From an optimization exercise on the open Yosys and OpenROAD flow, aimed at small area and a short achievable clock period; shortcuts taken in it are not production practice.
At most, simulation tests tie the RTL to the original design; equivalence was not proved.
Some runs may be left out. An edit can pass the tests and still lose a function that they never use.
For runs 4 to 6 and 10, only the layout was checked, not whether the RTL still works.
The clock cells of runs 9 and 10 come from the design's own scripts or RTL, not from TritonCTS.
The clock input has no modelled driver; a real chip could not lean on it and would need a root buffer or a full tree.

$ cat constraint.sdc
create_clock -name core_clock -period 5.0 [get_ports {i_clk}]
set_input_delay 1.0000 -clock core_clock [delete_from_list [all_inputs] [get_ports {i_clk}]]
set_output_delay 1.0000 -clock core_clock [all_outputs]
set_load 0.01 [all_outputs]
$ cat config.mk
export PLATFORM = sky130hd
export DESIGN_NAME = linetest
export DESIGN_NICKNAME = linetest
export VERILOG_FILES = /design/flow/design.v
export SDC_FILE = /design/flow/constraint.sdc
export NUM_CORES = 4
export LEC_CHECK = 0
export CAP_MARGIN = 20
export CORE_MARGIN = 2
export CORE_UTILIZATION = 40
export SLEW_MARGIN = 20
$ cat design.v
`default_nettype	none
module rxuart(i_clk, i_reset, i_uart_rx, o_wr, o_data);
	parameter  [15:0]	CLOCKS_PER_BAUD = 868;
	localparam	[3:0]	IDLE      = 4'h0;
	localparam	[3:0]	BIT_ZERO  = 4'h1;
	localparam	[3:0]	STOP_BIT  = 4'h9;
	input	wire		i_clk;
	input	wire		i_reset;
	input	wire		i_uart_rx;
	output	reg		o_wr;
	output	reg	[7:0]	o_data;
	reg	[3:0]		state;
	reg	[15:0]		baud_counter;
	reg			zero_baud_counter;
	reg		ck_uart;
	reg		q_uart;
	always @(posedge i_clk)
	if (i_reset)
		{ ck_uart, q_uart } <= -1;
	else
		{ ck_uart, q_uart } <= { q_uart, i_uart_rx };
	always @(posedge i_clk)
	if (i_reset)
	begin
		state <= IDLE;
		baud_counter <= 0;
	end else if (state == IDLE)
	begin
		state <= IDLE;
		baud_counter <= 0;
		if (!ck_uart)
		begin
			state <= BIT_ZERO;
			baud_counter <= CLOCKS_PER_BAUD+CLOCKS_PER_BAUD/2-1'b1;
		end
	end else if (zero_baud_counter)
	begin
		state <= state + 1;
		baud_counter <= CLOCKS_PER_BAUD-1'b1;
		if (state == STOP_BIT)
		begin
			state <= IDLE;
			baud_counter <= 0;
		end
	end else
		baud_counter <= baud_counter - 1'b1;
	always @(*)
		zero_baud_counter = (baud_counter == 0);
	always @(posedge i_clk)
	if ((zero_baud_counter)&&(state != STOP_BIT))
		o_data <= { ck_uart, o_data[7:1] };
	always @(posedge i_clk)
	if (i_reset)
		o_wr <= 1'b0;
	else
		o_wr <= ((zero_baud_counter)&&(state == STOP_BIT));
endmodule
`default_nettype	none
module sfifo(i_clk, i_reset, i_wr, i_data, o_full, o_fill, i_rd, o_data, o_empty);
	parameter	BW=8;	 
	parameter 	LGFLEN=4;
	input	wire			i_clk;
	input	wire			i_reset;
	input	wire			i_wr;
	input	wire [(BW-1):0]	i_data;
	output	reg 			o_full;
	output	reg [LGFLEN:0]	o_fill;
	input	wire			i_rd;
	output	reg [(BW-1):0]	o_data;
	output	reg				o_empty;	 
	reg	[(BW-1):0]		fifo_mem[0:(1<<LGFLEN)-1];
	reg	[LGFLEN:0]		wr_addr, rd_addr;
	reg	[LGFLEN-1:0]	rd_next;
	wire	w_wr = (i_wr && !o_full);
	wire	w_rd = (i_rd && !o_empty);
	always @(posedge i_clk)
	if (i_reset)
		wr_addr <= 0;
	else if (w_wr)
		wr_addr <= wr_addr + 1'b1;
	always @(posedge i_clk)
	if (w_wr)
		fifo_mem[wr_addr[(LGFLEN-1):0]] <= i_data;
	always @(posedge i_clk)
	if (i_reset)
		rd_addr <= 0;
	else if (w_rd)
		rd_addr <= rd_addr + 1;
	always @(*)
		o_data = fifo_mem[rd_addr[LGFLEN-1:0]];
	always @(*)
		o_fill = wr_addr - rd_addr;	 
	always @(*)
		o_full = o_fill == { 1'b1, {(LGFLEN){1'b0}} };	 
	always @(*)
		o_empty = (o_fill  == 0);	 
	always @(*)
		rd_next = rd_addr[LGFLEN-1:0] + 1;
	/*verilator lint_off UNUSED*/
	wire	[LGFLEN-1:0]	unused;
	assign	unused = rd_next;
	/*verilator lint_on UNUSED*/
endmodule
`default_nettype	none
module txuart(i_clk, i_reset, i_wr, i_data, o_uart_tx, o_busy);
	parameter	[15:0]	CLOCKS_PER_BAUD = 16'd868;
	input	wire		i_clk;
	input	wire		i_reset;
	input	wire		i_wr;
	input	wire	[7:0]	i_data;
	output	wire		o_uart_tx;
	output	reg		o_busy;
	localparam [3:0] START	= 4'h0,
		BIT_ZERO	= 4'h1,
		BIT_ONE		= 4'h2,
		BIT_TWO		= 4'h3,
		BIT_THREE	= 4'h4,
		BIT_FOUR	= 4'h5,
		BIT_FIVE	= 4'h6,
		BIT_SIX		= 4'h7,
		BIT_SEVEN	= 4'h8,
		LAST		= 4'h8,
		IDLE		= 4'hf;
	reg	[15:0]	counter;
	reg	[3:0]	state;
	reg	[8:0]	lcl_data;
	reg		baud_stb;
	always @(posedge i_clk)
	if (i_reset)
		{ o_busy, state } <= { 1'b0, IDLE };
	else if ((i_wr)&&(!o_busy))
		{ o_busy, state } <= { 1'b1, START };
	else if (baud_stb)
	begin
		if (state == IDLE)  
			{ o_busy, state } <= { 1'b0, IDLE };
		else if (state < LAST) begin
			o_busy <= 1'b1;
			state <= state + 1'b1;
		end else  
			{ o_busy, state } <= { 1'b1, IDLE };
	end
	always @(posedge i_clk)
	if (i_reset)
		lcl_data <= 9'h1ff;
	else if ((i_wr)&&(!o_busy))
		lcl_data <= { i_data, 1'b0 };
	else if (baud_stb)
		lcl_data <= { 1'b1, lcl_data[8:1] };
	assign	o_uart_tx = lcl_data[0];
	always @(posedge i_clk)
	if (i_reset)
	begin
		counter  <= 0;
		baud_stb <= 1'b1;
	end else if ((i_wr)&&(!o_busy))
	begin
		counter  <= CLOCKS_PER_BAUD - 1'b1;
		baud_stb <= 1'b0;
	end else if (!baud_stb)
	begin
		baud_stb <= (counter == 1);
		counter  <= counter - 1'b1;
	end else if (state != IDLE)
	begin
		counter <= CLOCKS_PER_BAUD - 1;
		baud_stb <= 1'b0;
	end
endmodule
`default_nettype	none
module	linetest(i_clk, i_reset, i_uart_rx, o_uart_tx);
	parameter 		CLOCKS_PER_BAUD = 24;
	input	wire		i_clk;
	input	wire		i_reset;
	input	wire		i_uart_rx;
	output	wire		o_uart_tx;
	wire		rx_stb, tx_busy, fifo_empty, fifo_valid,
			fifo_full;
	wire	[7:0]	rx_data, tx_data;
	wire	[8:0]	fifo_fill;
	reg	[7:0]	line_count;
	reg		run_tx, tx_stb, fifo_rd;
	rxuart	#(.CLOCKS_PER_BAUD(CLOCKS_PER_BAUD))
		receiver(i_clk, i_reset, i_uart_rx, rx_stb, rx_data);
	sfifo	#(.BW(8), .LGFLEN(8))
		fifo(i_clk, i_reset, rx_stb, rx_data, fifo_full, fifo_fill,
			fifo_rd, tx_data, fifo_empty);
	assign	fifo_valid = !fifo_empty;
	always @(posedge i_clk)
	if (i_reset)
	begin
		run_tx <= 1'b0;
		line_count <= 0;
	end else if (rx_stb && (rx_data == 8'ha || rx_data == 8'hd))
	begin
		run_tx <= 1'b1;
		line_count <= fifo_fill[7:0];
	end else if (!run_tx)
	begin
		if (fifo_fill >= 9'd80)
		begin
			run_tx <= 1'b1;
			line_count <= 80;
		end else if (fifo_valid && (tx_data == 8'ha || tx_data == 8'hd))
		begin
			run_tx <= 1'b1;
			line_count <= 1;
		end
	end else if (!fifo_empty && !tx_busy) begin  
		line_count <= line_count - 1;
		if (line_count == 1)
			run_tx <= 0;
	end
	always @(*)
		fifo_rd = (tx_stb && !tx_busy);
	always @(*)
		tx_stb = (run_tx && fifo_valid);
	txuart	#(.CLOCKS_PER_BAUD(CLOCKS_PER_BAUD))
		transmitter(i_clk, i_reset, tx_stb, tx_data, o_uart_tx, tx_busy);
	/*verilator lint_off UNUSED*/
	wire	unused;
	assign	unused = fifo_full;
	/*verilator lint_on UNUSED*/
endmodule
$ cat run.sh
#!/bin/bash
# synth_recipe.tcl (not shown) runs the flow's synth.tcl, then flattens the netlist and writes it again
# the make line also repeats each setting of config.mk as NAME=value (left out here)
make -C /OpenROAD-flow-scripts/flow DESIGN_CONFIG=/design/flow/config.mk WORK_HOME=/design/flow/orfs CLKGATE_MAP_FILE= SYNTH_SCRIPT=/design/flow/synth_recipe.tcl finish
**Run 1: cells by drive strength**

(1.5 px per µm)
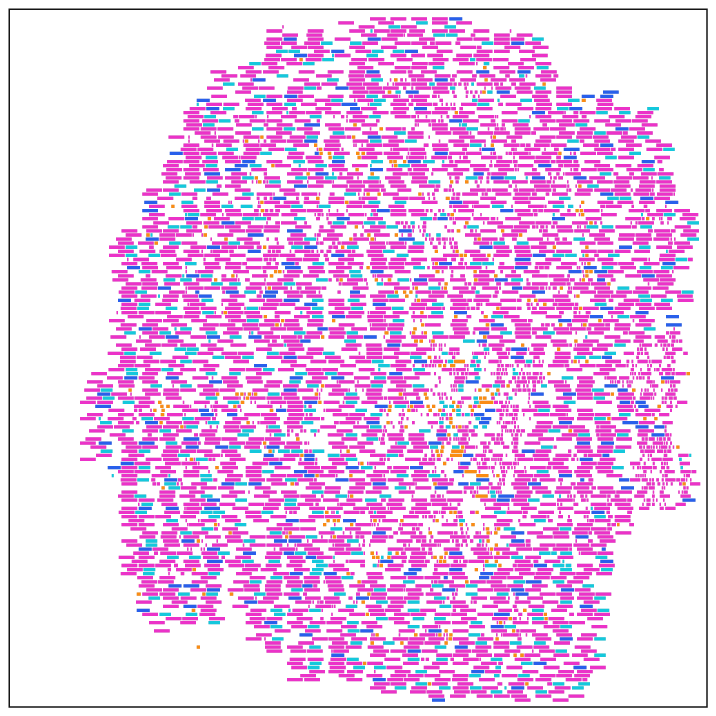
cyan -> x2  # cells 549, share 11%
orange -> x3 and x4  # cells 318, share 6.6%
magenta -> x1 and smaller  # cells 3,647, share 76%
blue -> x6 and larger  # cells 277, share 5.8%

**Run 1: cells colored by class**

(1 px per µm) Fill, decap, tap and diode cells in gray.
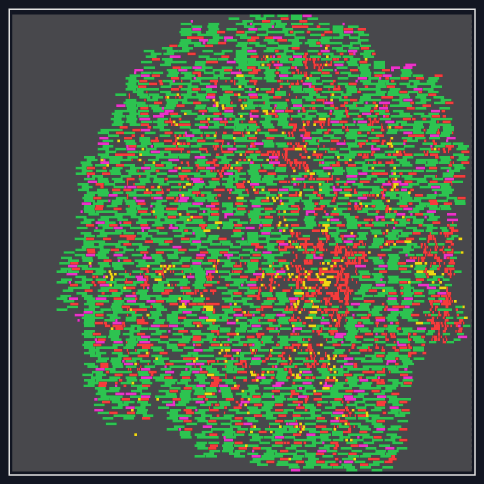
green -> registers  # cells 2,145, share of their area 68%
yellow -> remaining buffers and delay cells  # cells 327, share of their area 3.1%
magenta -> clock drivers and dummy loads  # cells 384, share of their area 7.3%
red -> remaining logic cells  # cells 1,935, share of their area 21%
std cell rows: 168
Core Footprint: 210,000 µm²
Seq area share: 65.88%
Finished Core Util: 45.93%

**Run 1: clock tree after CTS**

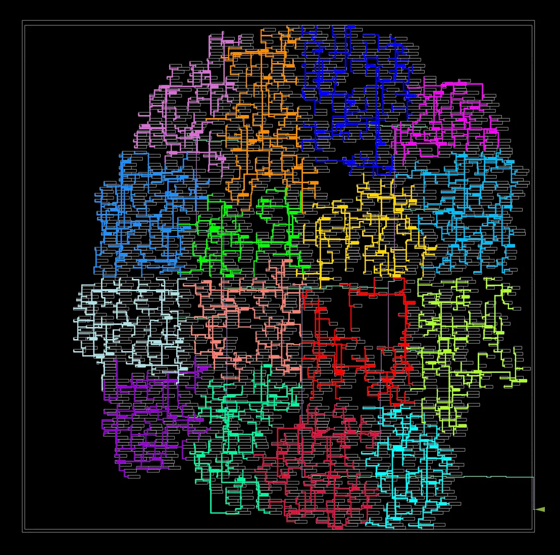
Seq cells: 2,145
H-tree Lvls: 4
Root Driver: clkbuf_16
CTS sink cnt: 2,145

==> results.sh, run 1 <==
export IMPL_tightest_slew_ps=1212
export IMPL_holdPathEnd="receiver.ck_uart"
export IMPL_yosysTopAreaCell="edfxtp_1"
export IMPL_seq_area_um2=63540
export IMPL_synth_most_common_cell="edfxtp_1"
export IMPL_finalSetupTns_ps=0
export IMPL_cp_slowest_stage_delay_ps=650
export IMPL_fin_skew_ps=51.88
export IMPL_drive_gt1_share_pct=23.88
export IMPL_fmax_mhz=213.5
export IMPL_rsz0062_at_grt="false"
export IMPL_place_congestion=0.8657
export IMPL_area_dominant_class="flip-flops and latches"
export IMPL_bufAreaShareNonClock_pct=2.976
export IMPL_path_clk_slew_ps=70
export IMPL_globalRoute_busiestLayer="met2"
export IMPL_finalNetCount=4645
export IMPL_synth_xor_area_share_pct=0.3516
export IMPL_synth_simple_gate_area_share_pct=4.211
export IMPL_dr_total_vias=43890
export IMPL_die_y_um=464.2
export IMPL_insertion_delay_ps=860
export IMPL_grt_use_total_pct=20.08
export IMPL_grt_pass1_wl_um=315200
export IMPL_nFillCells=17510
export IMPL_report_final_setup_viol=0
export IMPL_worstHoldPathType="reg2reg"
export IMPL_grtUsageMet3_pct=3.558
export IMPL_synth_edf_count=2056
export IMPL_reg2reg_depth=12
export IMPL_hold_worst_slack_ps=421.5
export IMPL_grt_pass1_vias=43210
export IMPL_m1WireLength_um=93640
export IMPL_rr_endpoint="line_count[3]"
export IMPL_nClkBuffers=249
export IMPL_ys_seq_elements=2145
export IMPL_max_cap_viol_count=0
export IMPL_ios=4
export IMPL_multi_input_area_share_pct=20.37
export IMPL_layout_commonest_cell="edfxtp_1"
export IMPL_post_cts_setup_buffers=0
export IMPL_place_hpwl_um=136900
export IMPL_dr_first_iter_drc_count=5610
export IMPL_crit_buf_inv=3
export IMPL_overflow=0
export IMPL_hold_path_startpoint="receiver.q_uart"
export IMPL_dieArea_um2=215400
export IMPL_async_reset_ff_share_pct=0
export IMPL_final_cell_mix="2,056 x edfxtp_1, 439 x mux4_2, 348 x nor2_1, 291 x buf_4, 209 x clkbuf_16"
export IMPL_hold_buffers=0
export IMPL_syn_inst=4323
export IMPL_seq_area_frac_synth_pct=74.99
export IMPL_cts_resized=0
export IMPL_min_period_over_period_pct=93.70
export IMPL_yosys_area_share_adder_pct=0.3634
export IMPL_required_ps=5740
export IMPL_synthFlopType="edfxtp_1"
export IMPL_multi_input_area_um2=19640
export IMPL_crit_arrival_ps=5420
export IMPL_hold_violations=0
export IMPL_top_layer="met4"
export IMPL_maxSlewViolCount=0
export IMPL_crit_slowest_cell="nor3_1"
export IMPL_wl_met2_um=100200
export IMPL_dpl_cell_count=7211
export IMPL_clockBufferDepth=3
export IMPL_synth_area_leaders="edfxtp_1 73%, mux4_2 12%, mux2i_1 2.4%"
export IMPL_portBuffers=3
export IMPL_place_area_um2=89660
export IMPL_synth_avg_cell_area_um2=19.59
export IMPL_startpoint_type="flop"
export IMPL_synth_mux_area_fraction_pct=14.69
export IMPL_outcome="timing/DRC/antenna clean"
export IMPL_drt_first_pass_iters=5
export IMPL_crit_end="line_count[3]"
export IMPL_route_detailed_drc=0
export IMPL_yosys_area_top_type_share_pct=72.89
export IMPL_path_delay_family="compound AO/OA/AOI/OAI gates"
export IMPL_wl_um=218100
export IMPL_critical_path_class="reg2reg"
export IMPL_num_multi_input_gates=1905
export IMPL_ys_types=91
export IMPL_crit_path_cell_trace="buf_12 > buf_4 > buf_4 > mux4_2 > a221oi_1 > o22ai_1 > nor3_1 > nor3_1 > and3_1 > o2111ai_2 > a221oi_2 > a31o_1"
export IMPL_ant_nets=0
export IMPL_instances_no_fill=7597
export IMPL_whs_path_depth=1
export IMPL_worstPathMaxFanout=28
export IMPL_cts_tree="done"
export IMPL_syn_nets=4350
export IMPL_synth_cell_area_um2=84700
export IMPL_synth_compound_area_share_pct=3.440
export IMPL_viasPerCell=5.777
export IMPL_period_minus_slack_ps=4685
export IMPL_rrSetupSlack_ps=320
export IMPL_finalInstanceArea_um2=96450
export IMPL_initial_core_util_pct=40.34
export IMPL_area_growth_pct=13.87
export IMPL_numCtsBuffers=209
export IMPL_wl_met3_um=18220
export IMPL_end_kind="flop"
export IMPL_synth_top_family_by_area="multiplexers"
export IMPL_largest_reg_flops=2048
export IMPL_slew_headroom_pct=19.17
export IMPL_yosysWarnings=4
export IMPL_synthTopCellsByCount="2,056 x edfxtp_1, 439 x mux4_2, 349 x nor2_1"
export IMPL_grt_max_degree=206
export IMPL_num_nonclk_buffers=327
export IMPL_cp_num_cells=12
export IMPL_die_w_um=464.2
export IMPL_use_met2_pct=30.62
export IMPL_place_ws_ps=409.5
export IMPL_grt_antenna_before_repair=2
export IMPL_layout_setup_ws_ps=315.1
export IMPL_taps=2805
export IMPL_clock_area_share_pct=7.016
export IMPL_inverters=30
export IMPL_grt_util_met1_pct=29.56
export IMPL_wl_per_cell_um=28.71
export IMPL_n_antenna_cell=1
**Run 1: clock distribution**

(1 px per µm)
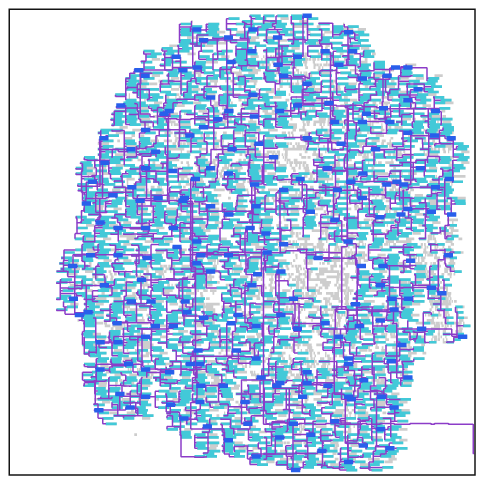

==> run 2: a larger rewrite; changed files in full <==
==> design.v <==
`default_nettype	none
module rxuart(i_clk, i_reset, i_uart_rx, o_wr, o_data);
	parameter	CLOCKS_PER_BAUD = 24;
	localparam	CW = 6;	 
	localparam	[3:0]	IDLE      = 4'h0;
	localparam	[3:0]	BIT_ZERO  = 4'h1;
	localparam	[3:0]	STOP_BIT  = 4'h9;
	input	wire		i_clk;
	input	wire		i_reset;
	input	wire		i_uart_rx;
	output	reg		o_wr;
	output	reg	[7:0]	o_data;
	reg	[3:0]		state;
	reg	[CW-1:0]	baud_counter;
	wire			zero_baud_counter = (baud_counter == 0);
	reg		ck_uart, q_uart;
	always @(posedge i_clk)
	if (i_reset)
		{ ck_uart, q_uart } <= 2'b11;
	else
		{ ck_uart, q_uart } <= { q_uart, i_uart_rx };
	always @(posedge i_clk)
	if (i_reset)
	begin
		state <= IDLE;
		baud_counter <= 0;
	end else if (state == IDLE)
	begin
		if (!ck_uart)
		begin
			state <= BIT_ZERO;
			baud_counter <= CLOCKS_PER_BAUD+CLOCKS_PER_BAUD/2-1;
		end
	end else if (zero_baud_counter)
	begin
		if (state == STOP_BIT)
			state <= IDLE;
		else begin
			state <= state + 1'b1;
			baud_counter <= CLOCKS_PER_BAUD-1;
		end
	end else
		baud_counter <= baud_counter - 1'b1;
	always @(posedge i_clk)
	if (zero_baud_counter && state != STOP_BIT)
		o_data <= { ck_uart, o_data[7:1] };
	always @(posedge i_clk)
	if (i_reset)
		o_wr <= 1'b0;
	else
		o_wr <= (zero_baud_counter && state == STOP_BIT);
endmodule
`default_nettype	none
module sfifo(i_clk, i_reset, i_wr, i_data, o_fill, i_rd, o_data, o_empty);
	input	wire		i_clk;
	input	wire		i_reset;
	input	wire		i_wr;
	input	wire	[7:0]	i_data;
	output	wire	[8:0]	o_fill;
	input	wire		i_rd;
	output	wire	[7:0]	o_data;
	output	wire		o_empty;
	reg	[8:0]	wr_addr, rd_addr;
	assign	o_fill  = wr_addr - rd_addr;
	assign	o_empty = (o_fill == 0);
	wire	full = o_fill[8];
	wire	w_wr = i_wr && !full;
	wire	w_rd = i_rd && !o_empty;
	always @(posedge i_clk)
	if (i_reset)
		wr_addr <= 0;
	else if (w_wr)
		wr_addr <= wr_addr + 1'b1;
	always @(posedge i_clk)
	if (i_reset)
		rd_addr <= 0;
	else if (w_rd)
		rd_addr <= rd_addr + 1'b1;
	reg	[6:0]	pos;
	always @(posedge i_clk)
		pos <= pos + 1'b1;
	reg		pend_v;
	reg	[7:0]	pend_d;
	wire		commit = pend_v && (pos == wr_addr[7:1]);
	wire		commit0 = commit &&  wr_addr[0];
	wire		commit1 = commit && !wr_addr[0];
	always @(posedge i_clk)
	if (i_reset)
		pend_v <= 1'b0;
	else if (w_wr)
		pend_v <= 1'b1;
	else if (commit)
		pend_v <= 1'b0;
	always @(posedge i_clk)
	if (w_wr)
		pend_d <= i_data;
	reg	[1023:0]	ring0, ring1;
	wire	[7:0]	port0 = commit0 ? pend_d : ring0[1023:1016];
	wire	[7:0]	port1 = commit1 ? pend_d : ring1[1023:1016];
	always @(posedge i_clk)
	begin
		ring0 <= { ring0[1015:0], port0 };
		ring1 <= { ring1[1015:0], port1 };
	end
	reg	[7:0]	head, nxt;
	reg		nxt_v;
	wire	[8:0]	rd_plus = { 1'b0, rd_addr[7:1] } + 1'b1;
	wire		fetch = !nxt_v && (pos == rd_plus[6:0]);
	wire	[7:0]	fetch_d = rd_addr[0] ? port0 : port1;
	wire		wr_head = w_wr && (w_rd ? (o_fill == 1) : (o_fill == 0));
	wire		wr_nxt  = w_wr && (w_rd ? (o_fill == 2) : (o_fill == 1));
	always @(posedge i_clk)
	if (wr_head)
		head <= i_data;
	else if (w_rd)
		head <= nxt;
	always @(posedge i_clk)
	if (wr_nxt)
		nxt <= i_data;
	else if (fetch)
		nxt <= fetch_d;
	always @(posedge i_clk)
	if (i_reset)
		nxt_v <= 1'b0;
	else if (wr_nxt)
		nxt_v <= 1'b1;
	else if (w_rd)
		nxt_v <= 1'b0;
	else if (fetch)
		nxt_v <= 1'b1;
	assign	o_data = head;
endmodule
`default_nettype	none
module txuart(i_clk, i_reset, i_wr, i_data, o_uart_tx, o_busy);
	parameter	CLOCKS_PER_BAUD = 24;
	localparam	CW = 5;	 
	input	wire		i_clk;
	input	wire		i_reset;
	input	wire		i_wr;
	input	wire	[7:0]	i_data;
	output	wire		o_uart_tx;
	output	reg		o_busy;
	localparam [3:0] START	= 4'h0,
		LAST		= 4'h8,
		IDLE		= 4'hf;
	reg	[CW-1:0]	counter;
	reg	[3:0]	state;
	reg	[8:0]	lcl_data;
	reg		baud_stb;
	wire	start = i_wr && !o_busy;
	always @(posedge i_clk)
	if (i_reset)
		{ o_busy, state } <= { 1'b0, IDLE };
	else if (start)
		{ o_busy, state } <= { 1'b1, START };
	else if (baud_stb)
	begin
		if (state == IDLE)
			o_busy <= 1'b0;
		else if (state < LAST)
			state <= state + 1'b1;
		else
			state <= IDLE;
	end
	always @(posedge i_clk)
	if (i_reset)
		lcl_data <= 9'h1ff;
	else if (start)
		lcl_data <= { i_data, 1'b0 };
	else if (baud_stb)
		lcl_data <= { 1'b1, lcl_data[8:1] };
	assign	o_uart_tx = lcl_data[0];
	always @(posedge i_clk)
	if (i_reset)
	begin
		counter  <= 0;
		baud_stb <= 1'b1;
	end else if (start)
	begin
		counter  <= CLOCKS_PER_BAUD - 1;
		baud_stb <= 1'b0;
	end else if (!baud_stb)
	begin
		baud_stb <= (counter == 1);
		counter  <= counter - 1'b1;
	end else if (state != IDLE)
	begin
		counter <= CLOCKS_PER_BAUD - 1;
		baud_stb <= 1'b0;
	end
endmodule
`default_nettype	none
module	linetest(i_clk, i_reset, i_uart_rx, o_uart_tx);
	parameter 		CLOCKS_PER_BAUD = 24;
	input	wire		i_clk;
	input	wire		i_reset;
	input	wire		i_uart_rx;
	output	wire		o_uart_tx;
	wire		rx_stb, tx_busy, fifo_empty;
	wire	[7:0]	rx_data, tx_data;
	wire	[8:0]	fifo_fill;
	reg	[7:0]	line_count;
	reg		run_tx;
	rxuart	#(.CLOCKS_PER_BAUD(CLOCKS_PER_BAUD))
		receiver(i_clk, i_reset, i_uart_rx, rx_stb, rx_data);
	wire	tx_stb  = run_tx && !fifo_empty;
	wire	fifo_rd = tx_stb && !tx_busy;
	sfifo	fifo(i_clk, i_reset, rx_stb, rx_data, fifo_fill,
			fifo_rd, tx_data, fifo_empty);
	always @(posedge i_clk)
	if (i_reset)
	begin
		run_tx <= 1'b0;
		line_count <= 0;
	end else if (rx_stb && (rx_data == 8'ha || rx_data == 8'hd))
	begin
		run_tx <= 1'b1;
		line_count <= fifo_fill[7:0];
	end else if (!run_tx)
	begin
		if (fifo_fill >= 9'd80)
		begin
			run_tx <= 1'b1;
			line_count <= 80;
		end else if (!fifo_empty && (tx_data == 8'ha || tx_data == 8'hd))
		begin
			run_tx <= 1'b1;
			line_count <= 1;
		end
	end else if (!fifo_empty && !tx_busy) begin
		line_count <= line_count - 1'b1;
		if (line_count == 1)
			run_tx <= 0;
	end
	txuart	#(.CLOCKS_PER_BAUD(CLOCKS_PER_BAUD))
		transmitter(i_clk, i_reset, tx_stb, tx_data, o_uart_tx, tx_busy);
endmodule
==> config.mk <==
export PLATFORM = sky130hd
export DESIGN_NAME = linetest
export DESIGN_NICKNAME = linetest
export VERILOG_FILES = /design/flow/design.v
export SDC_FILE = /design/flow/constraint.sdc
export NUM_CORES = 4
export LEC_CHECK = 0
export CAP_MARGIN = 20
export CORE_MARGIN = 2
export CORE_UTILIZATION = 70
export PLACE_DENSITY = 0.8
export SLEW_MARGIN = 20
**Run 2: clock distribution**

(2 px per µm)
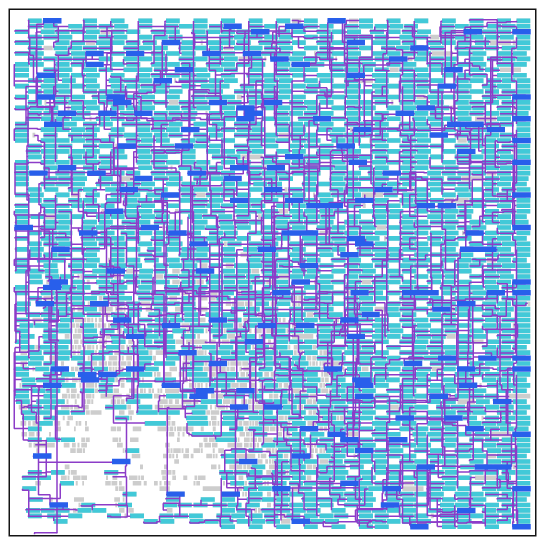
cyan -> flip-flops  # count 2,149
purple -> clock wires  # length 22.8 mm
blue -> clock-net drivers  # count 175
flops lie = all over the die
routed clock nets = 176
Clock Skew: 50.84 ps

==> run 2 against run 1 <==
Compared with the run above: global-route usage is 7.3 points higher; flip-flop and latch count rose by 4; worst setup slack better by 200 ps.
==> results.sh, run 2 <==
export IMPL_synth_edf_count=32
export IMPL_min_period_over_period_pct=89.68
export IMPL_period_minus_slack_ps=4484
export IMPL_top_layer="met5"
export IMPL_cp_common_cell="nand2_1"
export IMPL_synth_area_leaders="dfxtp_1 91%, edfxtp_1 2.1%, mux2_2 0.63%"
export IMPL_n_antenna_cell=2
export IMPL_instances_no_fill=3818
export IMPL_wl_met2_um=47590
export IMPL_die_w_um=262.5
export IMPL_syn_inst=2658
export IMPL_hold_path_startpoint="fifo.ring1[890]"
export IMPL_whs_path_depth=0
export IMPL_route_detailed_drc=0
export IMPL_cts_resized=0
export IMPL_yosys_area_top_type_share_pct=90.64
export IMPL_place_congestion=0.7494
export IMPL_tightest_slew_ps=1075
export IMPL_yosys_area_share_adder_pct=0.6583
export IMPL_crit_path_cell_trace="inv_1 > ha_1 > fa_1 > nand2b_1 > a211oi_1 > o21ai_0 > nand2_1 > nand2_1 > inv_2 > nand4_2 > or2_1 > o21ai_1"
export IMPL_async_reset_ff_share_pct=0
export IMPL_use_met2_pct=48.79
export IMPL_drive_gt1_share_pct=11.11
export IMPL_die_y_um=262.5
export IMPL_seq_area_frac_synth_pct=92.69
export IMPL_place_ws_ps=668.2
export IMPL_clockBufferDepth=3
export IMPL_synth_simple_gate_area_share_pct=2.438
export IMPL_rows=94
export IMPL_report_final_setup_viol=0
export IMPL_crit_slowest_cell="o21ai_1"
export IMPL_outcome="timing/DRC/antenna clean"
export IMPL_max_cap_viol_count=0
export IMPL_synthFlopType="dfxtp_1"
export IMPL_synthTopCellsByCount="2,117 x dfxtp_1, 68 x nor2_1, 37 x nand2_1"
export IMPL_taps=864
export IMPL_yosysWarnings=4
export IMPL_synth_most_common_cell="dfxtp_1"
export IMPL_layout_commonest_cell="dfxtp_1"
export IMPL_finalSetupTns_ps=0
export IMPL_wl_met3_um=4478
export IMPL_reg2reg_from="fifo.wr_addr[0]"
export IMPL_nFlopsAndLatches=2149
export IMPL_hold_worst_slack_ps=294.2
export IMPL_startpoint_type="flop"
export IMPL_reg2reg_depth=12
export IMPL_numCtsBuffers=175
export IMPL_syn_nets=2685
export IMPL_synth_cell_area_um2=46760
export IMPL_crit_end="fifo.nxt[7]"
export IMPL_ys_seq_elements=2149
export IMPL_holdPathEnd="fifo.ring1[898]"
export IMPL_dieArea_um2=68880
export IMPL_num_multi_input_gates=450
export IMPL_clock_area_share_pct=10.96
export IMPL_h_tree_depth=4
export IMPL_hold_violations=0
export IMPL_bufAreaShareNonClock_pct=0.1119
export IMPL_area_dominant_class="flip-flops and latches"
export IMPL_path_delay_family="simple AND/OR/NAND/NOR gates"
export IMPL_crit_arrival_ps=4850
export IMPL_seq_area_um2=43340
export IMPL_grt_use_total_pct=27.33
export IMPL_final_cell_mix="2,117 x dfxtp_1, 176 x clkbuf_16, 68 x nor2_1, 38 x clkbuf_8"
export IMPL_path_clk_slew_ps=70
export IMPL_grt_pass1_wl_um=139300
export IMPL_synth_xor_area_share_pct=0.8991
export IMPL_fmax_mhz=223.0
export IMPL_synth_compound_area_share_pct=1.683
export IMPL_yosysTopAreaCell="dfxtp_1"
export IMPL_portBuffers=3
export IMPL_fin_util_pct=81.34
export IMPL_cts_tree="done"
export IMPL_grt_max_degree=26
export IMPL_ant_nets=0
export IMPL_core_area_um2=65980
export IMPL_multi_input_area_um2=3158
export IMPL_wl_per_cell_um=23.76
export IMPL_crit_buf_inv=2
export IMPL_rrSetupSlack_ps=520
export IMPL_dpl_cell_count=3507
export IMPL_worstPathMaxFanout=16
export IMPL_nFillCells=2713
export IMPL_ios=4
export IMPL_worstSetupStartpoint="fifo.wr_addr[0]"
export IMPL_ys_types=73
export IMPL_multi_input_area_share_pct=5.884
export IMPL_overflow=0
export IMPL_required_ps=5370
export IMPL_cp_num_cells=12
export IMPL_synth_top_family_by_area="simple AND/OR/NAND/NOR gates"
export IMPL_synth_mux_area_fraction_pct=1.076
export IMPL_grt_pass1_vias=21820
export IMPL_finalNetCount=2847
export IMPL_place_area_um2=47780
export IMPL_rr_endpoint="fifo.nxt[7]"
export IMPL_cp_slowest_stage_delay_ps=520
export IMPL_grtUsageMet3_pct=5.144
export IMPL_slew_headroom_pct=28.20
export IMPL_sh_seq_area_pct=80.76
export IMPL_critical_path_class="reg2reg"
export IMPL_wl_um=90730
export IMPL_initial_core_util_pct=70.87
export IMPL_place_hpwl_um=37070
export IMPL_rsz0062_at_grt="false"
export IMPL_dr_first_iter_drc_count=1386
export IMPL_area_growth_pct=14.78
export IMPL_m1WireLength_um=33790
export IMPL_grt_antenna_before_repair=4
export IMPL_inverters=37
export IMPL_hold_buffers=0
export IMPL_end_kind="flop"
export IMPL_drt_first_pass_iters=5
export IMPL_synth_avg_cell_area_um2=17.59
export IMPL_globalRoute_busiestLayer="met2"
export IMPL_grt_util_met1_pct=31.20
export IMPL_dr_total_vias=19290
export IMPL_maxSlewViolCount=0
export IMPL_worstHoldPathType="reg2reg"
export IMPL_cts_root_buffer="clkbuf_16"
export IMPL_finalInstanceArea_um2=53670
export IMPL_cts_sinks=2149
export IMPL_nClkBuffers=251
export IMPL_insertion_delay_ps=770
export IMPL_post_cts_setup_buffers=0
export IMPL_viasPerCell=5.051
**Run 2: cells by drive strength**

(2 px per µm)
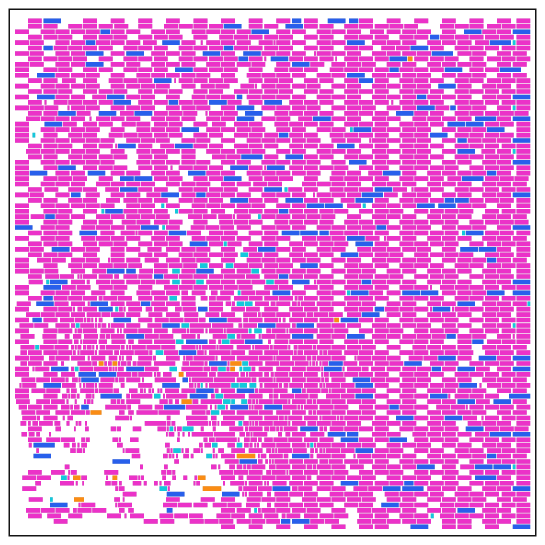
magenta -> x1 and smaller  # cells 2,624, share 89%
orange -> x3 and x4  # cells 15, share 0.51%
cyan -> x2  # cells 71, share 2.4%
blue -> x6 and larger  # cells 242, share 8.2%
bufs w/o clock: 7
Final WS setup: 515.8 ps

**Run 2: wires at chosen ports, followed through buffers**

(2 px per µm)
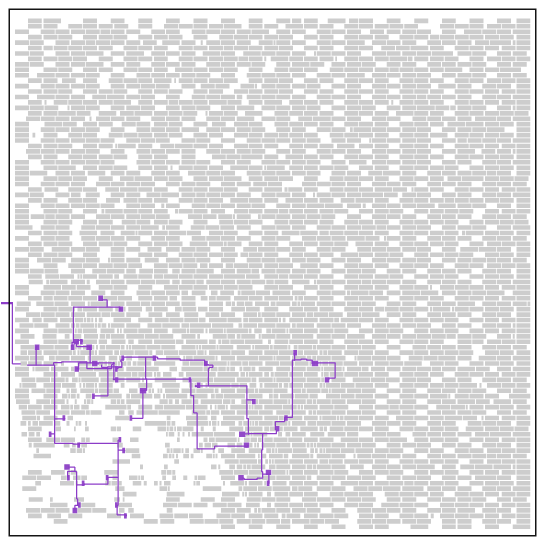

--- run 3 (diff from run 2) ---
--- a/config.mk
+++ b/config.mk
@@ -9,4 +9,3 @@
 export CORE_MARGIN = 2
-export CORE_UTILIZATION = 70
-export PLACE_DENSITY = 0.8
+export CORE_UTILIZATION = 40
 export SLEW_MARGIN = 20
**Run 3: wires at chosen ports, followed through buffers**

(1.5 px per µm)
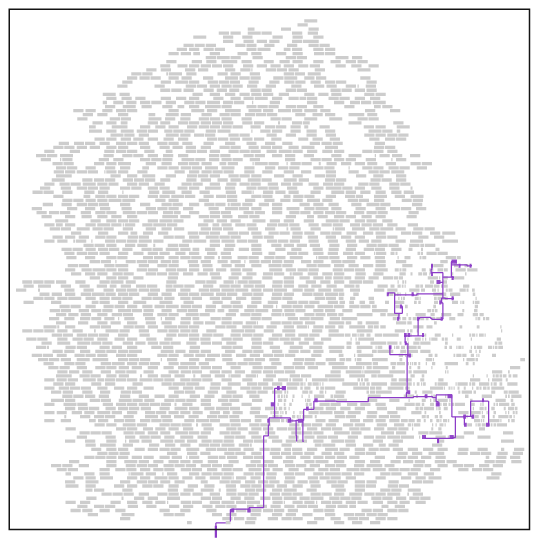
purple -> i_reset  # bits 1, direction input, edge bottom, end cells 45, buffers 2, wire 687 µm
Ports: 4
I/O Buffers: 3

==> run 3 against run 2 <==
Compared with the run above: fmax rose by 9.2%; synthesized cell count stayed put; die area increased by 74%; clock skew shrank 12 ps; global-route usage decreased by 18 points; utilization down 34 points; flip-flop and latch count stayed put; critical path depth is the same; worst hold slack worse by 1.4 ps; critical path type unchanged.
==> results.sh, run 3 <==
export IMPL_crit_slowest_cell="o21ai_1"
export IMPL_period_minus_slack_ps=4107
export IMPL_crit_path_cell_trace="inv_1 > ha_1 > fa_1 > nand2b_1 > a211oi_1 > o21ai_0 > nand2_1 > nand2_1 > inv_2 > nand4_2 > or2_1 > o21ai_1"
export IMPL_m1WireLength_um=29130
export IMPL_bufAreaShareNonClock_pct=0.1179
export IMPL_instances_no_fill=4510
export IMPL_die_w_um=345.9
export IMPL_finalInstanceArea_um2=55160
export IMPL_seq_area_um2=43340
export IMPL_grt_pass1_vias=17600
export IMPL_yosysTopAreaCell="dfxtp_1"
export IMPL_wl_met2_um=19340
export IMPL_wl_per_cell_um=11.61
export IMPL_hold_violations=0
export IMPL_min_period_over_period_pct=82.13
export IMPL_wl_met3_um=2350
export IMPL_synth_mux_area_fraction_pct=1.076
export IMPL_cts_sinks=2149
export IMPL_report_final_setup_viol=0
export IMPL_ys_types=73
export IMPL_yosys_area_top_type_share_pct=90.64
export IMPL_syn_inst=2658
export IMPL_overflow=0
export IMPL_rows=125
export IMPL_grtUsageMet3_pct=2.727
export IMPL_synth_compound_area_share_pct=1.683
export IMPL_drive_gt1_share_pct=12.09
export IMPL_viasPerCell=3.849
export IMPL_cp_num_cells=12
export IMPL_nClkBuffers=274
export IMPL_path_delay_family="simple AND/OR/NAND/NOR gates"
export IMPL_synth_avg_cell_area_um2=17.59
export IMPL_synthTopCellsByCount="2,117 x dfxtp_1, 68 x nor2_1, 37 x nand2_1"
export IMPL_cts_tree="done"
export IMPL_synth_simple_gate_area_share_pct=2.438
export IMPL_core_area_um2=116000
export IMPL_initial_core_util_pct=40.29
export IMPL_use_met2_pct=11.59
export IMPL_wl_um=52380
export IMPL_holdPathEnd="fifo.ring1[688]"
export IMPL_multi_input_area_share_pct=5.725
export IMPL_yosysWarnings=4
export IMPL_ys_seq_elements=2149
export IMPL_dr_total_vias=17360
export IMPL_synth_area_leaders="dfxtp_1 91%, edfxtp_1 2.1%, mux2_2 0.63%"
export IMPL_sh_seq_area_pct=78.57
export IMPL_synth_edf_count=32
export IMPL_place_area_um2=48610
export IMPL_layout_commonest_cell="dfxtp_1"
export IMPL_reg2reg_depth=12
export IMPL_nFillCells=9746
export IMPL_nFlopsAndLatches=2149
export IMPL_outcome="timing/DRC/antenna clean"
export IMPL_fmax_mhz=243.5
export IMPL_clockBufferDepth=3
export IMPL_final_cell_mix="2,117 x dfxtp_1, 189 x clkbuf_16, 68 x nor2_1, 48 x clkbuf_8"
export IMPL_dpl_cell_count=4166
export IMPL_hold_path_startpoint="fifo.ring1[680]"
export IMPL_worstHoldPathType="reg2reg"
export IMPL_synthFlopType="dfxtp_1"
export IMPL_inverters=37
export IMPL_finalSetupTns_ps=0
export IMPL_whs_path_depth=0
export IMPL_layout_setup_ws_ps=893.3
export IMPL_seq_area_frac_synth_pct=92.69
export IMPL_tightest_slew_ps=841.1
export IMPL_synth_most_common_cell="dfxtp_1"
export IMPL_rrSetupSlack_ps=890
export IMPL_synth_top_family_by_area="simple AND/OR/NAND/NOR gates"
export IMPL_grt_use_total_pct=9.078
export IMPL_die_y_um=345.9
export IMPL_ant_nets=0
export IMPL_syn_nets=2685
export IMPL_fin_util_pct=47.54
export IMPL_route_detailed_drc=0
export IMPL_crit_arrival_ps=4490
export IMPL_top_layer="met4"
export IMPL_grt_antenna_before_repair=3
export IMPL_end_kind="flop"
export IMPL_max_cap_viol_count=0
export IMPL_globalRoute_busiestLayer="met1"
export IMPL_taps=1524
export IMPL_drt_first_pass_iters=4
export IMPL_rsz0062_at_grt="false"
export IMPL_startpoint_type="flop"
export IMPL_fin_skew_ps=39.10
export IMPL_required_ps=5380
export IMPL_dieArea_um2=119600
export IMPL_maxSlewViolCount=0
export IMPL_hold_worst_slack_ps=292.8
export IMPL_hold_buffers=0
**Run 3: cells by drive strength**

(2 px per µm)
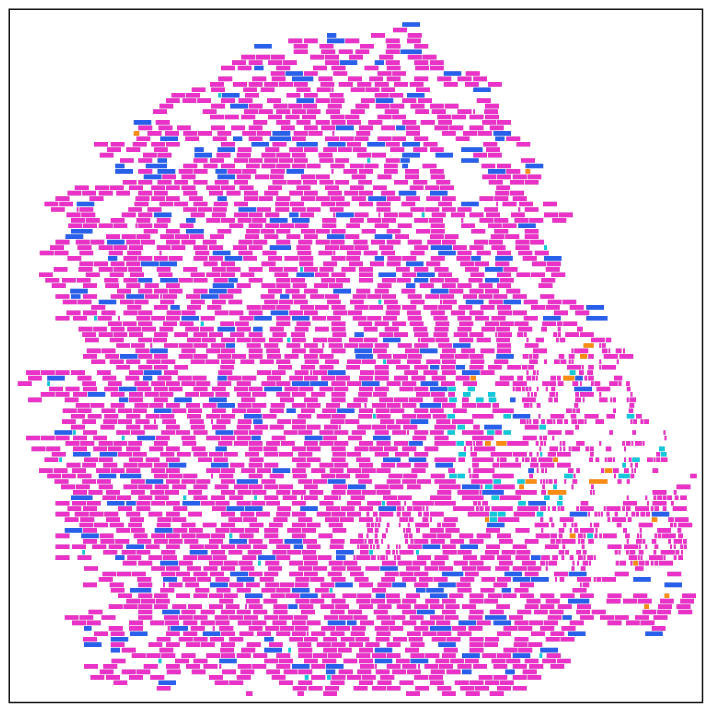
layout overhead on the synthesized area: 17.98%
bufs w/o clock: 6

**Run 3: cells colored by class**

(1.5 px per µm) Fill, decap, tap and diode cells in gray.
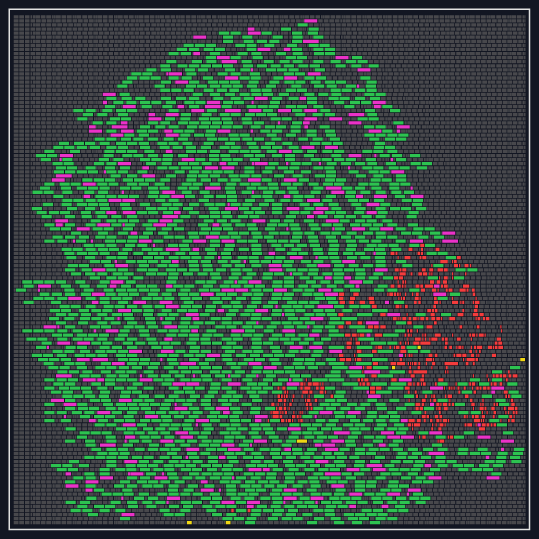

--- run 4 (changed files replaced; the others as in run 3) ---
==> design.v <==
`default_nettype	none
module rxuart(i_clk, i_reset, i_uart_rx, o_wr, o_data, o_nl);
	parameter	CLOCKS_PER_BAUD = 24;
	localparam	CW = 6;	 
	localparam	[3:0]	IDLE      = 4'h0;
	localparam	[3:0]	BIT_ZERO  = 4'h1;
	localparam	[3:0]	STOP_BIT  = 4'h9;
	input	wire		i_clk;
	input	wire		i_reset;
	input	wire		i_uart_rx;
	output	reg		o_wr;
	output	reg	[7:0]	o_data;
	output	reg		o_nl;	 
	reg	[3:0]		state;
	reg	[CW-1:0]	baud_counter;
	wire			zero_baud_counter = (baud_counter == 0);
	reg		ck_uart, q_uart;
	always @(posedge i_clk)
	if (i_reset)
		{ ck_uart, q_uart } <= 2'b11;
	else
		{ ck_uart, q_uart } <= { q_uart, i_uart_rx };
	always @(posedge i_clk)
	if (i_reset)
	begin
		state <= IDLE;
		baud_counter <= 0;
	end else if (state == IDLE)
	begin
		if (!ck_uart)
		begin
			state <= BIT_ZERO;
			baud_counter <= CLOCKS_PER_BAUD+CLOCKS_PER_BAUD/2-1;
		end
	end else if (zero_baud_counter)
	begin
		if (state == STOP_BIT)
			state <= IDLE;
		else begin
			state <= state + 1'b1;
			baud_counter <= CLOCKS_PER_BAUD-1;
		end
	end else
		baud_counter <= baud_counter - 1'b1;
	always @(posedge i_clk)
	if (zero_baud_counter && state != STOP_BIT)
		o_data <= { ck_uart, o_data[7:1] };
	always @(posedge i_clk)
		o_nl <= (o_data == 8'h0a) || (o_data == 8'h0d);
	always @(posedge i_clk)
	if (i_reset)
		o_wr <= 1'b0;
	else
		o_wr <= (zero_baud_counter && state == STOP_BIT);
endmodule
`default_nettype	none
module sfifo(i_clk, i_reset, i_wr, i_data, i_nl, o_fill, o_ne, o_full,
		i_rd, o_data, o_nl);
	input	wire		i_clk;
	input	wire		i_reset;
	input	wire		i_wr;	 
	input	wire	[7:0]	i_data;
	input	wire		i_nl;	 
	output	reg	[8:0]	o_fill;
	output	reg		o_ne;	 
	output	wire		o_full;
	input	wire		i_rd;	 
	output	reg	[7:0]	o_data;
	output	reg		o_nl;	 
	assign	o_full = o_fill[8];
	wire	fill_is1 = (o_fill == 9'd1);
	wire	fill_is0 = !o_ne;
	wire	[8:0]	fill_inc = o_fill + 1'b1;
	wire	[8:0]	fill_dec = o_fill - 1'b1;
	always @(posedge i_clk)
	if (i_reset)
		o_fill <= 0;
	else if (i_wr && !i_rd)
		o_fill <= fill_inc;
	else if (!i_wr && i_rd)
		o_fill <= fill_dec;
	always @(posedge i_clk)
	if (i_reset)
		o_ne <= 1'b0;
	else if (i_wr)
		o_ne <= 1'b1;
	else if (i_rd && fill_is1)
		o_ne <= 1'b0;
	reg	[7:0]	wl, tg;
	always @(posedge i_clk)
	if (i_reset)
		wl <= 8'hff;
	else if (i_wr)
		wl <= wl + 1'b1;
	always @(posedge i_clk)
	if (i_reset)
		tg <= 8'h01;
	else if (i_rd)
		tg <= tg + 1'b1;
	reg	[6:0]	pos;
	always @(posedge i_clk)
		pos <= pos + 1'b1;
	reg		pend_v;
	reg	[7:0]	pend_d;
	wire		commit  = pend_v && (pos == wl[7:1]);
	wire		commit0 = commit && !wl[0];
	wire		commit1 = commit &&  wl[0];
	always @(posedge i_clk)
	if (i_reset)
		pend_v <= 1'b0;
	else if (i_wr)
		pend_v <= 1'b1;
	else if (commit)
		pend_v <= 1'b0;
	always @(posedge i_clk)
	if (i_wr)
		pend_d <= i_data;
	reg	[1023:0]	ring0, ring1;
	wire	[7:0]	port0 = commit0 ? pend_d : ring0[1023:1016];
	wire	[7:0]	port1 = commit1 ? pend_d : ring1[1023:1016];
	always @(posedge i_clk)
	begin
		ring0 <= { ring0[1015:0], port0 };
		ring1 <= { ring1[1015:0], port1 };
	end
	reg	[7:0]	nxt;
	reg		nxt_nl, nxt_v;
	wire		fetch = !nxt_v && (pos == tg[7:1]);
	wire	[7:0]	fetch_d = tg[0] ? port1 : port0;
	wire		wr_head = i_wr && (i_rd ? fill_is1 : fill_is0);
	wire		wr_nxt  = i_wr && !i_rd && fill_is1;
	always @(posedge i_clk)
	if (wr_head)
		{ o_nl, o_data } <= { i_nl, i_data };
	else if (i_rd)
		{ o_nl, o_data } <= { nxt_nl, nxt };
	always @(posedge i_clk)
	if (wr_nxt)
		{ nxt_nl, nxt } <= { i_nl, i_data };
	else if (fetch)
		{ nxt_nl, nxt } <= { (fetch_d == 8'h0a) || (fetch_d == 8'h0d),
					fetch_d };
	always @(posedge i_clk)
	if (i_reset)
		nxt_v <= 1'b0;
	else if (wr_nxt)
		nxt_v <= 1'b1;
	else if (i_rd)
		nxt_v <= 1'b0;
	else if (fetch)
		nxt_v <= 1'b1;
endmodule
`default_nettype	none
module txuart(i_clk, i_reset, i_wr, i_data, o_uart_tx, o_busy);
	parameter	CLOCKS_PER_BAUD = 24;
	localparam	CW = 5;	 
	input	wire		i_clk;
	input	wire		i_reset;
	input	wire		i_wr;
	input	wire	[7:0]	i_data;
	output	wire		o_uart_tx;
	output	reg		o_busy;
	localparam [3:0] START	= 4'h0,
		LAST		= 4'h8,
		IDLE		= 4'hf;
	reg	[CW-1:0]	counter;
	reg	[3:0]	state;
	reg	[8:0]	lcl_data;
	reg		baud_stb;
	wire	start = i_wr && !o_busy;
	always @(posedge i_clk)
	if (i_reset)
		{ o_busy, state } <= { 1'b0, IDLE };
	else if (start)
		{ o_busy, state } <= { 1'b1, START };
	else if (baud_stb)
	begin
		if (state == IDLE)
			o_busy <= 1'b0;
		else if (state < LAST)
			state <= state + 1'b1;
		else
			state <= IDLE;
	end
	always @(posedge i_clk)
	if (i_reset)
		lcl_data <= 9'h1ff;
	else if (start)
		lcl_data <= { i_data, 1'b0 };
	else if (baud_stb)
		lcl_data <= { 1'b1, lcl_data[8:1] };
	assign	o_uart_tx = lcl_data[0];
	always @(posedge i_clk)
	if (i_reset)
	begin
		counter  <= 0;
		baud_stb <= 1'b1;
	end else if (start)
	begin
		counter  <= CLOCKS_PER_BAUD - 1;
		baud_stb <= 1'b0;
	end else if (!baud_stb)
	begin
		baud_stb <= (counter == 1);
		counter  <= counter - 1'b1;
	end else if (state != IDLE)
	begin
		counter <= CLOCKS_PER_BAUD - 1;
		baud_stb <= 1'b0;
	end
endmodule
`default_nettype	none
module	linetest(i_clk, i_reset, i_uart_rx, o_uart_tx);
	parameter 		CLOCKS_PER_BAUD = 24;
	input	wire		i_clk;
	input	wire		i_reset;
	input	wire		i_uart_rx;
	output	wire		o_uart_tx;
	wire		rx_stb, rx_nl, tx_busy, fifo_ne, fifo_full, head_nl;
	wire	[7:0]	rx_data, tx_data;
	wire	[8:0]	fifo_fill;
	reg	[7:0]	line_count;
	reg		run_tx;
	rxuart	#(.CLOCKS_PER_BAUD(CLOCKS_PER_BAUD))
		receiver(i_clk, i_reset, i_uart_rx, rx_stb, rx_data, rx_nl);
	wire	tx_stb  = run_tx && fifo_ne;
	wire	fifo_rd = tx_stb && !tx_busy;
	wire	fifo_wr = rx_stb && !fifo_full;
	sfifo	fifo(i_clk, i_reset, fifo_wr, rx_data, rx_nl, fifo_fill,
			fifo_ne, fifo_full, fifo_rd, tx_data, head_nl);
	wire		fill_ge80 = fifo_fill >= 9'd80;
	wire	[7:0]	count_dec = line_count - 1'b1;
	wire		count_is1 = (line_count == 8'd1);
	always @(posedge i_clk)
	if (i_reset)
	begin
		run_tx <= 1'b0;
		line_count <= 0;
	end else if (rx_stb && rx_nl)
	begin
		run_tx <= 1'b1;
		line_count <= fifo_fill[7:0];
	end else if (!run_tx)
	begin
		if (fill_ge80)
		begin
			run_tx <= 1'b1;
			line_count <= 80;
		end else if (fifo_ne && head_nl)
		begin
			run_tx <= 1'b1;
			line_count <= 1;
		end
	end else if (fifo_rd) begin
		line_count <= count_dec;
		if (count_is1)
			run_tx <= 0;
	end
	txuart	#(.CLOCKS_PER_BAUD(CLOCKS_PER_BAUD))
		transmitter(i_clk, i_reset, tx_stb, tx_data, o_uart_tx, tx_busy);
endmodule
==> config.mk <==
export PLATFORM = sky130hd
export DESIGN_NAME = linetest
export DESIGN_NICKNAME = linetest
export VERILOG_FILES = /design/flow/design.v
export SDC_FILE = /design/flow/constraint.sdc
export NUM_CORES = 4
export LEC_CHECK = 0
export CAP_MARGIN = 20
export CORE_MARGIN = 2
export CORE_UTILIZATION = 70
export CTS_CLUSTER_DIAMETER = 60
export CTS_CLUSTER_SIZE = 30
export PLACE_DENSITY = 0.8
export SLEW_MARGIN = 20
**Run 4: cells colored by class**

(2 px per µm) Fill, decap, tap and diode cells in gray.
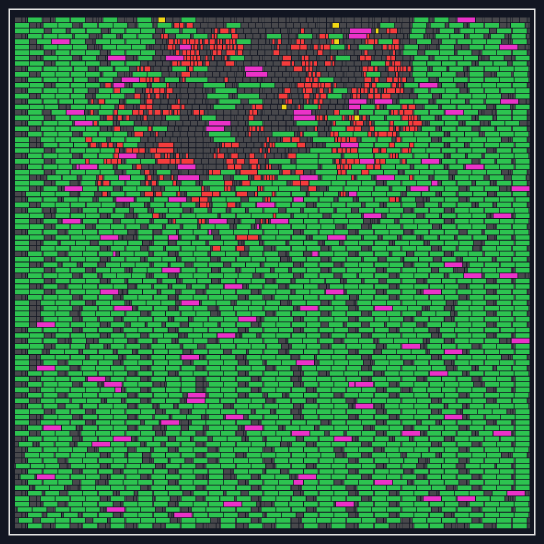
Finished Core Util: 76.14%
Finished Cell Area: 50,150 µm²
std cell rows: 94
Seq area share: 86.91%

==> run 4 against run 3 <==
Compared with the run above: global-route usage increased by 12 points; design area down 9.1%; wire length is 31% higher; via count down 3.6%; final cell count shrank 21%; worst setup slack improved by 970 ps; critical path depth decreased by 6; largest cell class unchanged; die area fell by 43%.
==> results.sh, run 4 <==
export IMPL_grtUsageMet3_pct=3.328
export IMPL_required_ps=5280
export IMPL_instances_no_fill=3582
export IMPL_ant_nets=0
export IMPL_grt_util_met1_pct=26.55
export IMPL_numCtsBuffers=86
export IMPL_fin_skew_ps=27.39
export IMPL_report_final_setup_viol=0
export IMPL_synth_xor_area_share_pct=0.8458
export IMPL_initial_core_util_pct=70.75
export IMPL_crit_arrival_ps=3420
export IMPL_end_kind="flop"
export IMPL_top_layer="met5"
export IMPL_synthFlopType="dfxtp_1"
export IMPL_hold_worst_slack_ps=319.6
export IMPL_syn_nets=2650
export IMPL_wl_met3_um=1879
export IMPL_num_multi_input_gates=419
export IMPL_synth_compound_area_share_pct=1.171
export IMPL_clockBufferDepth=3
export IMPL_grt_max_degree=41
export IMPL_drt_first_pass_iters=5
export IMPL_async_reset_ff_share_pct=0
export IMPL_seq_area_um2=43580
export IMPL_slew_headroom_pct=35.33
export IMPL_area_dominant_class="flip-flops and latches"
export IMPL_finalNetCount=2718
export IMPL_maxSlewViolCount=0
export IMPL_grt_antenna_before_repair=3
export IMPL_synth_simple_gate_area_share_pct=2.586
export IMPL_yosys_area_share_adder_pct=0.4833
export IMPL_crit_end="fifo.nxt[1]"
export IMPL_crit_buf_inv=1
export IMPL_cp_common_cell="nand2_1"
export IMPL_outcome="timing/DRC/antenna clean"
export IMPL_critical_path_class="reg2reg"
export IMPL_seq_area_frac_synth_pct=93.53
export IMPL_place_ws_ps=1952
export IMPL_cts_sinks=2160
export IMPL_cp_num_cells=6
export IMPL_synth_avg_cell_area_um2=17.72
export IMPL_portBuffers=3
export IMPL_path_delay_family="buffers and inverters"
export IMPL_synth_cell_area_um2=46600
export IMPL_multi_input_area_share_pct=5.644
export IMPL_cp_slowest_stage_delay_ps=700
export IMPL_m1WireLength_um=30170
export IMPL_synth_most_common_cell="dfxtp_1"
export IMPL_rsz0062_at_grt="false"
export IMPL_layout_setup_ws_ps=1865
export IMPL_reg2reg_from="run_tx"
export IMPL_clock_area_share_pct=5.015
export IMPL_nFlopsAndLatches=2160
export IMPL_cts_root_buffer="clkbuf_16"
export IMPL_num_nonclk_buffers=6
export IMPL_min_period_over_period_pct=62.69
export IMPL_synth_edf_count=34
export IMPL_finalSetupTns_ps=0
export IMPL_place_hpwl_um=33650
export IMPL_crit_path_cell_trace="nand2_1 > nor2_1 > inv_1 > ha_1 > nand2_1 > o21ai_1"
export IMPL_period_minus_slack_ps=3135
export IMPL_worstSetupStartpoint="run_tx"
export IMPL_startpoint_type="flop"
export IMPL_cts_resized=0
export IMPL_taps=864
export IMPL_yosysTopAreaCell="dfxtp_1"
export IMPL_wl_per_cell_um=19.18
export IMPL_dieArea_um2=68650
export IMPL_core_area_um2=65860
export IMPL_synthTopCellsByCount="2,126 x dfxtp_1, 62 x nand2_1, 50 x nor2_1"
export IMPL_reg2reg_depth=6
export IMPL_dr_total_vias=16740
export IMPL_drive_gt1_share_pct=5.556
export IMPL_path_clk_slew_ps=110
export IMPL_cts_tree="done"
export IMPL_place_congestion=0.7157
export IMPL_ys_types=57
export IMPL_bufAreaShareNonClock_pct=0.09482
export IMPL_worstPathMaxFanout=29
export IMPL_yosys_area_top_type_share_pct=91.34
export IMPL_rr_endpoint="fifo.nxt[1]"
export IMPL_hold_path_startpoint="fifo.ring1[294]"
export IMPL_grt_pass1_wl_um=106300
export IMPL_wl_met2_um=35110
export IMPL_hold_buffers=0
export IMPL_layout_commonest_cell="dfxtp_1"
export IMPL_yosysWarnings=4
export IMPL_synth_mux_area_fraction_pct=0.9720
export IMPL_multi_input_area_um2=2830
export IMPL_ys_seq_elements=2160
export IMPL_viasPerCell=4.672
export IMPL_synth_top_family_by_area="simple AND/OR/NAND/NOR gates"
export IMPL_max_cap_viol_count=0
export IMPL_tightest_slew_ps=969.0
export IMPL_syn_inst=2629
export IMPL_ios=4
export IMPL_inverters=24
export IMPL_area_growth_pct=7.618
export IMPL_overflow=0
export IMPL_holdPathEnd="fifo.ring1[302]"
export IMPL_worstHoldPathType="reg2reg"
export IMPL_nFillCells=3342
export IMPL_hold_violations=0
export IMPL_insertion_delay_ps=670
export IMPL_h_tree_depth=3
export IMPL_rrSetupSlack_ps=1870
export IMPL_final_cell_mix="2,126 x dfxtp_1, 87 x clkbuf_16, 62 x nand2_1, 50 x nor2_1, 34 x edfxtp_1"
export IMPL_crit_slowest_cell="inv_1"
export IMPL_die_y_um=262.0
export IMPL_n_antenna_cell=0
export IMPL_use_met2_pct=36.57
export IMPL_grt_use_total_pct=20.64
export IMPL_wl_um=68690
export IMPL_die_w_um=262.0
export IMPL_place_area_um2=47630
export IMPL_grt_pass1_vias=18200
export IMPL_fmax_mhz=319.0
export IMPL_nClkBuffers=94
export IMPL_post_cts_setup_buffers=0
export IMPL_dpl_cell_count=3473
export IMPL_globalRoute_busiestLayer="met2"
export IMPL_whs_path_depth=0
export IMPL_synth_area_leaders="dfxtp_1 91%, edfxtp_1 2.2%, xor2_1 0.51%"
export IMPL_dr_first_iter_drc_count=950
export IMPL_route_detailed_drc=0
**Run 4: cells by drive strength**

(2 px per µm)
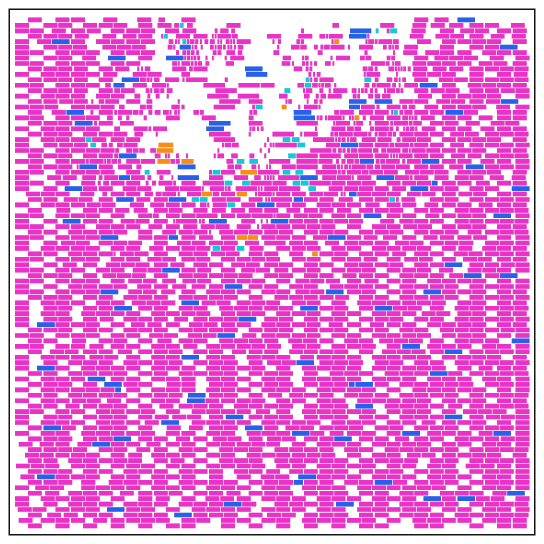
orange -> x3 and x4  # cells 13, share 0.48%
blue -> x6 and larger  # cells 104, share 3.8%
cyan -> x2  # cells 34, share 1.3%
magenta -> x1 and smaller  # cells 2,567, share 94%

**Run 4: clock tree after CTS**

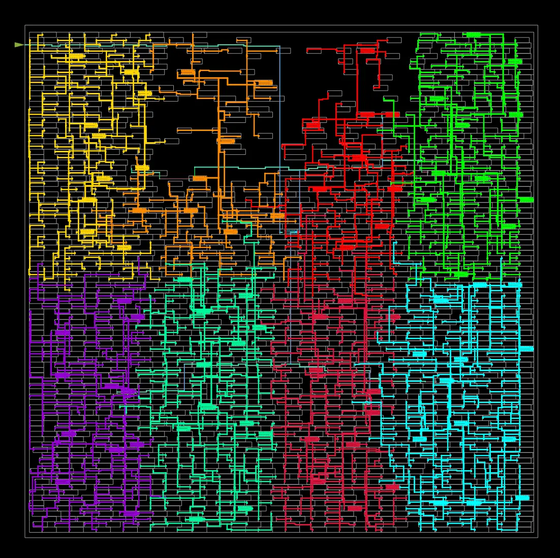

--- run 5 (diff from run 4) ---
--- a/config.mk
+++ b/config.mk
@@ -13,2 +13,3 @@
 export PLACE_DENSITY = 0.8
+export SETUP_SLACK_MARGIN = 2.5
 export SLEW_MARGIN = 20
**Run 5: clock tree after CTS**

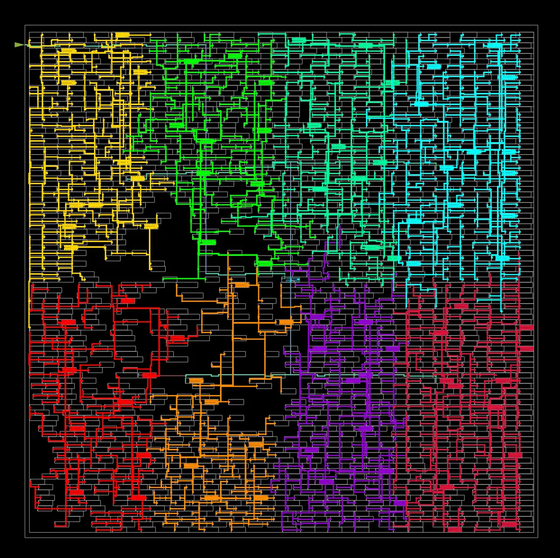
Seq cells: 2,160
CTS sink cnt: 2,160
Num CTS Buffers: 86

**Run 5: wires at chosen ports, followed through buffers**

(2 px per µm)
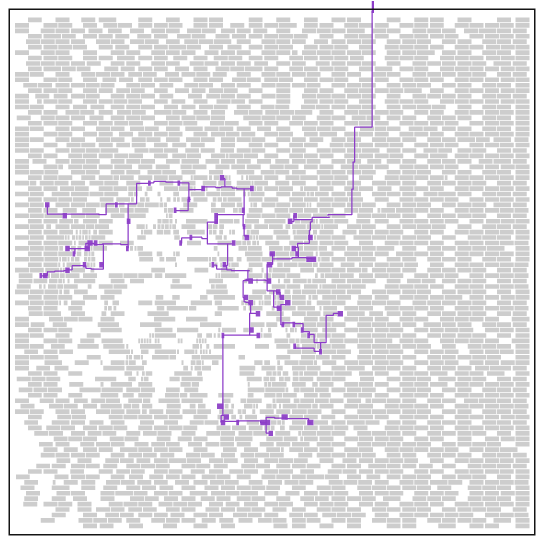
purple -> i_reset  # bits 1, direction input, edge top, end cells 69, buffers 2, wire 902 µm

==> run 5 against run 4 <==
Compared with the run above: still clean; register-to-register slack improved by 690 ps; clock-buffer cell count decreased by 6; critical path type unchanged; largest cell class unchanged.
==> results.sh, run 5 <==
export IMPL_outcome="timing/DRC/antenna clean"
export IMPL_grt_pass1_wl_um=105200
export IMPL_finalNetCount=2727
export IMPL_required_ps=5410
export IMPL_syn_nets=2650
export IMPL_synth_edf_count=34
export IMPL_rr_endpoint="fifo.nxt_nl"
export IMPL_ys_types=57
export IMPL_area_growth_pct=7.948
export IMPL_crit_path_cell_trace="xor2_4 > nor4b_4 > nand3_4 > mux2i_4 > mux2i_1 > and2b_1 > a21o_1 > a32o_1"
export IMPL_clock_area_share_pct=5.020
export IMPL_startpoint_type="flop"
export IMPL_async_reset_ff_share_pct=0
export IMPL_route_detailed_drc=0
export IMPL_clockBufferDepth=3
export IMPL_grt_pass1_vias=18040
export IMPL_synth_mux_area_fraction_pct=0.9720
export IMPL_multi_input_area_share_pct=5.754
export IMPL_synth_simple_gate_area_share_pct=2.586
export IMPL_synth_cell_area_um2=46600
export IMPL_fmax_mhz=408.7
export IMPL_period_minus_slack_ps=2447
export IMPL_hold_violations=0
export IMPL_hold_worst_slack_ps=324.0
export IMPL_die_y_um=262.0
export IMPL_synthFlopType="dfxtp_1"
export IMPL_path_delay_family="simple AND/OR/NAND/NOR gates"
export IMPL_layout_commonest_cell="dfxtp_1"
export IMPL_viasPerCell=4.680
export IMPL_hold_path_startpoint="fifo.ring0[248]"
export IMPL_sh_seq_area_pct=86.67
export IMPL_cts_resized=5
export IMPL_worstPathMaxFanout=8
export IMPL_path_clk_slew_ps=110
export IMPL_drive_gt1_share_pct=6.774
export IMPL_seq_area_um2=43590
export IMPL_grt_max_degree=39
export IMPL_reg2reg_depth=8
export IMPL_drt_first_pass_iters=5
export IMPL_crit_end="fifo.nxt_nl"
export IMPL_num_nonclk_buffers=15
export IMPL_maxSlewViolCount=0
export IMPL_yosysTopAreaCell="dfxtp_1"
export IMPL_use_met2_pct=34.77
export IMPL_post_cts_setup_buffers=1
export IMPL_wl_met2_um=33680
export IMPL_grt_use_total_pct=20.25
export IMPL_ys_seq_elements=2160
export IMPL_grtUsageMet3_pct=3.009
export IMPL_report_final_setup_viol=0
export IMPL_num_multi_input_gates=419
export IMPL_slew_headroom_pct=43.55
export IMPL_h_tree_depth=3
export IMPL_inverters=24
export IMPL_grt_util_met1_pct=27.34
**Run 5: cells by drive strength**

(2 px per µm)
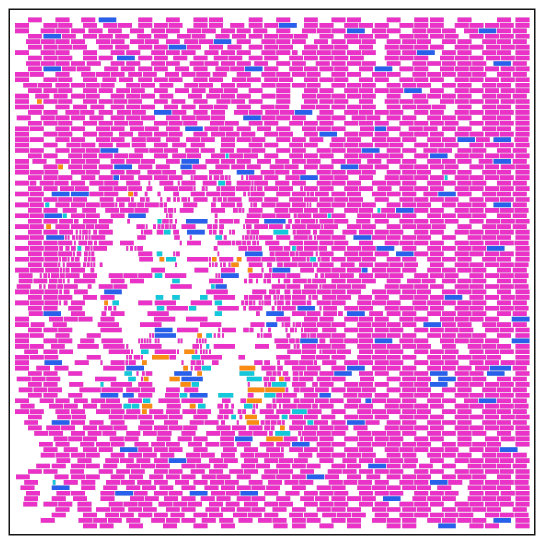

--- run 6 (diff from run 5) ---
--- a/config.mk
+++ b/config.mk
@@ -13,3 +13,3 @@
 export PLACE_DENSITY = 0.8
-export SETUP_SLACK_MARGIN = 2.5
+export SETUP_SLACK_MARGIN = 3.0
 export SLEW_MARGIN = 20
**Run 6: cells by drive strength**

(2 px per µm)
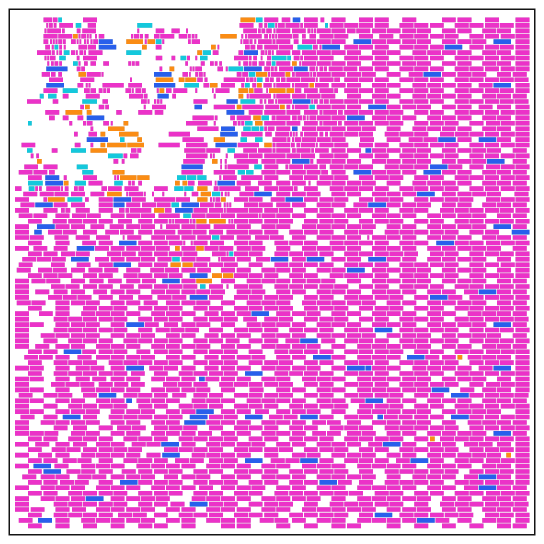
blue -> x6 and larger  # cells 113, share 4.1%
cyan -> x2  # cells 65, share 2.4%
magenta -> x1 and smaller  # cells 2,503, share 91%
orange -> x3 and x4  # cells 70, share 2.5%

**Run 6: wires at chosen ports, followed through buffers**

(2 px per µm)
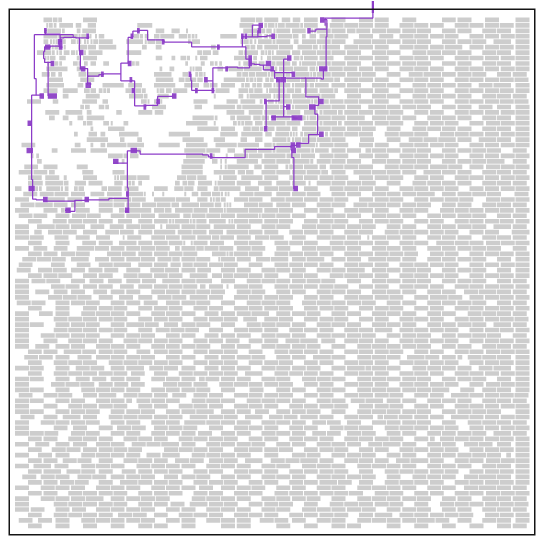
purple -> i_reset  # bits 1, direction input, edge top, end cells 69, buffers 2, wire 959 µm

==> run 6 against run 5 <==
Compared with the run above: wire length grew 11%; highest routed layer unchanged; final cell count grew 0.56%; via count grew 3.2%; still clean; worst hold slack is essentially flat; non-clock buffer count grew 17.
==> results.sh, run 6 <==
export IMPL_hold_worst_slack_ps=323.7
export IMPL_grt_pass1_vias=19080
export IMPL_report_final_setup_viol=0
export IMPL_die_y_um=262.0
export IMPL_place_hpwl_um=33880
export IMPL_period_minus_slack_ps=2430
export IMPL_worstSetupStartpoint="fifo.pos[1]"
export IMPL_nClkBuffers=92
export IMPL_yosys_area_share_adder_pct=0.4833
export IMPL_route_detailed_drc=0
export IMPL_post_cts_setup_buffers=12
export IMPL_min_period_over_period_pct=48.60
export IMPL_wl_um=74780
export IMPL_holdPathEnd="fifo.ring1[56]"
export IMPL_yosys_area_top_type_share_pct=91.34
export IMPL_syn_inst=2629
export IMPL_rrSetupSlack_ps=2570
export IMPL_worstPathMaxFanout=8
export IMPL_synth_area_leaders="dfxtp_1 91%, edfxtp_1 2.2%, xor2_1 0.51%"
export IMPL_clock_area_share_pct=5.131
export IMPL_hold_buffers=0
export IMPL_hold_path_startpoint="fifo.ring1[48]"
export IMPL_synth_avg_cell_area_um2=17.72
export IMPL_taps=864
export IMPL_seq_area_frac_synth_pct=93.53
export IMPL_reg2reg_from="fifo.pos[1]"
export IMPL_path_clk_slew_ps=110
export IMPL_cp_slowest_stage_delay_ps=380
export IMPL_path_delay_family="simple AND/OR/NAND/NOR gates"
export IMPL_finalInstanceArea_um2=50840
export IMPL_die_w_um=262.0
export IMPL_crit_buf_inv=0
export IMPL_globalRoute_busiestLayer="met2"
export IMPL_sh_seq_area_pct=85.82
export IMPL_max_cap_viol_count=0
export IMPL_m1WireLength_um=32040
export IMPL_numCtsBuffers=88
export IMPL_portBuffers=3
export IMPL_viasPerCell=4.801
export IMPL_fmax_mhz=411.5
export IMPL_cts_resized=45
export IMPL_hold_violations=0
export IMPL_n_antenna_cell=0
export IMPL_wl_per_cell_um=20.68
export IMPL_grtUsageMet3_pct=3.096
export IMPL_num_multi_input_gates=421
export IMPL_rr_endpoint="fifo.nxt_nl"
export IMPL_tightest_slew_ps=843.8
export IMPL_use_met2_pct=39.85
export IMPL_drt_first_pass_iters=5
export IMPL_end_kind="flop"
export IMPL_crit_arrival_ps=2860
export IMPL_wl_met2_um=38450
export IMPL_rsz0062_at_grt="true"
export IMPL_grt_max_degree=41
export IMPL_synth_edf_count=34
export IMPL_finalNetCount=2749
export IMPL_startpoint_type="flop"
export IMPL_synth_most_common_cell="dfxtp_1"
export IMPL_synth_top_family_by_area="simple AND/OR/NAND/NOR gates"
export IMPL_drive_gt1_share_pct=9.015
export IMPL_finalSetupTns_ps=0
export IMPL_outcome="timing/DRC/antenna clean"
export IMPL_cts_tree="done"
export IMPL_multi_input_area_share_pct=6.160
export IMPL_grt_pass1_wl_um=114700
export IMPL_layout_commonest_cell="dfxtp_1"
export IMPL_multi_input_area_um2=3132
export IMPL_synth_simple_gate_area_share_pct=2.586
export IMPL_ios=4
export IMPL_reg2reg_depth=7
export IMPL_yosysWarnings=4
export IMPL_top_layer="met4"
export IMPL_final_cell_mix="2,105 x dfxtp_1, 89 x clkbuf_16, 56 x nand2_1, 46 x nor2_1, 34 x edfxtp_1"
export IMPL_crit_slowest_cell="dfxtp_4"
export IMPL_area_dominant_class="flip-flops and latches"
export IMPL_cp_common_cell="mux2_4"
export IMPL_seq_area_um2=43630
export IMPL_maxSlewViolCount=0
export IMPL_inverters=25
export IMPL_required_ps=5430
export IMPL_synth_xor_area_share_pct=0.8458
export IMPL_grt_util_met1_pct=28.70
export IMPL_wl_met3_um=2134
export IMPL_yosysTopAreaCell="dfxtp_1"
export IMPL_overflow=0
export IMPL_dr_total_vias=17360
export IMPL_dpl_cell_count=3472
export IMPL_fin_util_pct=77.19
export IMPL_nFillCells=3203
export IMPL_nFlopsAndLatches=2160
export IMPL_cts_sinks=2160
export IMPL_num_nonclk_buffers=32
export IMPL_synth_cell_area_um2=46600
export IMPL_instances_no_fill=3615
export IMPL_fin_skew_ps=33.60
export IMPL_crit_end="fifo.nxt_nl"
export IMPL_place_congestion=0.7337
export IMPL_dr_first_iter_drc_count=1230
export IMPL_worstHoldPathType="reg2reg"
export IMPL_ys_seq_elements=2160
**Run 6: cells colored by class**

(2 px per µm) Fill, decap, tap and diode cells in gray.
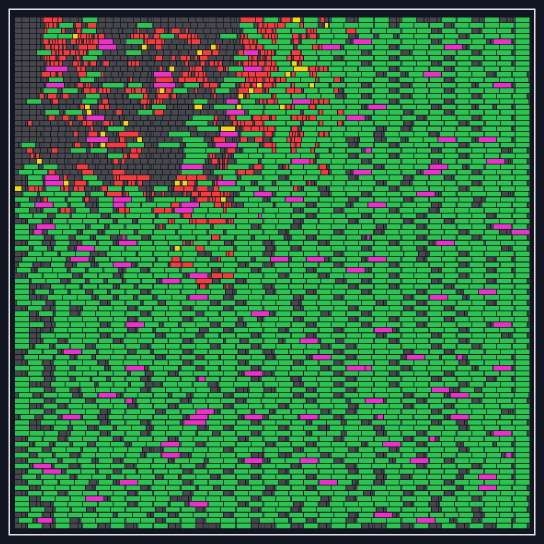

--- run 7 (diff from run 6) ---
--- a/design.v
+++ b/design.v
@@ -100,9 +100,20 @@
 	reg	[6:0]	pos;
-	always @(posedge i_clk)
-		pos <= pos + 1'b1;
+	wire	[6:0]	pos_inc = pos + 1'b1;
+	always @(posedge i_clk)
+		pos <= pos_inc;
 	reg		pend_v;
 	reg	[7:0]	pend_d;
-	wire		commit  = pend_v && (pos == wl[7:1]);
-	wire		commit0 = commit && !wl[0];
-	wire		commit1 = commit &&  wl[0];
+	reg		pend_nl;
+	reg		commit0, commit1;
+	wire		commit = commit0 || commit1;
+	wire		wmatch = !i_wr && pend_v && (pos_inc == wl[7:1]);
+	always @(posedge i_clk)
+	if (i_reset)
+	begin
+		commit0 <= 1'b0;
+		commit1 <= 1'b0;
+	end else begin
+		commit0 <= wmatch && !wl[0];
+		commit1 <= wmatch &&  wl[0];
+	end
 	always @(posedge i_clk)
@@ -116,3 +127,3 @@
 	if (i_wr)
-		pend_d <= i_data;
+		{ pend_nl, pend_d } <= { i_nl, i_data };
 	reg	[1023:0]	ring0, ring1;
@@ -125,6 +136,15 @@
 	end
+	reg		ring0_nl, ring1_nl;
+	always @(posedge i_clk)
+	begin
+		ring0_nl <= (ring0[1015:1008] == 8'h0a) || (ring0[1015:1008] == 8'h0d);
+		ring1_nl <= (ring1[1015:1008] == 8'h0a) || (ring1[1015:1008] == 8'h0d);
+	end
+	wire	port0_nl = commit0 ? pend_nl : ring0_nl;
+	wire	port1_nl = commit1 ? pend_nl : ring1_nl;
 	reg	[7:0]	nxt;
 	reg		nxt_nl, nxt_v;
-	wire		fetch = !nxt_v && (pos == tg[7:1]);
-	wire	[7:0]	fetch_d = tg[0] ? port1 : port0;
+	reg		fetch;
+	wire	[7:0]	fetch_d  = tg[0] ? port1 : port0;
+	wire		fetch_nl = tg[0] ? port1_nl : port0_nl;
 	wire		wr_head = i_wr && (i_rd ? fill_is1 : fill_is0);
@@ -140,4 +160,9 @@
 	else if (fetch)
-		{ nxt_nl, nxt } <= { (fetch_d == 8'h0a) || (fetch_d == 8'h0d),
-					fetch_d };
+		{ nxt_nl, nxt } <= { fetch_nl, fetch_d };
+	always @(posedge i_clk)
+	if (i_reset)
+		fetch <= 1'b0;
+	else
+		fetch <= !i_rd && !wr_nxt && !fetch && !nxt_v
+				&& (pos_inc == tg[7:1]);
 	always @(posedge i_clk)
--- a/config.mk
+++ b/config.mk
@@ -7,2 +7,3 @@
 export LEC_CHECK = 0
+export ABC_AREA = 1
 export CAP_MARGIN = 20
**Run 7: cells colored by class**

(2 px per µm) Fill, decap, tap and diode cells in gray.
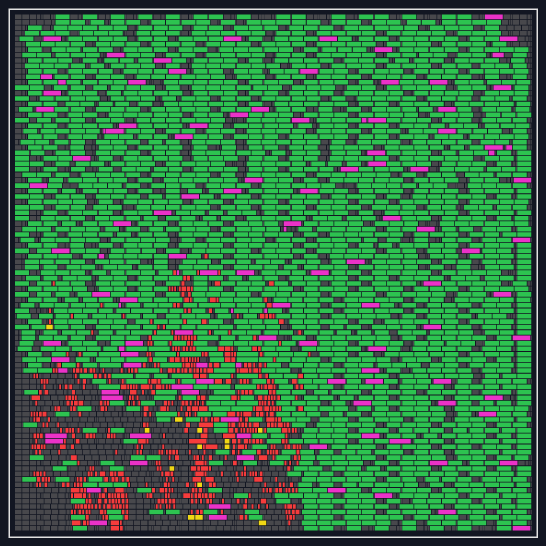
Finished Core Util: 76.22%
Finished Cell Area: 50,920 µm²
std cell rows: 95
Seq area share: 85.86%
Core Footprint: 66,800 µm²

==> run 7 against run 6 <==
Compared with the run above: first-iteration DRC count shrank 3.0%; worst setup slack gained 310 ps; still clean on timing, DRC and antenna; clock skew shrank 10 ps.
==> results.sh, run 7 <==
export IMPL_outcome="timing/DRC/antenna clean"
export IMPL_cts_root_buffer="clkbuf_16"
export IMPL_yosysWarnings=4
export IMPL_finalSetupTns_ps=0
export IMPL_synth_top_family_by_area="simple AND/OR/NAND/NOR gates"
export IMPL_layout_commonest_cell="dfxtp_1"
export IMPL_dr_total_vias=18510
export IMPL_yosys_area_share_adder_pct=0.4788
export IMPL_wl_per_cell_um=19.61
export IMPL_startpoint_type="flop"
export IMPL_synth_edf_count=35
export IMPL_crit_buf_inv=1
export IMPL_seq_area_frac_synth_pct=92.92
export IMPL_whs_path_depth=0
export IMPL_crit_end="o_uart_tx"
export IMPL_numCtsBuffers=89
export IMPL_synth_avg_cell_area_um2=16.55
export IMPL_worstPathMaxFanout=2
export IMPL_dieArea_um2=69290
export IMPL_required_ps=4000
export IMPL_crit_slowest_cell="dfxtp_2"
export IMPL_synth_most_common_cell="dfxtp_1"
export IMPL_h_tree_depth=3
export IMPL_initial_core_util_pct=70.42
export IMPL_wl_met2_um=37740
export IMPL_die_y_um=263.2
export IMPL_crit_arrival_ps=1120
export IMPL_dpl_cell_count=3697
export IMPL_critical_path_class="reg2out"
export IMPL_wl_met3_um=3116
export IMPL_area_dominant_class="flip-flops and latches"
export IMPL_hold_buffers=0
export IMPL_grt_util_met1_pct=28.50
export IMPL_multi_input_area_um2=2833
export IMPL_top_layer="met5"
export IMPL_nClkBuffers=98
export IMPL_m1WireLength_um=31240
export IMPL_synth_cell_area_um2=47040
export IMPL_rr_endpoint="fifo.nxt[0]"
export IMPL_inverters=123
export IMPL_end_kind="primary output"
export IMPL_use_met2_pct=38.85
export IMPL_max_cap_viol_count=0
export IMPL_ys_seq_elements=2166
export IMPL_ant_nets=0
export IMPL_route_detailed_drc=0
export IMPL_nFillCells=3415
export IMPL_grt_max_degree=40
export IMPL_die_w_um=263.2
export IMPL_finalNetCount=2946
export IMPL_hold_worst_slack_ps=321.5
export IMPL_slew_headroom_pct=46.38
export IMPL_path_delay_family="flip-flops"
export IMPL_grt_pass1_vias=20030
export IMPL_synthTopCellsByCount="2,131 x dfxtp_1, 178 x nand2_1, 110 x inv_1"
export IMPL_grt_use_total_pct=22.36
export IMPL_instances_no_fill=3825
export IMPL_synthFlopType="dfxtp_1"
export IMPL_layout_setup_ws_ps=2879
export IMPL_place_ws_ps=2020
export IMPL_hold_violations=0
export IMPL_synth_mux_area_fraction_pct=0
export IMPL_cts_resized=14
export IMPL_place_congestion=0.8397
export IMPL_cts_sinks=2166
export IMPL_async_reset_ff_share_pct=0
export IMPL_clockBufferDepth=3
export IMPL_report_final_setup_viol=0
export IMPL_maxSlewViolCount=0
export IMPL_rrSetupSlack_ps=3000
export IMPL_reg2reg_depth=4
export IMPL_drt_first_pass_iters=7
export IMPL_insertion_delay_ps=670
export IMPL_cp_num_cells=1
export IMPL_portBuffers=3
export IMPL_place_area_um2=48060
export IMPL_wl_um=75020
export IMPL_dr_first_iter_drc_count=1193
export IMPL_yosysTopAreaCell="dfxtp_1"
export IMPL_reg2reg_from="fifo.commit0"
export IMPL_synth_simple_gate_area_share_pct=3.258
export IMPL_ios=4
**Run 7: cells by drive strength**

(2 px per µm)
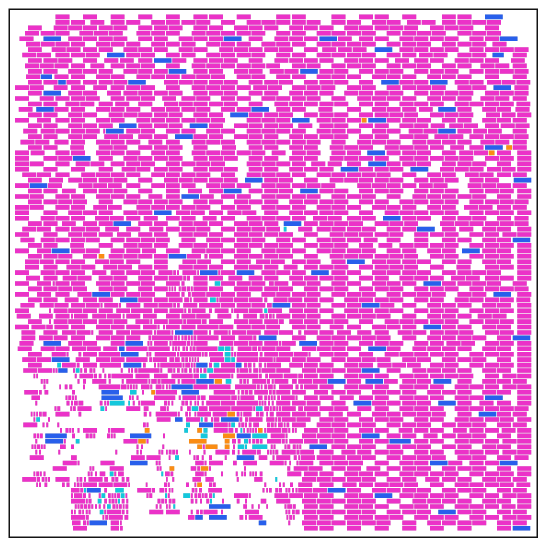
layout overhead on the synthesized area: 8.240%
bufs w/o clock: 13

**Run 7: clock distribution**

(2 px per µm)
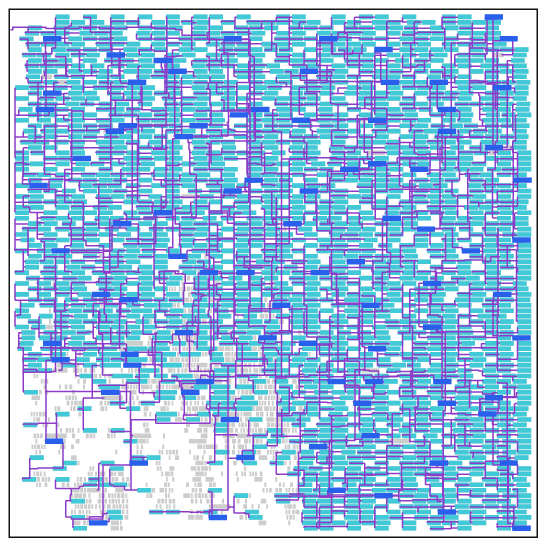

--- run 8 (diff from run 7) ---
--- a/config.mk
+++ b/config.mk
@@ -7,3 +7,2 @@
 export LEC_CHECK = 0
-export ABC_AREA = 1
 export CAP_MARGIN = 20
**Run 8: clock distribution**

(2 px per µm)
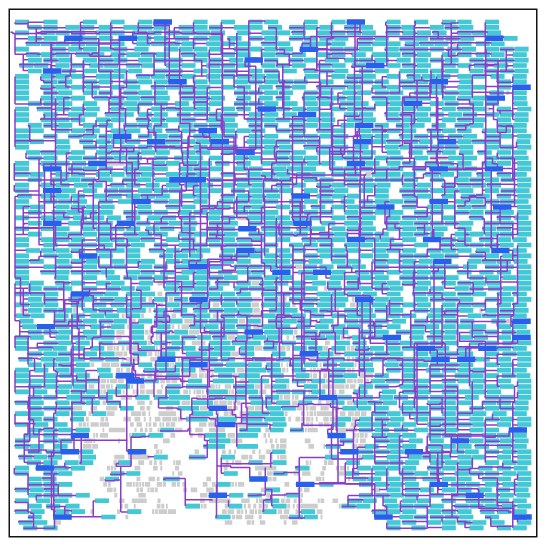
blue -> clock-net drivers  # count 87
purple -> clock wires  # length 18,300 µm
cyan -> flip-flops  # count 2,166
routed clock nets = 88

==> run 8 against run 7 <==
Compared with the run above: synthesized cell count is 6.5% lower; sequential share of layout area is 0.090 points higher; die area is 0.15% lower; final cell count is 4.9% lower; fmax is 1.5% higher; first-iteration DRC count is 14% lower; design area hardly changed; via count is 5.0% lower; synthesized area is 0.15% lower.
==> results.sh, run 8 <==
export IMPL_wl_met2_um=37750
export IMPL_period_minus_slack_ps=2090
export IMPL_grt_pass1_wl_um=114500
export IMPL_finalNetCount=2768
export IMPL_nFillCells=3341
export IMPL_fmax_mhz=478.5
export IMPL_synth_cell_area_um2=46970
export IMPL_taps=864
export IMPL_path_clk_slew_ps=110
export IMPL_synth_compound_area_share_pct=1.548
export IMPL_yosysTopAreaCell="dfxtp_1"
export IMPL_clockBufferDepth=3
export IMPL_fin_util_pct=76.97
export IMPL_outcome="timing/DRC/antenna clean"
export IMPL_tightest_slew_ps=830.1
export IMPL_post_cts_setup_buffers=23
export IMPL_synth_xor_area_share_pct=0.9350
export IMPL_synth_edf_count=35
export IMPL_maxSlewViolCount=0
export IMPL_finalInstanceArea_um2=50880
export IMPL_crit_slowest_cell="dfxtp_2"
export IMPL_ant_nets=0
export IMPL_whs_path_depth=0
export IMPL_yosys_area_top_type_share_pct=90.83
export IMPL_rr_endpoint="fifo.o_fill[6]"
export IMPL_multi_input_area_um2=3147
export IMPL_reg2reg_depth=8
export IMPL_yosysWarnings=4
export IMPL_dr_first_iter_drc_count=1025
export IMPL_slew_headroom_pct=44.66
export IMPL_viasPerCell=4.836
export IMPL_multi_input_area_share_pct=6.185
export IMPL_instances_no_fill=3636
export IMPL_yosys_area_share_adder_pct=0.4795
export IMPL_die_y_um=263.0
export IMPL_portBuffers=3
export IMPL_place_area_um2=47960
export IMPL_area_growth_pct=8.322
export IMPL_cts_tree="done"
export IMPL_reg2reg_from="fifo.o_ne"
export IMPL_core_area_um2=66100
export IMPL_rsz0062_at_grt="true"
export IMPL_critical_path_class="reg2out"
export IMPL_synth_mux_area_fraction_pct=1.028
export IMPL_synthTopCellsByCount="2,131 x dfxtp_1, 49 x nor2_1, 44 x nand2_1"
export IMPL_wl_um=72880
export IMPL_initial_core_util_pct=71.06
export IMPL_startpoint_type="flop"
export IMPL_place_congestion=0.7476
export IMPL_hold_buffers=0
export IMPL_grt_use_total_pct=21.67
export IMPL_die_w_um=263.0
export IMPL_cts_resized=24
export IMPL_num_multi_input_gates=440
export IMPL_cp_slowest_stage_delay_ps=330
export IMPL_place_ws_ps=2307
export IMPL_ios=4
export IMPL_synth_simple_gate_area_share_pct=2.448
export IMPL_top_layer="met4"
export IMPL_synth_avg_cell_area_um2=17.67
export IMPL_insertion_delay_ps=680
**Run 8: clock tree after CTS**

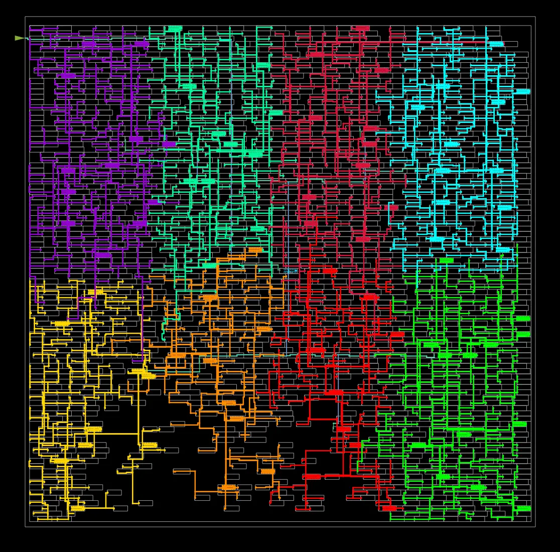
CTS sink cnt: 2,166
Seq cells: 2,166
H-tree Lvls: 3
Num CTS Buffers: 87

**Run 8: cells colored by class**

(2 px per µm) Fill, decap, tap and diode cells in gray.
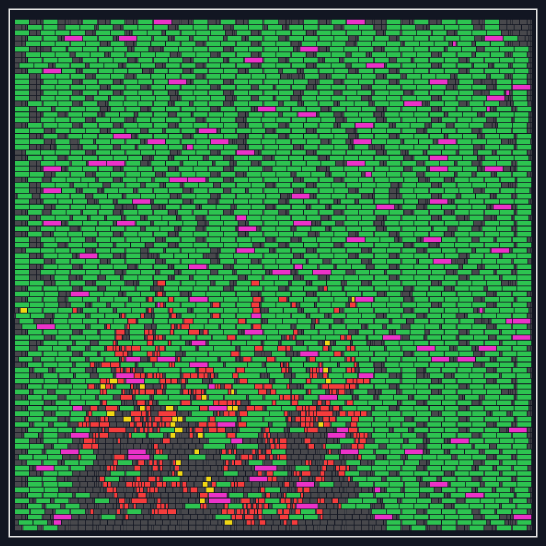

--- run 9 (diff from run 8) ---
==> flow/run.sh (new file) <==
#!/bin/bash
# The standard layout (standard.sh), except for the clock tree: in
# place of TritonCTS, flow/pre_cts.tcl builds a two-level tree of
# clkbuf_16s (four roots on the clock port, each driving the leaf buffers
# of its quarter; each leaf drives a compact cluster of at most 30
# flip-flops). The rest of the CTS step (legalisation, timing repair) and
# every other step are ORFS's own.
set -euo pipefail
export PRE_CTS_TCL="$PWD/flow/pre_cts.tcl"
bash standard.sh > standard.log 2>&1
==> flow/pre_cts.tcl (new file) <==
# Sourced by ORFS's cts.tcl (PRE_CTS_TCL) just before clock_tree_synthesis.
# Build a two-level clock tree by hand: leaf clkbuf_16s driving compact
# clusters of flip-flops, and NROOT root clkbuf_16s on the clock port.
proc mt_split {items k} {
  # items: list of {name x y}; split into k spatially compact groups
  if {$k <= 1} { return [list $items] }
  set xs [lmap i $items {lindex $i 1}]
  set ys [lmap i $items {lindex $i 2}]
  set w [expr {[tcl::mathfunc::max {*}$xs] - [tcl::mathfunc::min {*}$xs]}]
  set h [expr {[tcl::mathfunc::max {*}$ys] - [tcl::mathfunc::min {*}$ys]}]
  set idx [expr {$w >= $h ? 1 : 2}]
  set s [lsort -integer -index $idx $items]
  set k1 [expr {$k / 2}]
  set n1 [expr {int(round(double([llength $s]) * $k1 / $k))}]
  return [concat [mt_split [lrange $s 0 [expr {$n1 - 1}]] $k1] \
                 [mt_split [lrange $s $n1 end] [expr {$k - $k1}]]]
}
proc mt_centroid {items} {
  set sx 0; set sy 0
  foreach i $items { set sx [expr {$sx + [lindex $i 1]}]; set sy [expr {$sy + [lindex $i 2]}] }
  set n [llength $items]
  return [list [expr {$sx / $n}] [expr {$sy / $n}]]
}
proc mt_build {clkport leafsize nroot bufcell rootcell} {
  set db [ord::get_db]
  set block [ord::get_db_block]
  set bmaster [$db findMaster $bufcell]
  set rmaster [$db findMaster $rootcell]
  set bterm [$block findBTerm $clkport]
  set clknet [$bterm getNet]
  set sinks {}
  foreach it [$clknet getITerms] {
    set inst [$it getInst]
    set bb [$inst getBBox]
    lappend sinks [list $it [expr {([$bb xMin] + [$bb xMax]) / 2}] [expr {([$bb yMin] + [$bb yMax]) / 2}]]
  }
  set n [llength $sinks]
  set k [expr {int(ceil(double($n) / $leafsize))}]
  puts "MYTREE sinks $n leaves $k roots $nroot"
  set leaves {}
  set li 0
  foreach grp [mt_split $sinks $k] {
    lassign [mt_centroid $grp] cx cy
    set inst [odb::dbInst_create $block $bmaster "clkleaf_$li"]
    $inst setLocation [expr {int($cx)}] [expr {int($cy)}]
    $inst setPlacementStatus PLACED
    set net [odb::dbNet_create $block "clknet_leaf_$li"]
    $net setSigType CLOCK
    [$inst findITerm X] connect $net
    foreach s $grp {
      set it [lindex $s 0]
      $it disconnect
      $it connect $net
    }
    lappend leaves [list $inst $cx $cy]
    incr li
  }
  set ri 0
  foreach grp [mt_split $leaves $nroot] {
    lassign [mt_centroid $grp] cx cy
    set inst [odb::dbInst_create $block $rmaster "clkroot_$ri"]
    $inst setLocation [expr {int($cx)}] [expr {int($cy)}]
    $inst setPlacementStatus PLACED
    set net [odb::dbNet_create $block "clknet_root_$ri"]
    $net setSigType CLOCK
    [$inst findITerm X] connect $net
    foreach s $grp { [[lindex $s 0] findITerm A] connect $net }
    [$inst findITerm A] connect $clknet
    incr ri
  }
  $clknet setSigType CLOCK
}

mt_build i_clk 30 4 sky130_fd_sc_hd__clkbuf_16 sky130_fd_sc_hd__clkbuf_16

# The tree is built: cts.tcl's clock_tree_synthesis call only has to
# switch the timer to propagated clocks.
rename clock_tree_synthesis ""
proc clock_tree_synthesis {args} {
  set_propagated_clock [all_clocks]
}
==> standard.sh (new file) <==
#!/bin/bash
# synth_recipe.tcl (not shown) runs the flow's synth.tcl, then flattens the netlist and writes it again
# the make line also repeats each setting of config.mk as NAME=value (left out here)
make -C /OpenROAD-flow-scripts/flow DESIGN_CONFIG=/design/flow/config.mk WORK_HOME=/design/flow/orfs CLKGATE_MAP_FILE= SYNTH_SCRIPT=/design/flow/synth_recipe.tcl "${@:-finish}"
removed: run.sh
**Run 9: cells colored by class**

(2 px per µm) Fill, decap, tap and diode cells in gray.
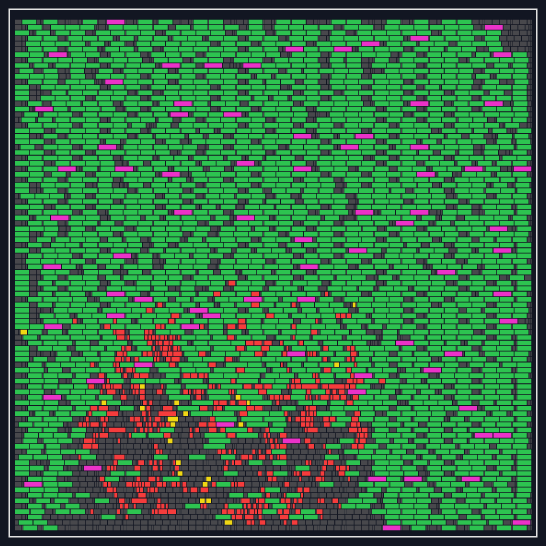
magenta -> clock-net drivers  # cells 77, share of their area 3.9%
red -> remaining logic cells  # cells 461, share of their area 6.5%
green -> registers  # cells 2,166, share of their area 89%
yellow -> remaining buffers and delay cells  # cells 21, share of their area 0.34%

==> run 9 against run 8 <==
Compared with the run above: still clean; wire length decreased by 3.6%; die area unchanged; first-iteration DRC count increased by 6.5%; synthesized cell count unchanged; final cell count decreased by 1.3%; sequential share of layout area increased by 1.4 points; worst setup slack improved by 89 ps; clock skew increased by 20 ps; utilization decreased by 1.2 points.
==> results.sh, run 9 <==
export IMPL_place_ws_ps=2307
export IMPL_yosysWarnings=4
export IMPL_period_minus_slack_ps=2001
export IMPL_critical_path_class="reg2reg"
export IMPL_crit_path_cell_trace="and3b_2 > inv_8 > ha_4 > or4b_4 > a21oi_4 > o21ai_2 > xor2_1 > nor2_1"
export IMPL_path_delay_family="simple AND/OR/NAND/NOR gates"
export IMPL_globalRoute_busiestLayer="met2"
export IMPL_layout_commonest_cell="dfxtp_1"
export IMPL_hold_worst_slack_ps=294.1
export IMPL_grt_pass1_vias=18700
export IMPL_area_dominant_class="flip-flops and latches"
export IMPL_ios=4
export IMPL_taps=864
export IMPL_crit_slowest_cell="or4b_4"
export IMPL_wl_um=70230
export IMPL_reg2reg_from="transmitter.o_busy"
export IMPL_crit_arrival_ps=2400
export IMPL_rows=94
export IMPL_m1WireLength_um=29060
export IMPL_synth_edf_count=35
export IMPL_synth_xor_area_share_pct=0.9350
export IMPL_reg2reg_depth=8
export IMPL_grt_util_met1_pct=25.66
export IMPL_hold_violations=0
export IMPL_core_area_um2=66100
export IMPL_portBuffers=3
export IMPL_grt_max_degree=71
export IMPL_grt_pass1_wl_um=109700
export IMPL_fin_util_pct=75.77
export IMPL_viasPerCell=4.826
export IMPL_worstHoldPathType="reg2reg"
export IMPL_cp_slowest_stage_delay_ps=530
export IMPL_num_multi_input_gates=440
export IMPL_fmax_mhz=499.7
export IMPL_async_reset_ff_share_pct=0
export IMPL_rrSetupSlack_ps=3000
export IMPL_place_area_um2=47960
export IMPL_startpoint_type="flop"
export IMPL_nFillCells=3414
export IMPL_dpl_cell_count=3495
export IMPL_instances_no_fill=3589
export IMPL_wl_met2_um=36950
export IMPL_tightest_slew_ps=821.8
export IMPL_synth_most_common_cell="dfxtp_1"
export IMPL_drt_first_pass_iters=5
export IMPL_synthFlopType="dfxtp_1"
export IMPL_maxSlewViolCount=0
export IMPL_grtUsageMet3_pct=2.245
export IMPL_ys_types=67
export IMPL_wl_met3_um=2414
export IMPL_die_y_um=263.0
export IMPL_top_layer="met5"
export IMPL_max_cap_viol_count=0
export IMPL_yosysTopAreaCell="dfxtp_1"
export IMPL_min_period_over_period_pct=40.02
export IMPL_inverters=21
export IMPL_seq_area_frac_synth_pct=93.06
export IMPL_multi_input_area_um2=3094
export IMPL_syn_nets=2679
export IMPL_drive_gt1_share_pct=5.505
export IMPL_die_w_um=263.0
export IMPL_worstPathMaxFanout=5
export IMPL_grt_use_total_pct=20.26
export IMPL_required_ps=5400
export IMPL_dieArea_um2=69190
export IMPL_synth_area_leaders="dfxtp_1 91%, edfxtp_1 2.2%, xor2_1 0.52%"
export IMPL_use_met2_pct=37.54
export IMPL_whs_path_depth=0
export IMPL_hold_path_startpoint="fifo.ring1[122]"
export IMPL_ant_nets=0
export IMPL_initial_core_util_pct=71.06
export IMPL_synth_mux_area_fraction_pct=1.028
export IMPL_grt_antenna_before_repair=2
export IMPL_sh_seq_area_pct=87.31
export IMPL_crit_end="fifo.o_fill[6]"
export IMPL_synthTopCellsByCount="2,131 x dfxtp_1, 49 x nor2_1, 44 x nand2_1"
export IMPL_end_kind="flop"
export IMPL_insertion_delay_ps=530
export IMPL_syn_inst=2658
export IMPL_path_clk_slew_ps=120
export IMPL_cts_resized=19
export IMPL_dr_total_vias=17320
export IMPL_seq_area_um2=43730
export IMPL_report_final_setup_viol=0
export IMPL_final_cell_mix="2,122 x dfxtp_1, 77 x clkbuf_16, 48 x nor2_1, 43 x nand2_1, 35 x edfxtp_1"
export IMPL_place_congestion=0.7476
export IMPL_overflow=0
export IMPL_yosys_area_share_adder_pct=0.4795
export IMPL_ys_seq_elements=2166
export IMPL_multi_input_area_share_pct=6.178
export IMPL_outcome="timing/DRC/antenna clean"
export IMPL_cp_num_cells=8
export IMPL_finalSetupTns_ps=0
export IMPL_place_hpwl_um=36170
export IMPL_synth_avg_cell_area_um2=17.67
export IMPL_post_cts_setup_buffers=11
export IMPL_holdPathEnd="fifo.ring1[130]"
export IMPL_rr_endpoint="fifo.o_fill[6]"
export IMPL_route_detailed_drc=0
export IMPL_rsz0062_at_grt="true"
export IMPL_synth_top_family_by_area="simple AND/OR/NAND/NOR gates"
export IMPL_hold_buffers=0
export IMPL_slew_headroom_pct=45.21
export IMPL_synth_compound_area_share_pct=1.548
**Run 9: cells by drive strength**

(2 px per µm)
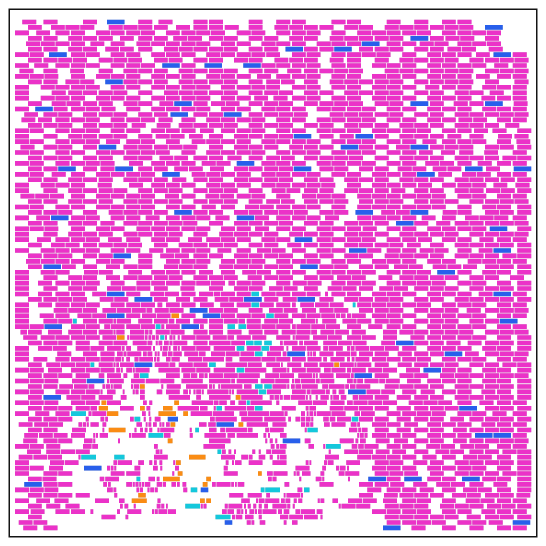
Finished Cell Area: 50,090 µm²
layout overhead on the synthesized area: 6.633%
Final WS setup: 2999 ps

**Run 9: wires at chosen ports, followed through buffers**

(2 px per µm)
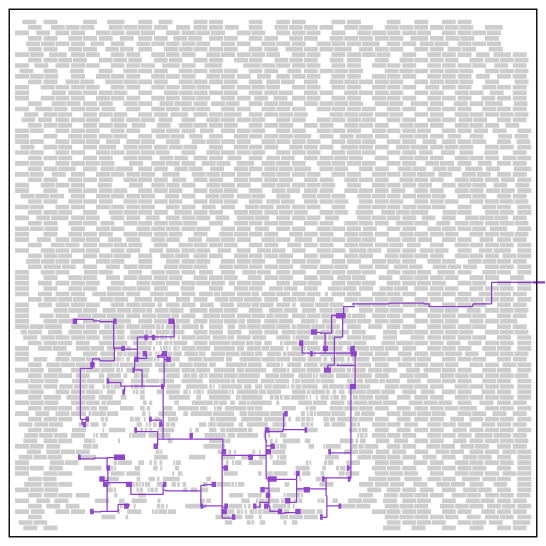

--- run 10 (diff from run 9) ---
--- a/design.v
+++ b/design.v
@@ -1,3 +1,3 @@
 `default_nettype	none
-module rxuart(i_clk, i_reset, i_uart_rx, o_wr, o_data, o_nl);
+module rxuart(i_clk, i_reset, i_uart_rx, o_wr, o_data, o_nl, o_wr_next);
 	parameter	CLOCKS_PER_BAUD = 24;
@@ -12,2 +12,3 @@
 	output	reg	[7:0]	o_data;
+	output	wire		o_wr_next;	 
 	output	reg		o_nl;	 
@@ -53,3 +54,4 @@
 	else
-		o_wr <= (zero_baud_counter && state == STOP_BIT);
+		o_wr <= o_wr_next;
+	assign	o_wr_next = zero_baud_counter && (state == STOP_BIT);
 endmodule
@@ -178,3 +180,3 @@
 `default_nettype	none
-module txuart(i_clk, i_reset, i_wr, i_data, o_uart_tx, o_busy);
+module txuart(i_clk, i_reset, i_start, i_data, o_uart_tx, o_busy, o_done);
 	parameter	CLOCKS_PER_BAUD = 24;
@@ -183,3 +185,3 @@
 	input	wire		i_reset;
-	input	wire		i_wr;
+	input	wire		i_start;	 
 	input	wire	[7:0]	i_data;
@@ -187,2 +189,3 @@
 	output	reg		o_busy;
+	output	wire		o_done;	 
 	localparam [3:0] START	= 4'h0,
@@ -194,3 +197,4 @@
 	reg		baud_stb;
-	wire	start = i_wr && !o_busy;
+	wire	start = i_start;
+	assign	o_done = baud_stb && (state == IDLE);
 	always @(posedge i_clk)
@@ -243,3 +247,4 @@
 	output	wire		o_uart_tx;
-	wire		rx_stb, rx_nl, tx_busy, fifo_ne, fifo_full, head_nl;
+	wire		rx_stb, rx_nl, rx_stb_next, tx_busy, tx_done,
+			fifo_ne, fifo_full, head_nl;
 	wire	[7:0]	rx_data, tx_data;
@@ -249,8 +254,4 @@
 	rxuart	#(.CLOCKS_PER_BAUD(CLOCKS_PER_BAUD))
-		receiver(i_clk, i_reset, i_uart_rx, rx_stb, rx_data, rx_nl);
-	wire	tx_stb  = run_tx && fifo_ne;
-	wire	fifo_rd = tx_stb && !tx_busy;
-	wire	fifo_wr = rx_stb && !fifo_full;
-	sfifo	fifo(i_clk, i_reset, fifo_wr, rx_data, rx_nl, fifo_fill,
-			fifo_ne, fifo_full, fifo_rd, tx_data, head_nl);
+		receiver(i_clk, i_reset, i_uart_rx, rx_stb, rx_data, rx_nl,
+			rx_stb_next);
 	wire		fill_ge80 = fifo_fill >= 9'd80;
@@ -258,2 +259,18 @@
 	wire		count_is1 = (line_count == 8'd1);
+	reg	fifo_rd, fifo_wr;
+	always @(posedge i_clk)
+	if (i_reset)
+	begin
+		fifo_rd <= 1'b0;
+		fifo_wr <= 1'b0;
+	end else begin
+		fifo_rd <= !fifo_rd
+			&& ((rx_stb && rx_nl) || run_tx || fill_ge80
+				|| (fifo_ne && head_nl))
+			&& (fifo_wr || fifo_ne)
+			&& !(tx_busy && !tx_done);
+		fifo_wr <= rx_stb_next && !(fifo_full && !fifo_rd);
+	end
+	sfifo	fifo(i_clk, i_reset, fifo_wr, rx_data, rx_nl, fifo_fill,
+			fifo_ne, fifo_full, fifo_rd, tx_data, head_nl);
 	always @(posedge i_clk)
@@ -284,3 +301,4 @@
 	txuart	#(.CLOCKS_PER_BAUD(CLOCKS_PER_BAUD))
-		transmitter(i_clk, i_reset, tx_stb, tx_data, o_uart_tx, tx_busy);
+		transmitter(i_clk, i_reset, fifo_rd, tx_data, o_uart_tx, tx_busy,
+			tx_done);
 endmodule
**Run 10: wires at chosen ports, followed through buffers**

(2 px per µm)
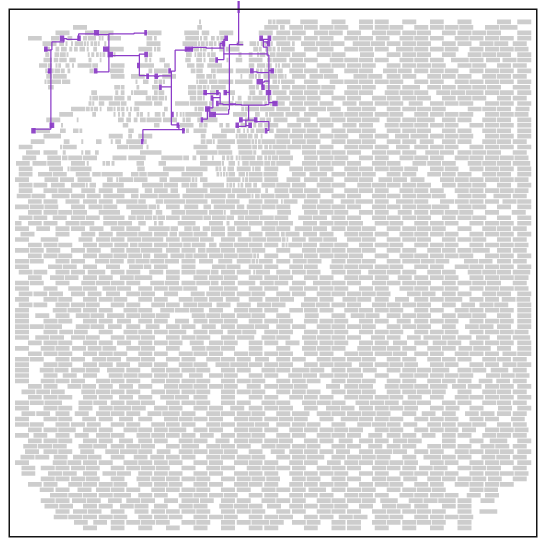

**Run 10: cells colored by class**

(2 px per µm) Fill, decap, tap and diode cells in gray.
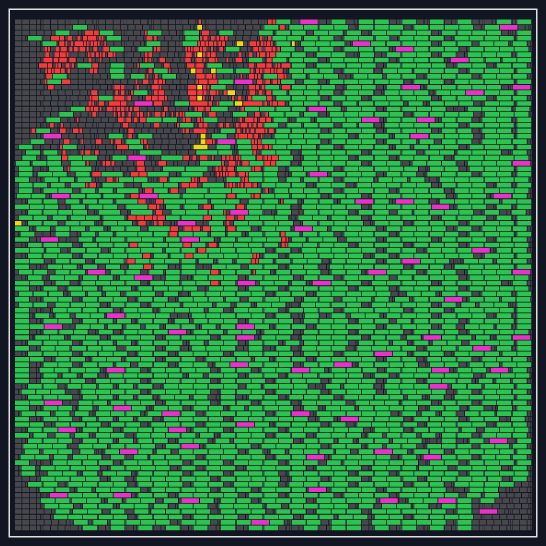
green -> registers  # cells 2,168, share of their area 89%
yellow -> remaining buffers and delay cells  # cells 14, share of their area 0.26%
magenta -> clock-net drivers  # cells 77, share of their area 3.9%
red -> remaining logic cells  # cells 456, share of their area 6.4%
Finished Cell Area: 50,050 µm²
Seq area share: 87.47%

==> run 10 against run 9 <==
Compared with the run above: register-to-register slack better by 50 ps; die area about the same; via count down 1.8%; design area about the same; worst hold slack better by 31 ps; global-route usage down 0.83 points; utilization down 0.057 points; clock skew down 19 ps; critical endpoint is now o_uart_tx; largest cell class unchanged; highest routed layer is now met4.
==> results.sh, run 10 <==
export IMPL_outcome="timing/DRC/antenna clean"
export IMPL_period_minus_slack_ps=2023
export IMPL_grtUsageMet3_pct=1.702
export IMPL_crit_slowest_cell="dfxtp_2"
export IMPL_dpl_cell_count=3492
export IMPL_path_clk_slew_ps=110
export IMPL_synth_compound_area_share_pct=1.623
export IMPL_synth_xor_area_share_pct=0.6714
export IMPL_wl_per_cell_um=18.63
export IMPL_drive_gt1_share_pct=6.483
export IMPL_taps=864
export IMPL_grt_pass1_vias=18480
export IMPL_ios=4
export IMPL_die_w_um=263.0
export IMPL_syn_nets=2679
export IMPL_fin_skew_ps=27.71
export IMPL_ys_seq_elements=2168
export IMPL_hold_violations=0
export IMPL_dr_total_vias=17000
export IMPL_layout_setup_ws_ps=2977
export IMPL_portBuffers=3
export IMPL_grt_max_degree=48
export IMPL_async_reset_ff_share_pct=0
export IMPL_syn_inst=2658
export IMPL_crit_buf_inv=1
export IMPL_m1WireLength_um=29400
export IMPL_seq_area_um2=43770
export IMPL_crit_arrival_ps=1020
export IMPL_core_area_um2=66100
export IMPL_area_dominant_class="flip-flops and latches"
export IMPL_worstSetupStartpoint="transmitter.lcl_data[0]"
export IMPL_synth_cell_area_um2=46960
export IMPL_area_growth_pct=6.579
export IMPL_final_cell_mix="2,121 x dfxtp_1, 77 x clkbuf_16, 56 x nand2_1, 49 x nor2_1, 42 x mux2_2"
export IMPL_place_area_um2=47940
export IMPL_n_antenna_cell=1
export IMPL_post_cts_setup_buffers=3
export IMPL_multi_input_area_um2=3060
export IMPL_cp_num_cells=1
export IMPL_grt_util_met1_pct=26.03
export IMPL_synthTopCellsByCount="2,133 x dfxtp_1, 58 x nand2_1, 50 x nor2_1"
export IMPL_nFillCells=3425
export IMPL_grt_pass1_wl_um=106800
export IMPL_globalRoute_busiestLayer="met2"
export IMPL_crit_path_cell_trace="clkbuf_2"
export IMPL_multi_input_area_share_pct=6.115
export IMPL_synth_most_common_cell="dfxtp_1"
export IMPL_required_ps=4000
export IMPL_layout_commonest_cell="dfxtp_1"
export IMPL_grt_use_total_pct=19.43
export IMPL_rr_endpoint="fifo.o_data[2]"
export IMPL_synthFlopType="dfxtp_1"
export IMPL_hold_path_startpoint="fifo.ring1[455]"
export IMPL_synth_top_family_by_area="simple AND/OR/NAND/NOR gates"
export IMPL_grt_antenna_before_repair=0

==> gallery <==
Wires at chosen ports, followed through buffers.
shot_01.png
(2 px per µm)
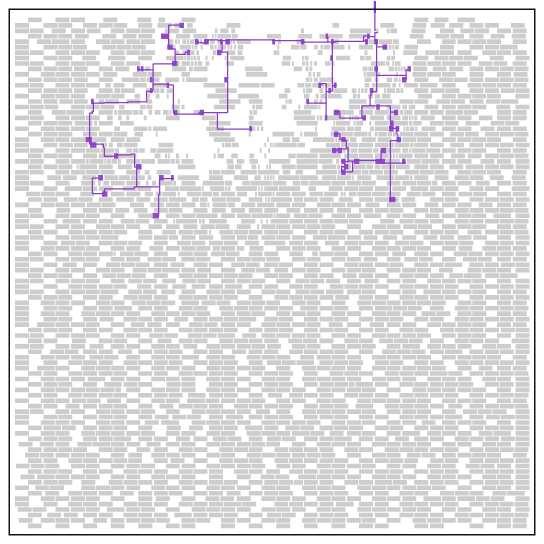
shot_02.png
(2 px per µm)
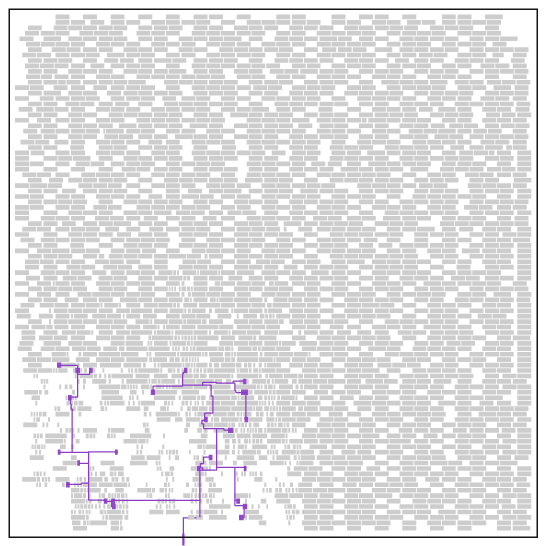
shot_03.png
(1 px per µm)
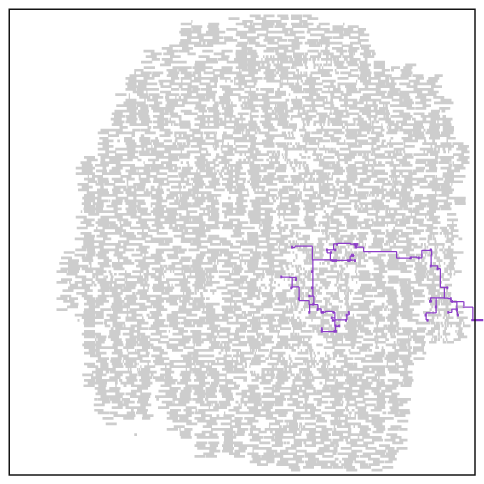
shot_04.png
(2 px per µm)
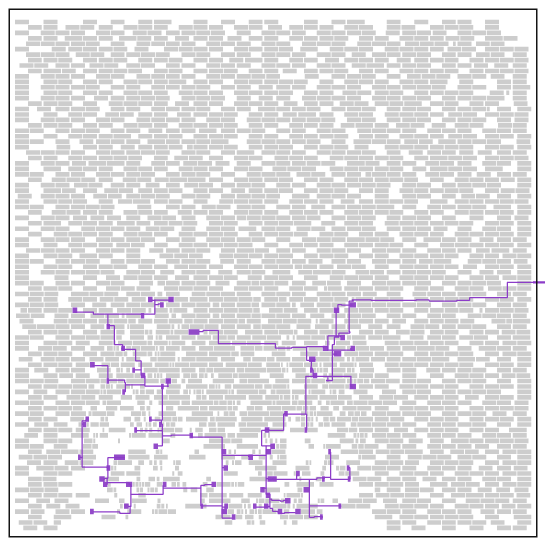
shot_01.png -> run 4
shot_04.png -> run 8
shot_02.png -> run 7
shot_03.png -> run 1

Key to shot_03.png:
purple -> i_reset  # bits 1, direction input, edge right, end cells 50, buffers 2, wire 670 µm


==> layout pictures side by side <==
Clock distribution.
Plate I
(2 px per µm)
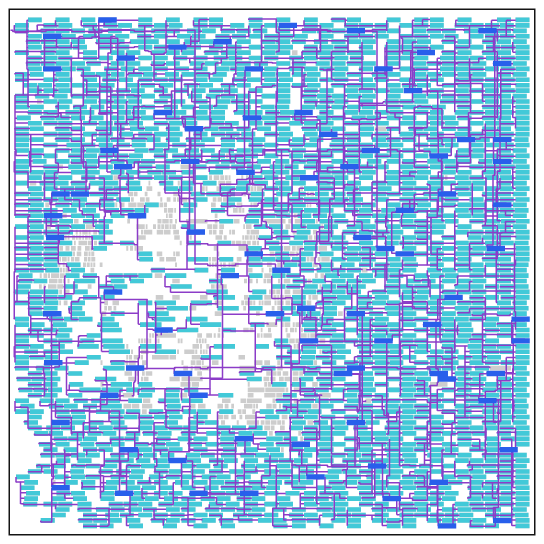
Plate II
(1.5 px per µm)
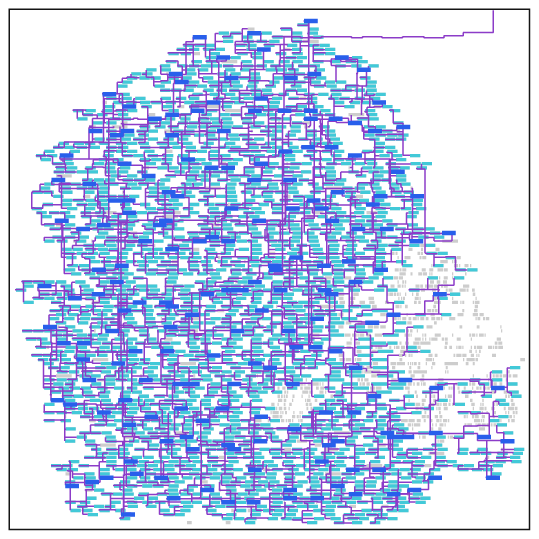
Plate III
(2 px per µm)
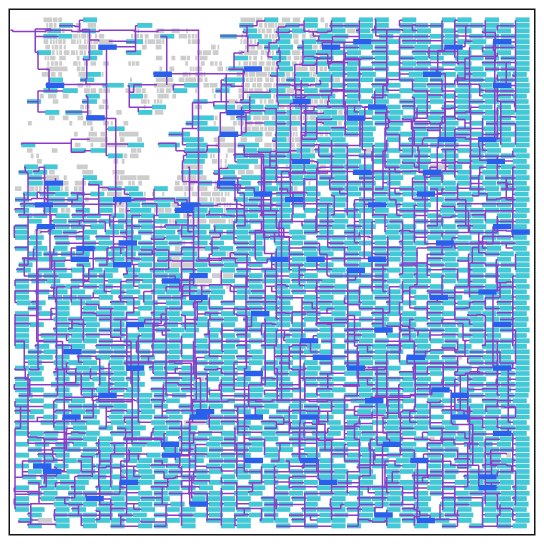
Plate IV
(2 px per µm)
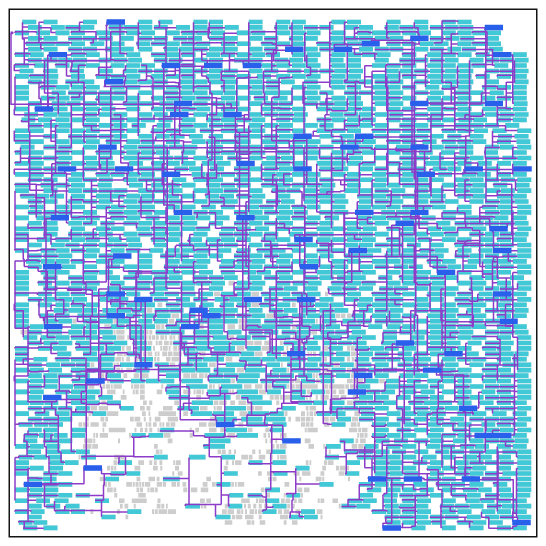
Plate V
(2 px per µm)
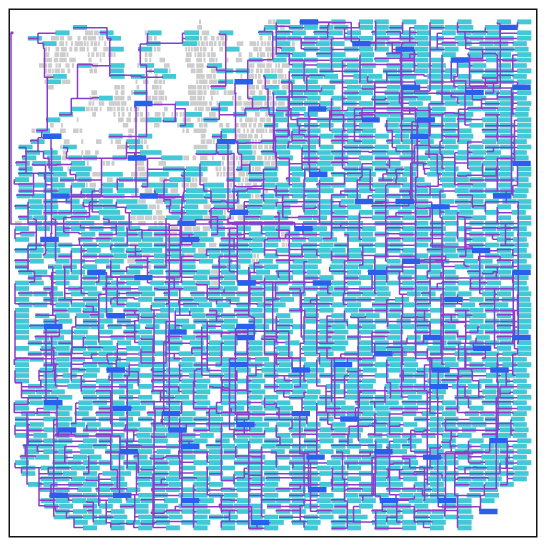
Plate VI
(2 px per µm)
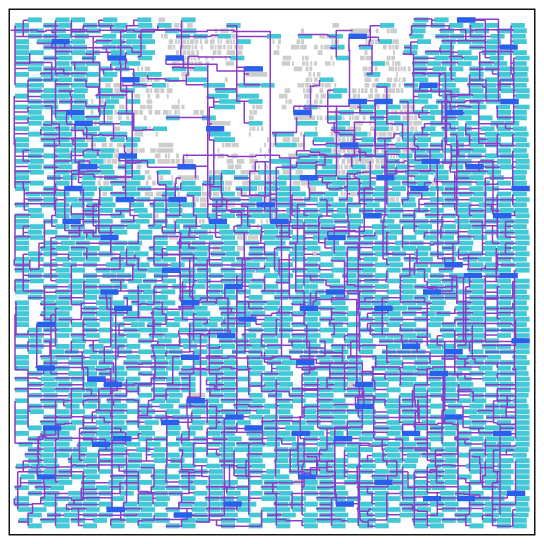
Of these, largest die: Plate II
Plate IV is run 9.
Plate II is run 3.
Plate III is run 6.
Plate V is run 10.
Plate I is run 5.
Plate VI is run 4.

Key to Plate I:
blue -> clock-net drivers  # count 86
purple -> clock wires  # length 17,900 µm
cyan -> flip-flops  # count 2,160
flops lie = all over the die
routed clock nets = 87

re-timing with driven ports:
How much do the figures lean on ideal ports? The routed layouts below were timed once more, with nothing changed but the port constraints. Step 1: set_driving_cell puts a clkbuf_16 on i_clk and a buf_2 on each other input, an assumption about the parent block. Step 2 times the ports against the registers' clock, not the clock port: input delays grow and output delays shrink by t, the midpoint of the rising clock arrivals with the driver on. Slacks: ideal / step 1 / step 2; pairs: ideal / step 1.
| run | t, ns | setup slack, ns | hold slack, ns | worst setup path at the end | cell pins on the clock port's net |
|---|---|---|---|---|---|
| run 1 | 0.930 | 0.315 / 0.315 / 0.315 | 0.422 / 0.422 / 0.422 | register to register | 1 |
| run 2 | 0.816 | 0.516 / 0.516 / 0.516 | 0.294 / 0.294 / 0.294 | register to register | 1 |
| run 3 | 0.798 | 0.893 / 0.893 / 0.893 | 0.293 / 0.293 / 0.293 | register to register | 1 |
| run 4 | 0.724 | 1.865 / 1.865 / 1.865 | 0.320 / 0.320 / 0.320 | register to register | 1 |
| run 5 | 0.714 | 2.553 / 2.553 / 2.532 | 0.324 / 0.324 / 0.324 | input to register | 1 |
| run 6 | 0.720 | 2.570 / 2.570 / 2.498 | 0.324 / 0.324 / 0.324 | input to register | 1 |
| run 7 | 0.724 | 2.879 / 2.812 / 2.426 | 0.321 / 0.321 / 0.321 | input to register | 1 |
| run 8 | 0.730 | 2.910 / 2.847 / 2.673 | 0.324 / 0.324 / 0.324 | input to register | 1 |
| run 9 | 0.639 | 2.999 / 2.882 / 2.711 | 0.294 / 0.294 / 0.294 | input to register | 4 |
| run 10 | 0.641 | 2.977 / 2.844 / 2.467 | 0.325 / 0.325 / 0.325 | input to register | 4 |
After both steps every run listed still meets setup and hold. For run 10, which loses most, drivers alone change the setup slack by -0.133 ns; drivers and shift together by -0.510 ns.
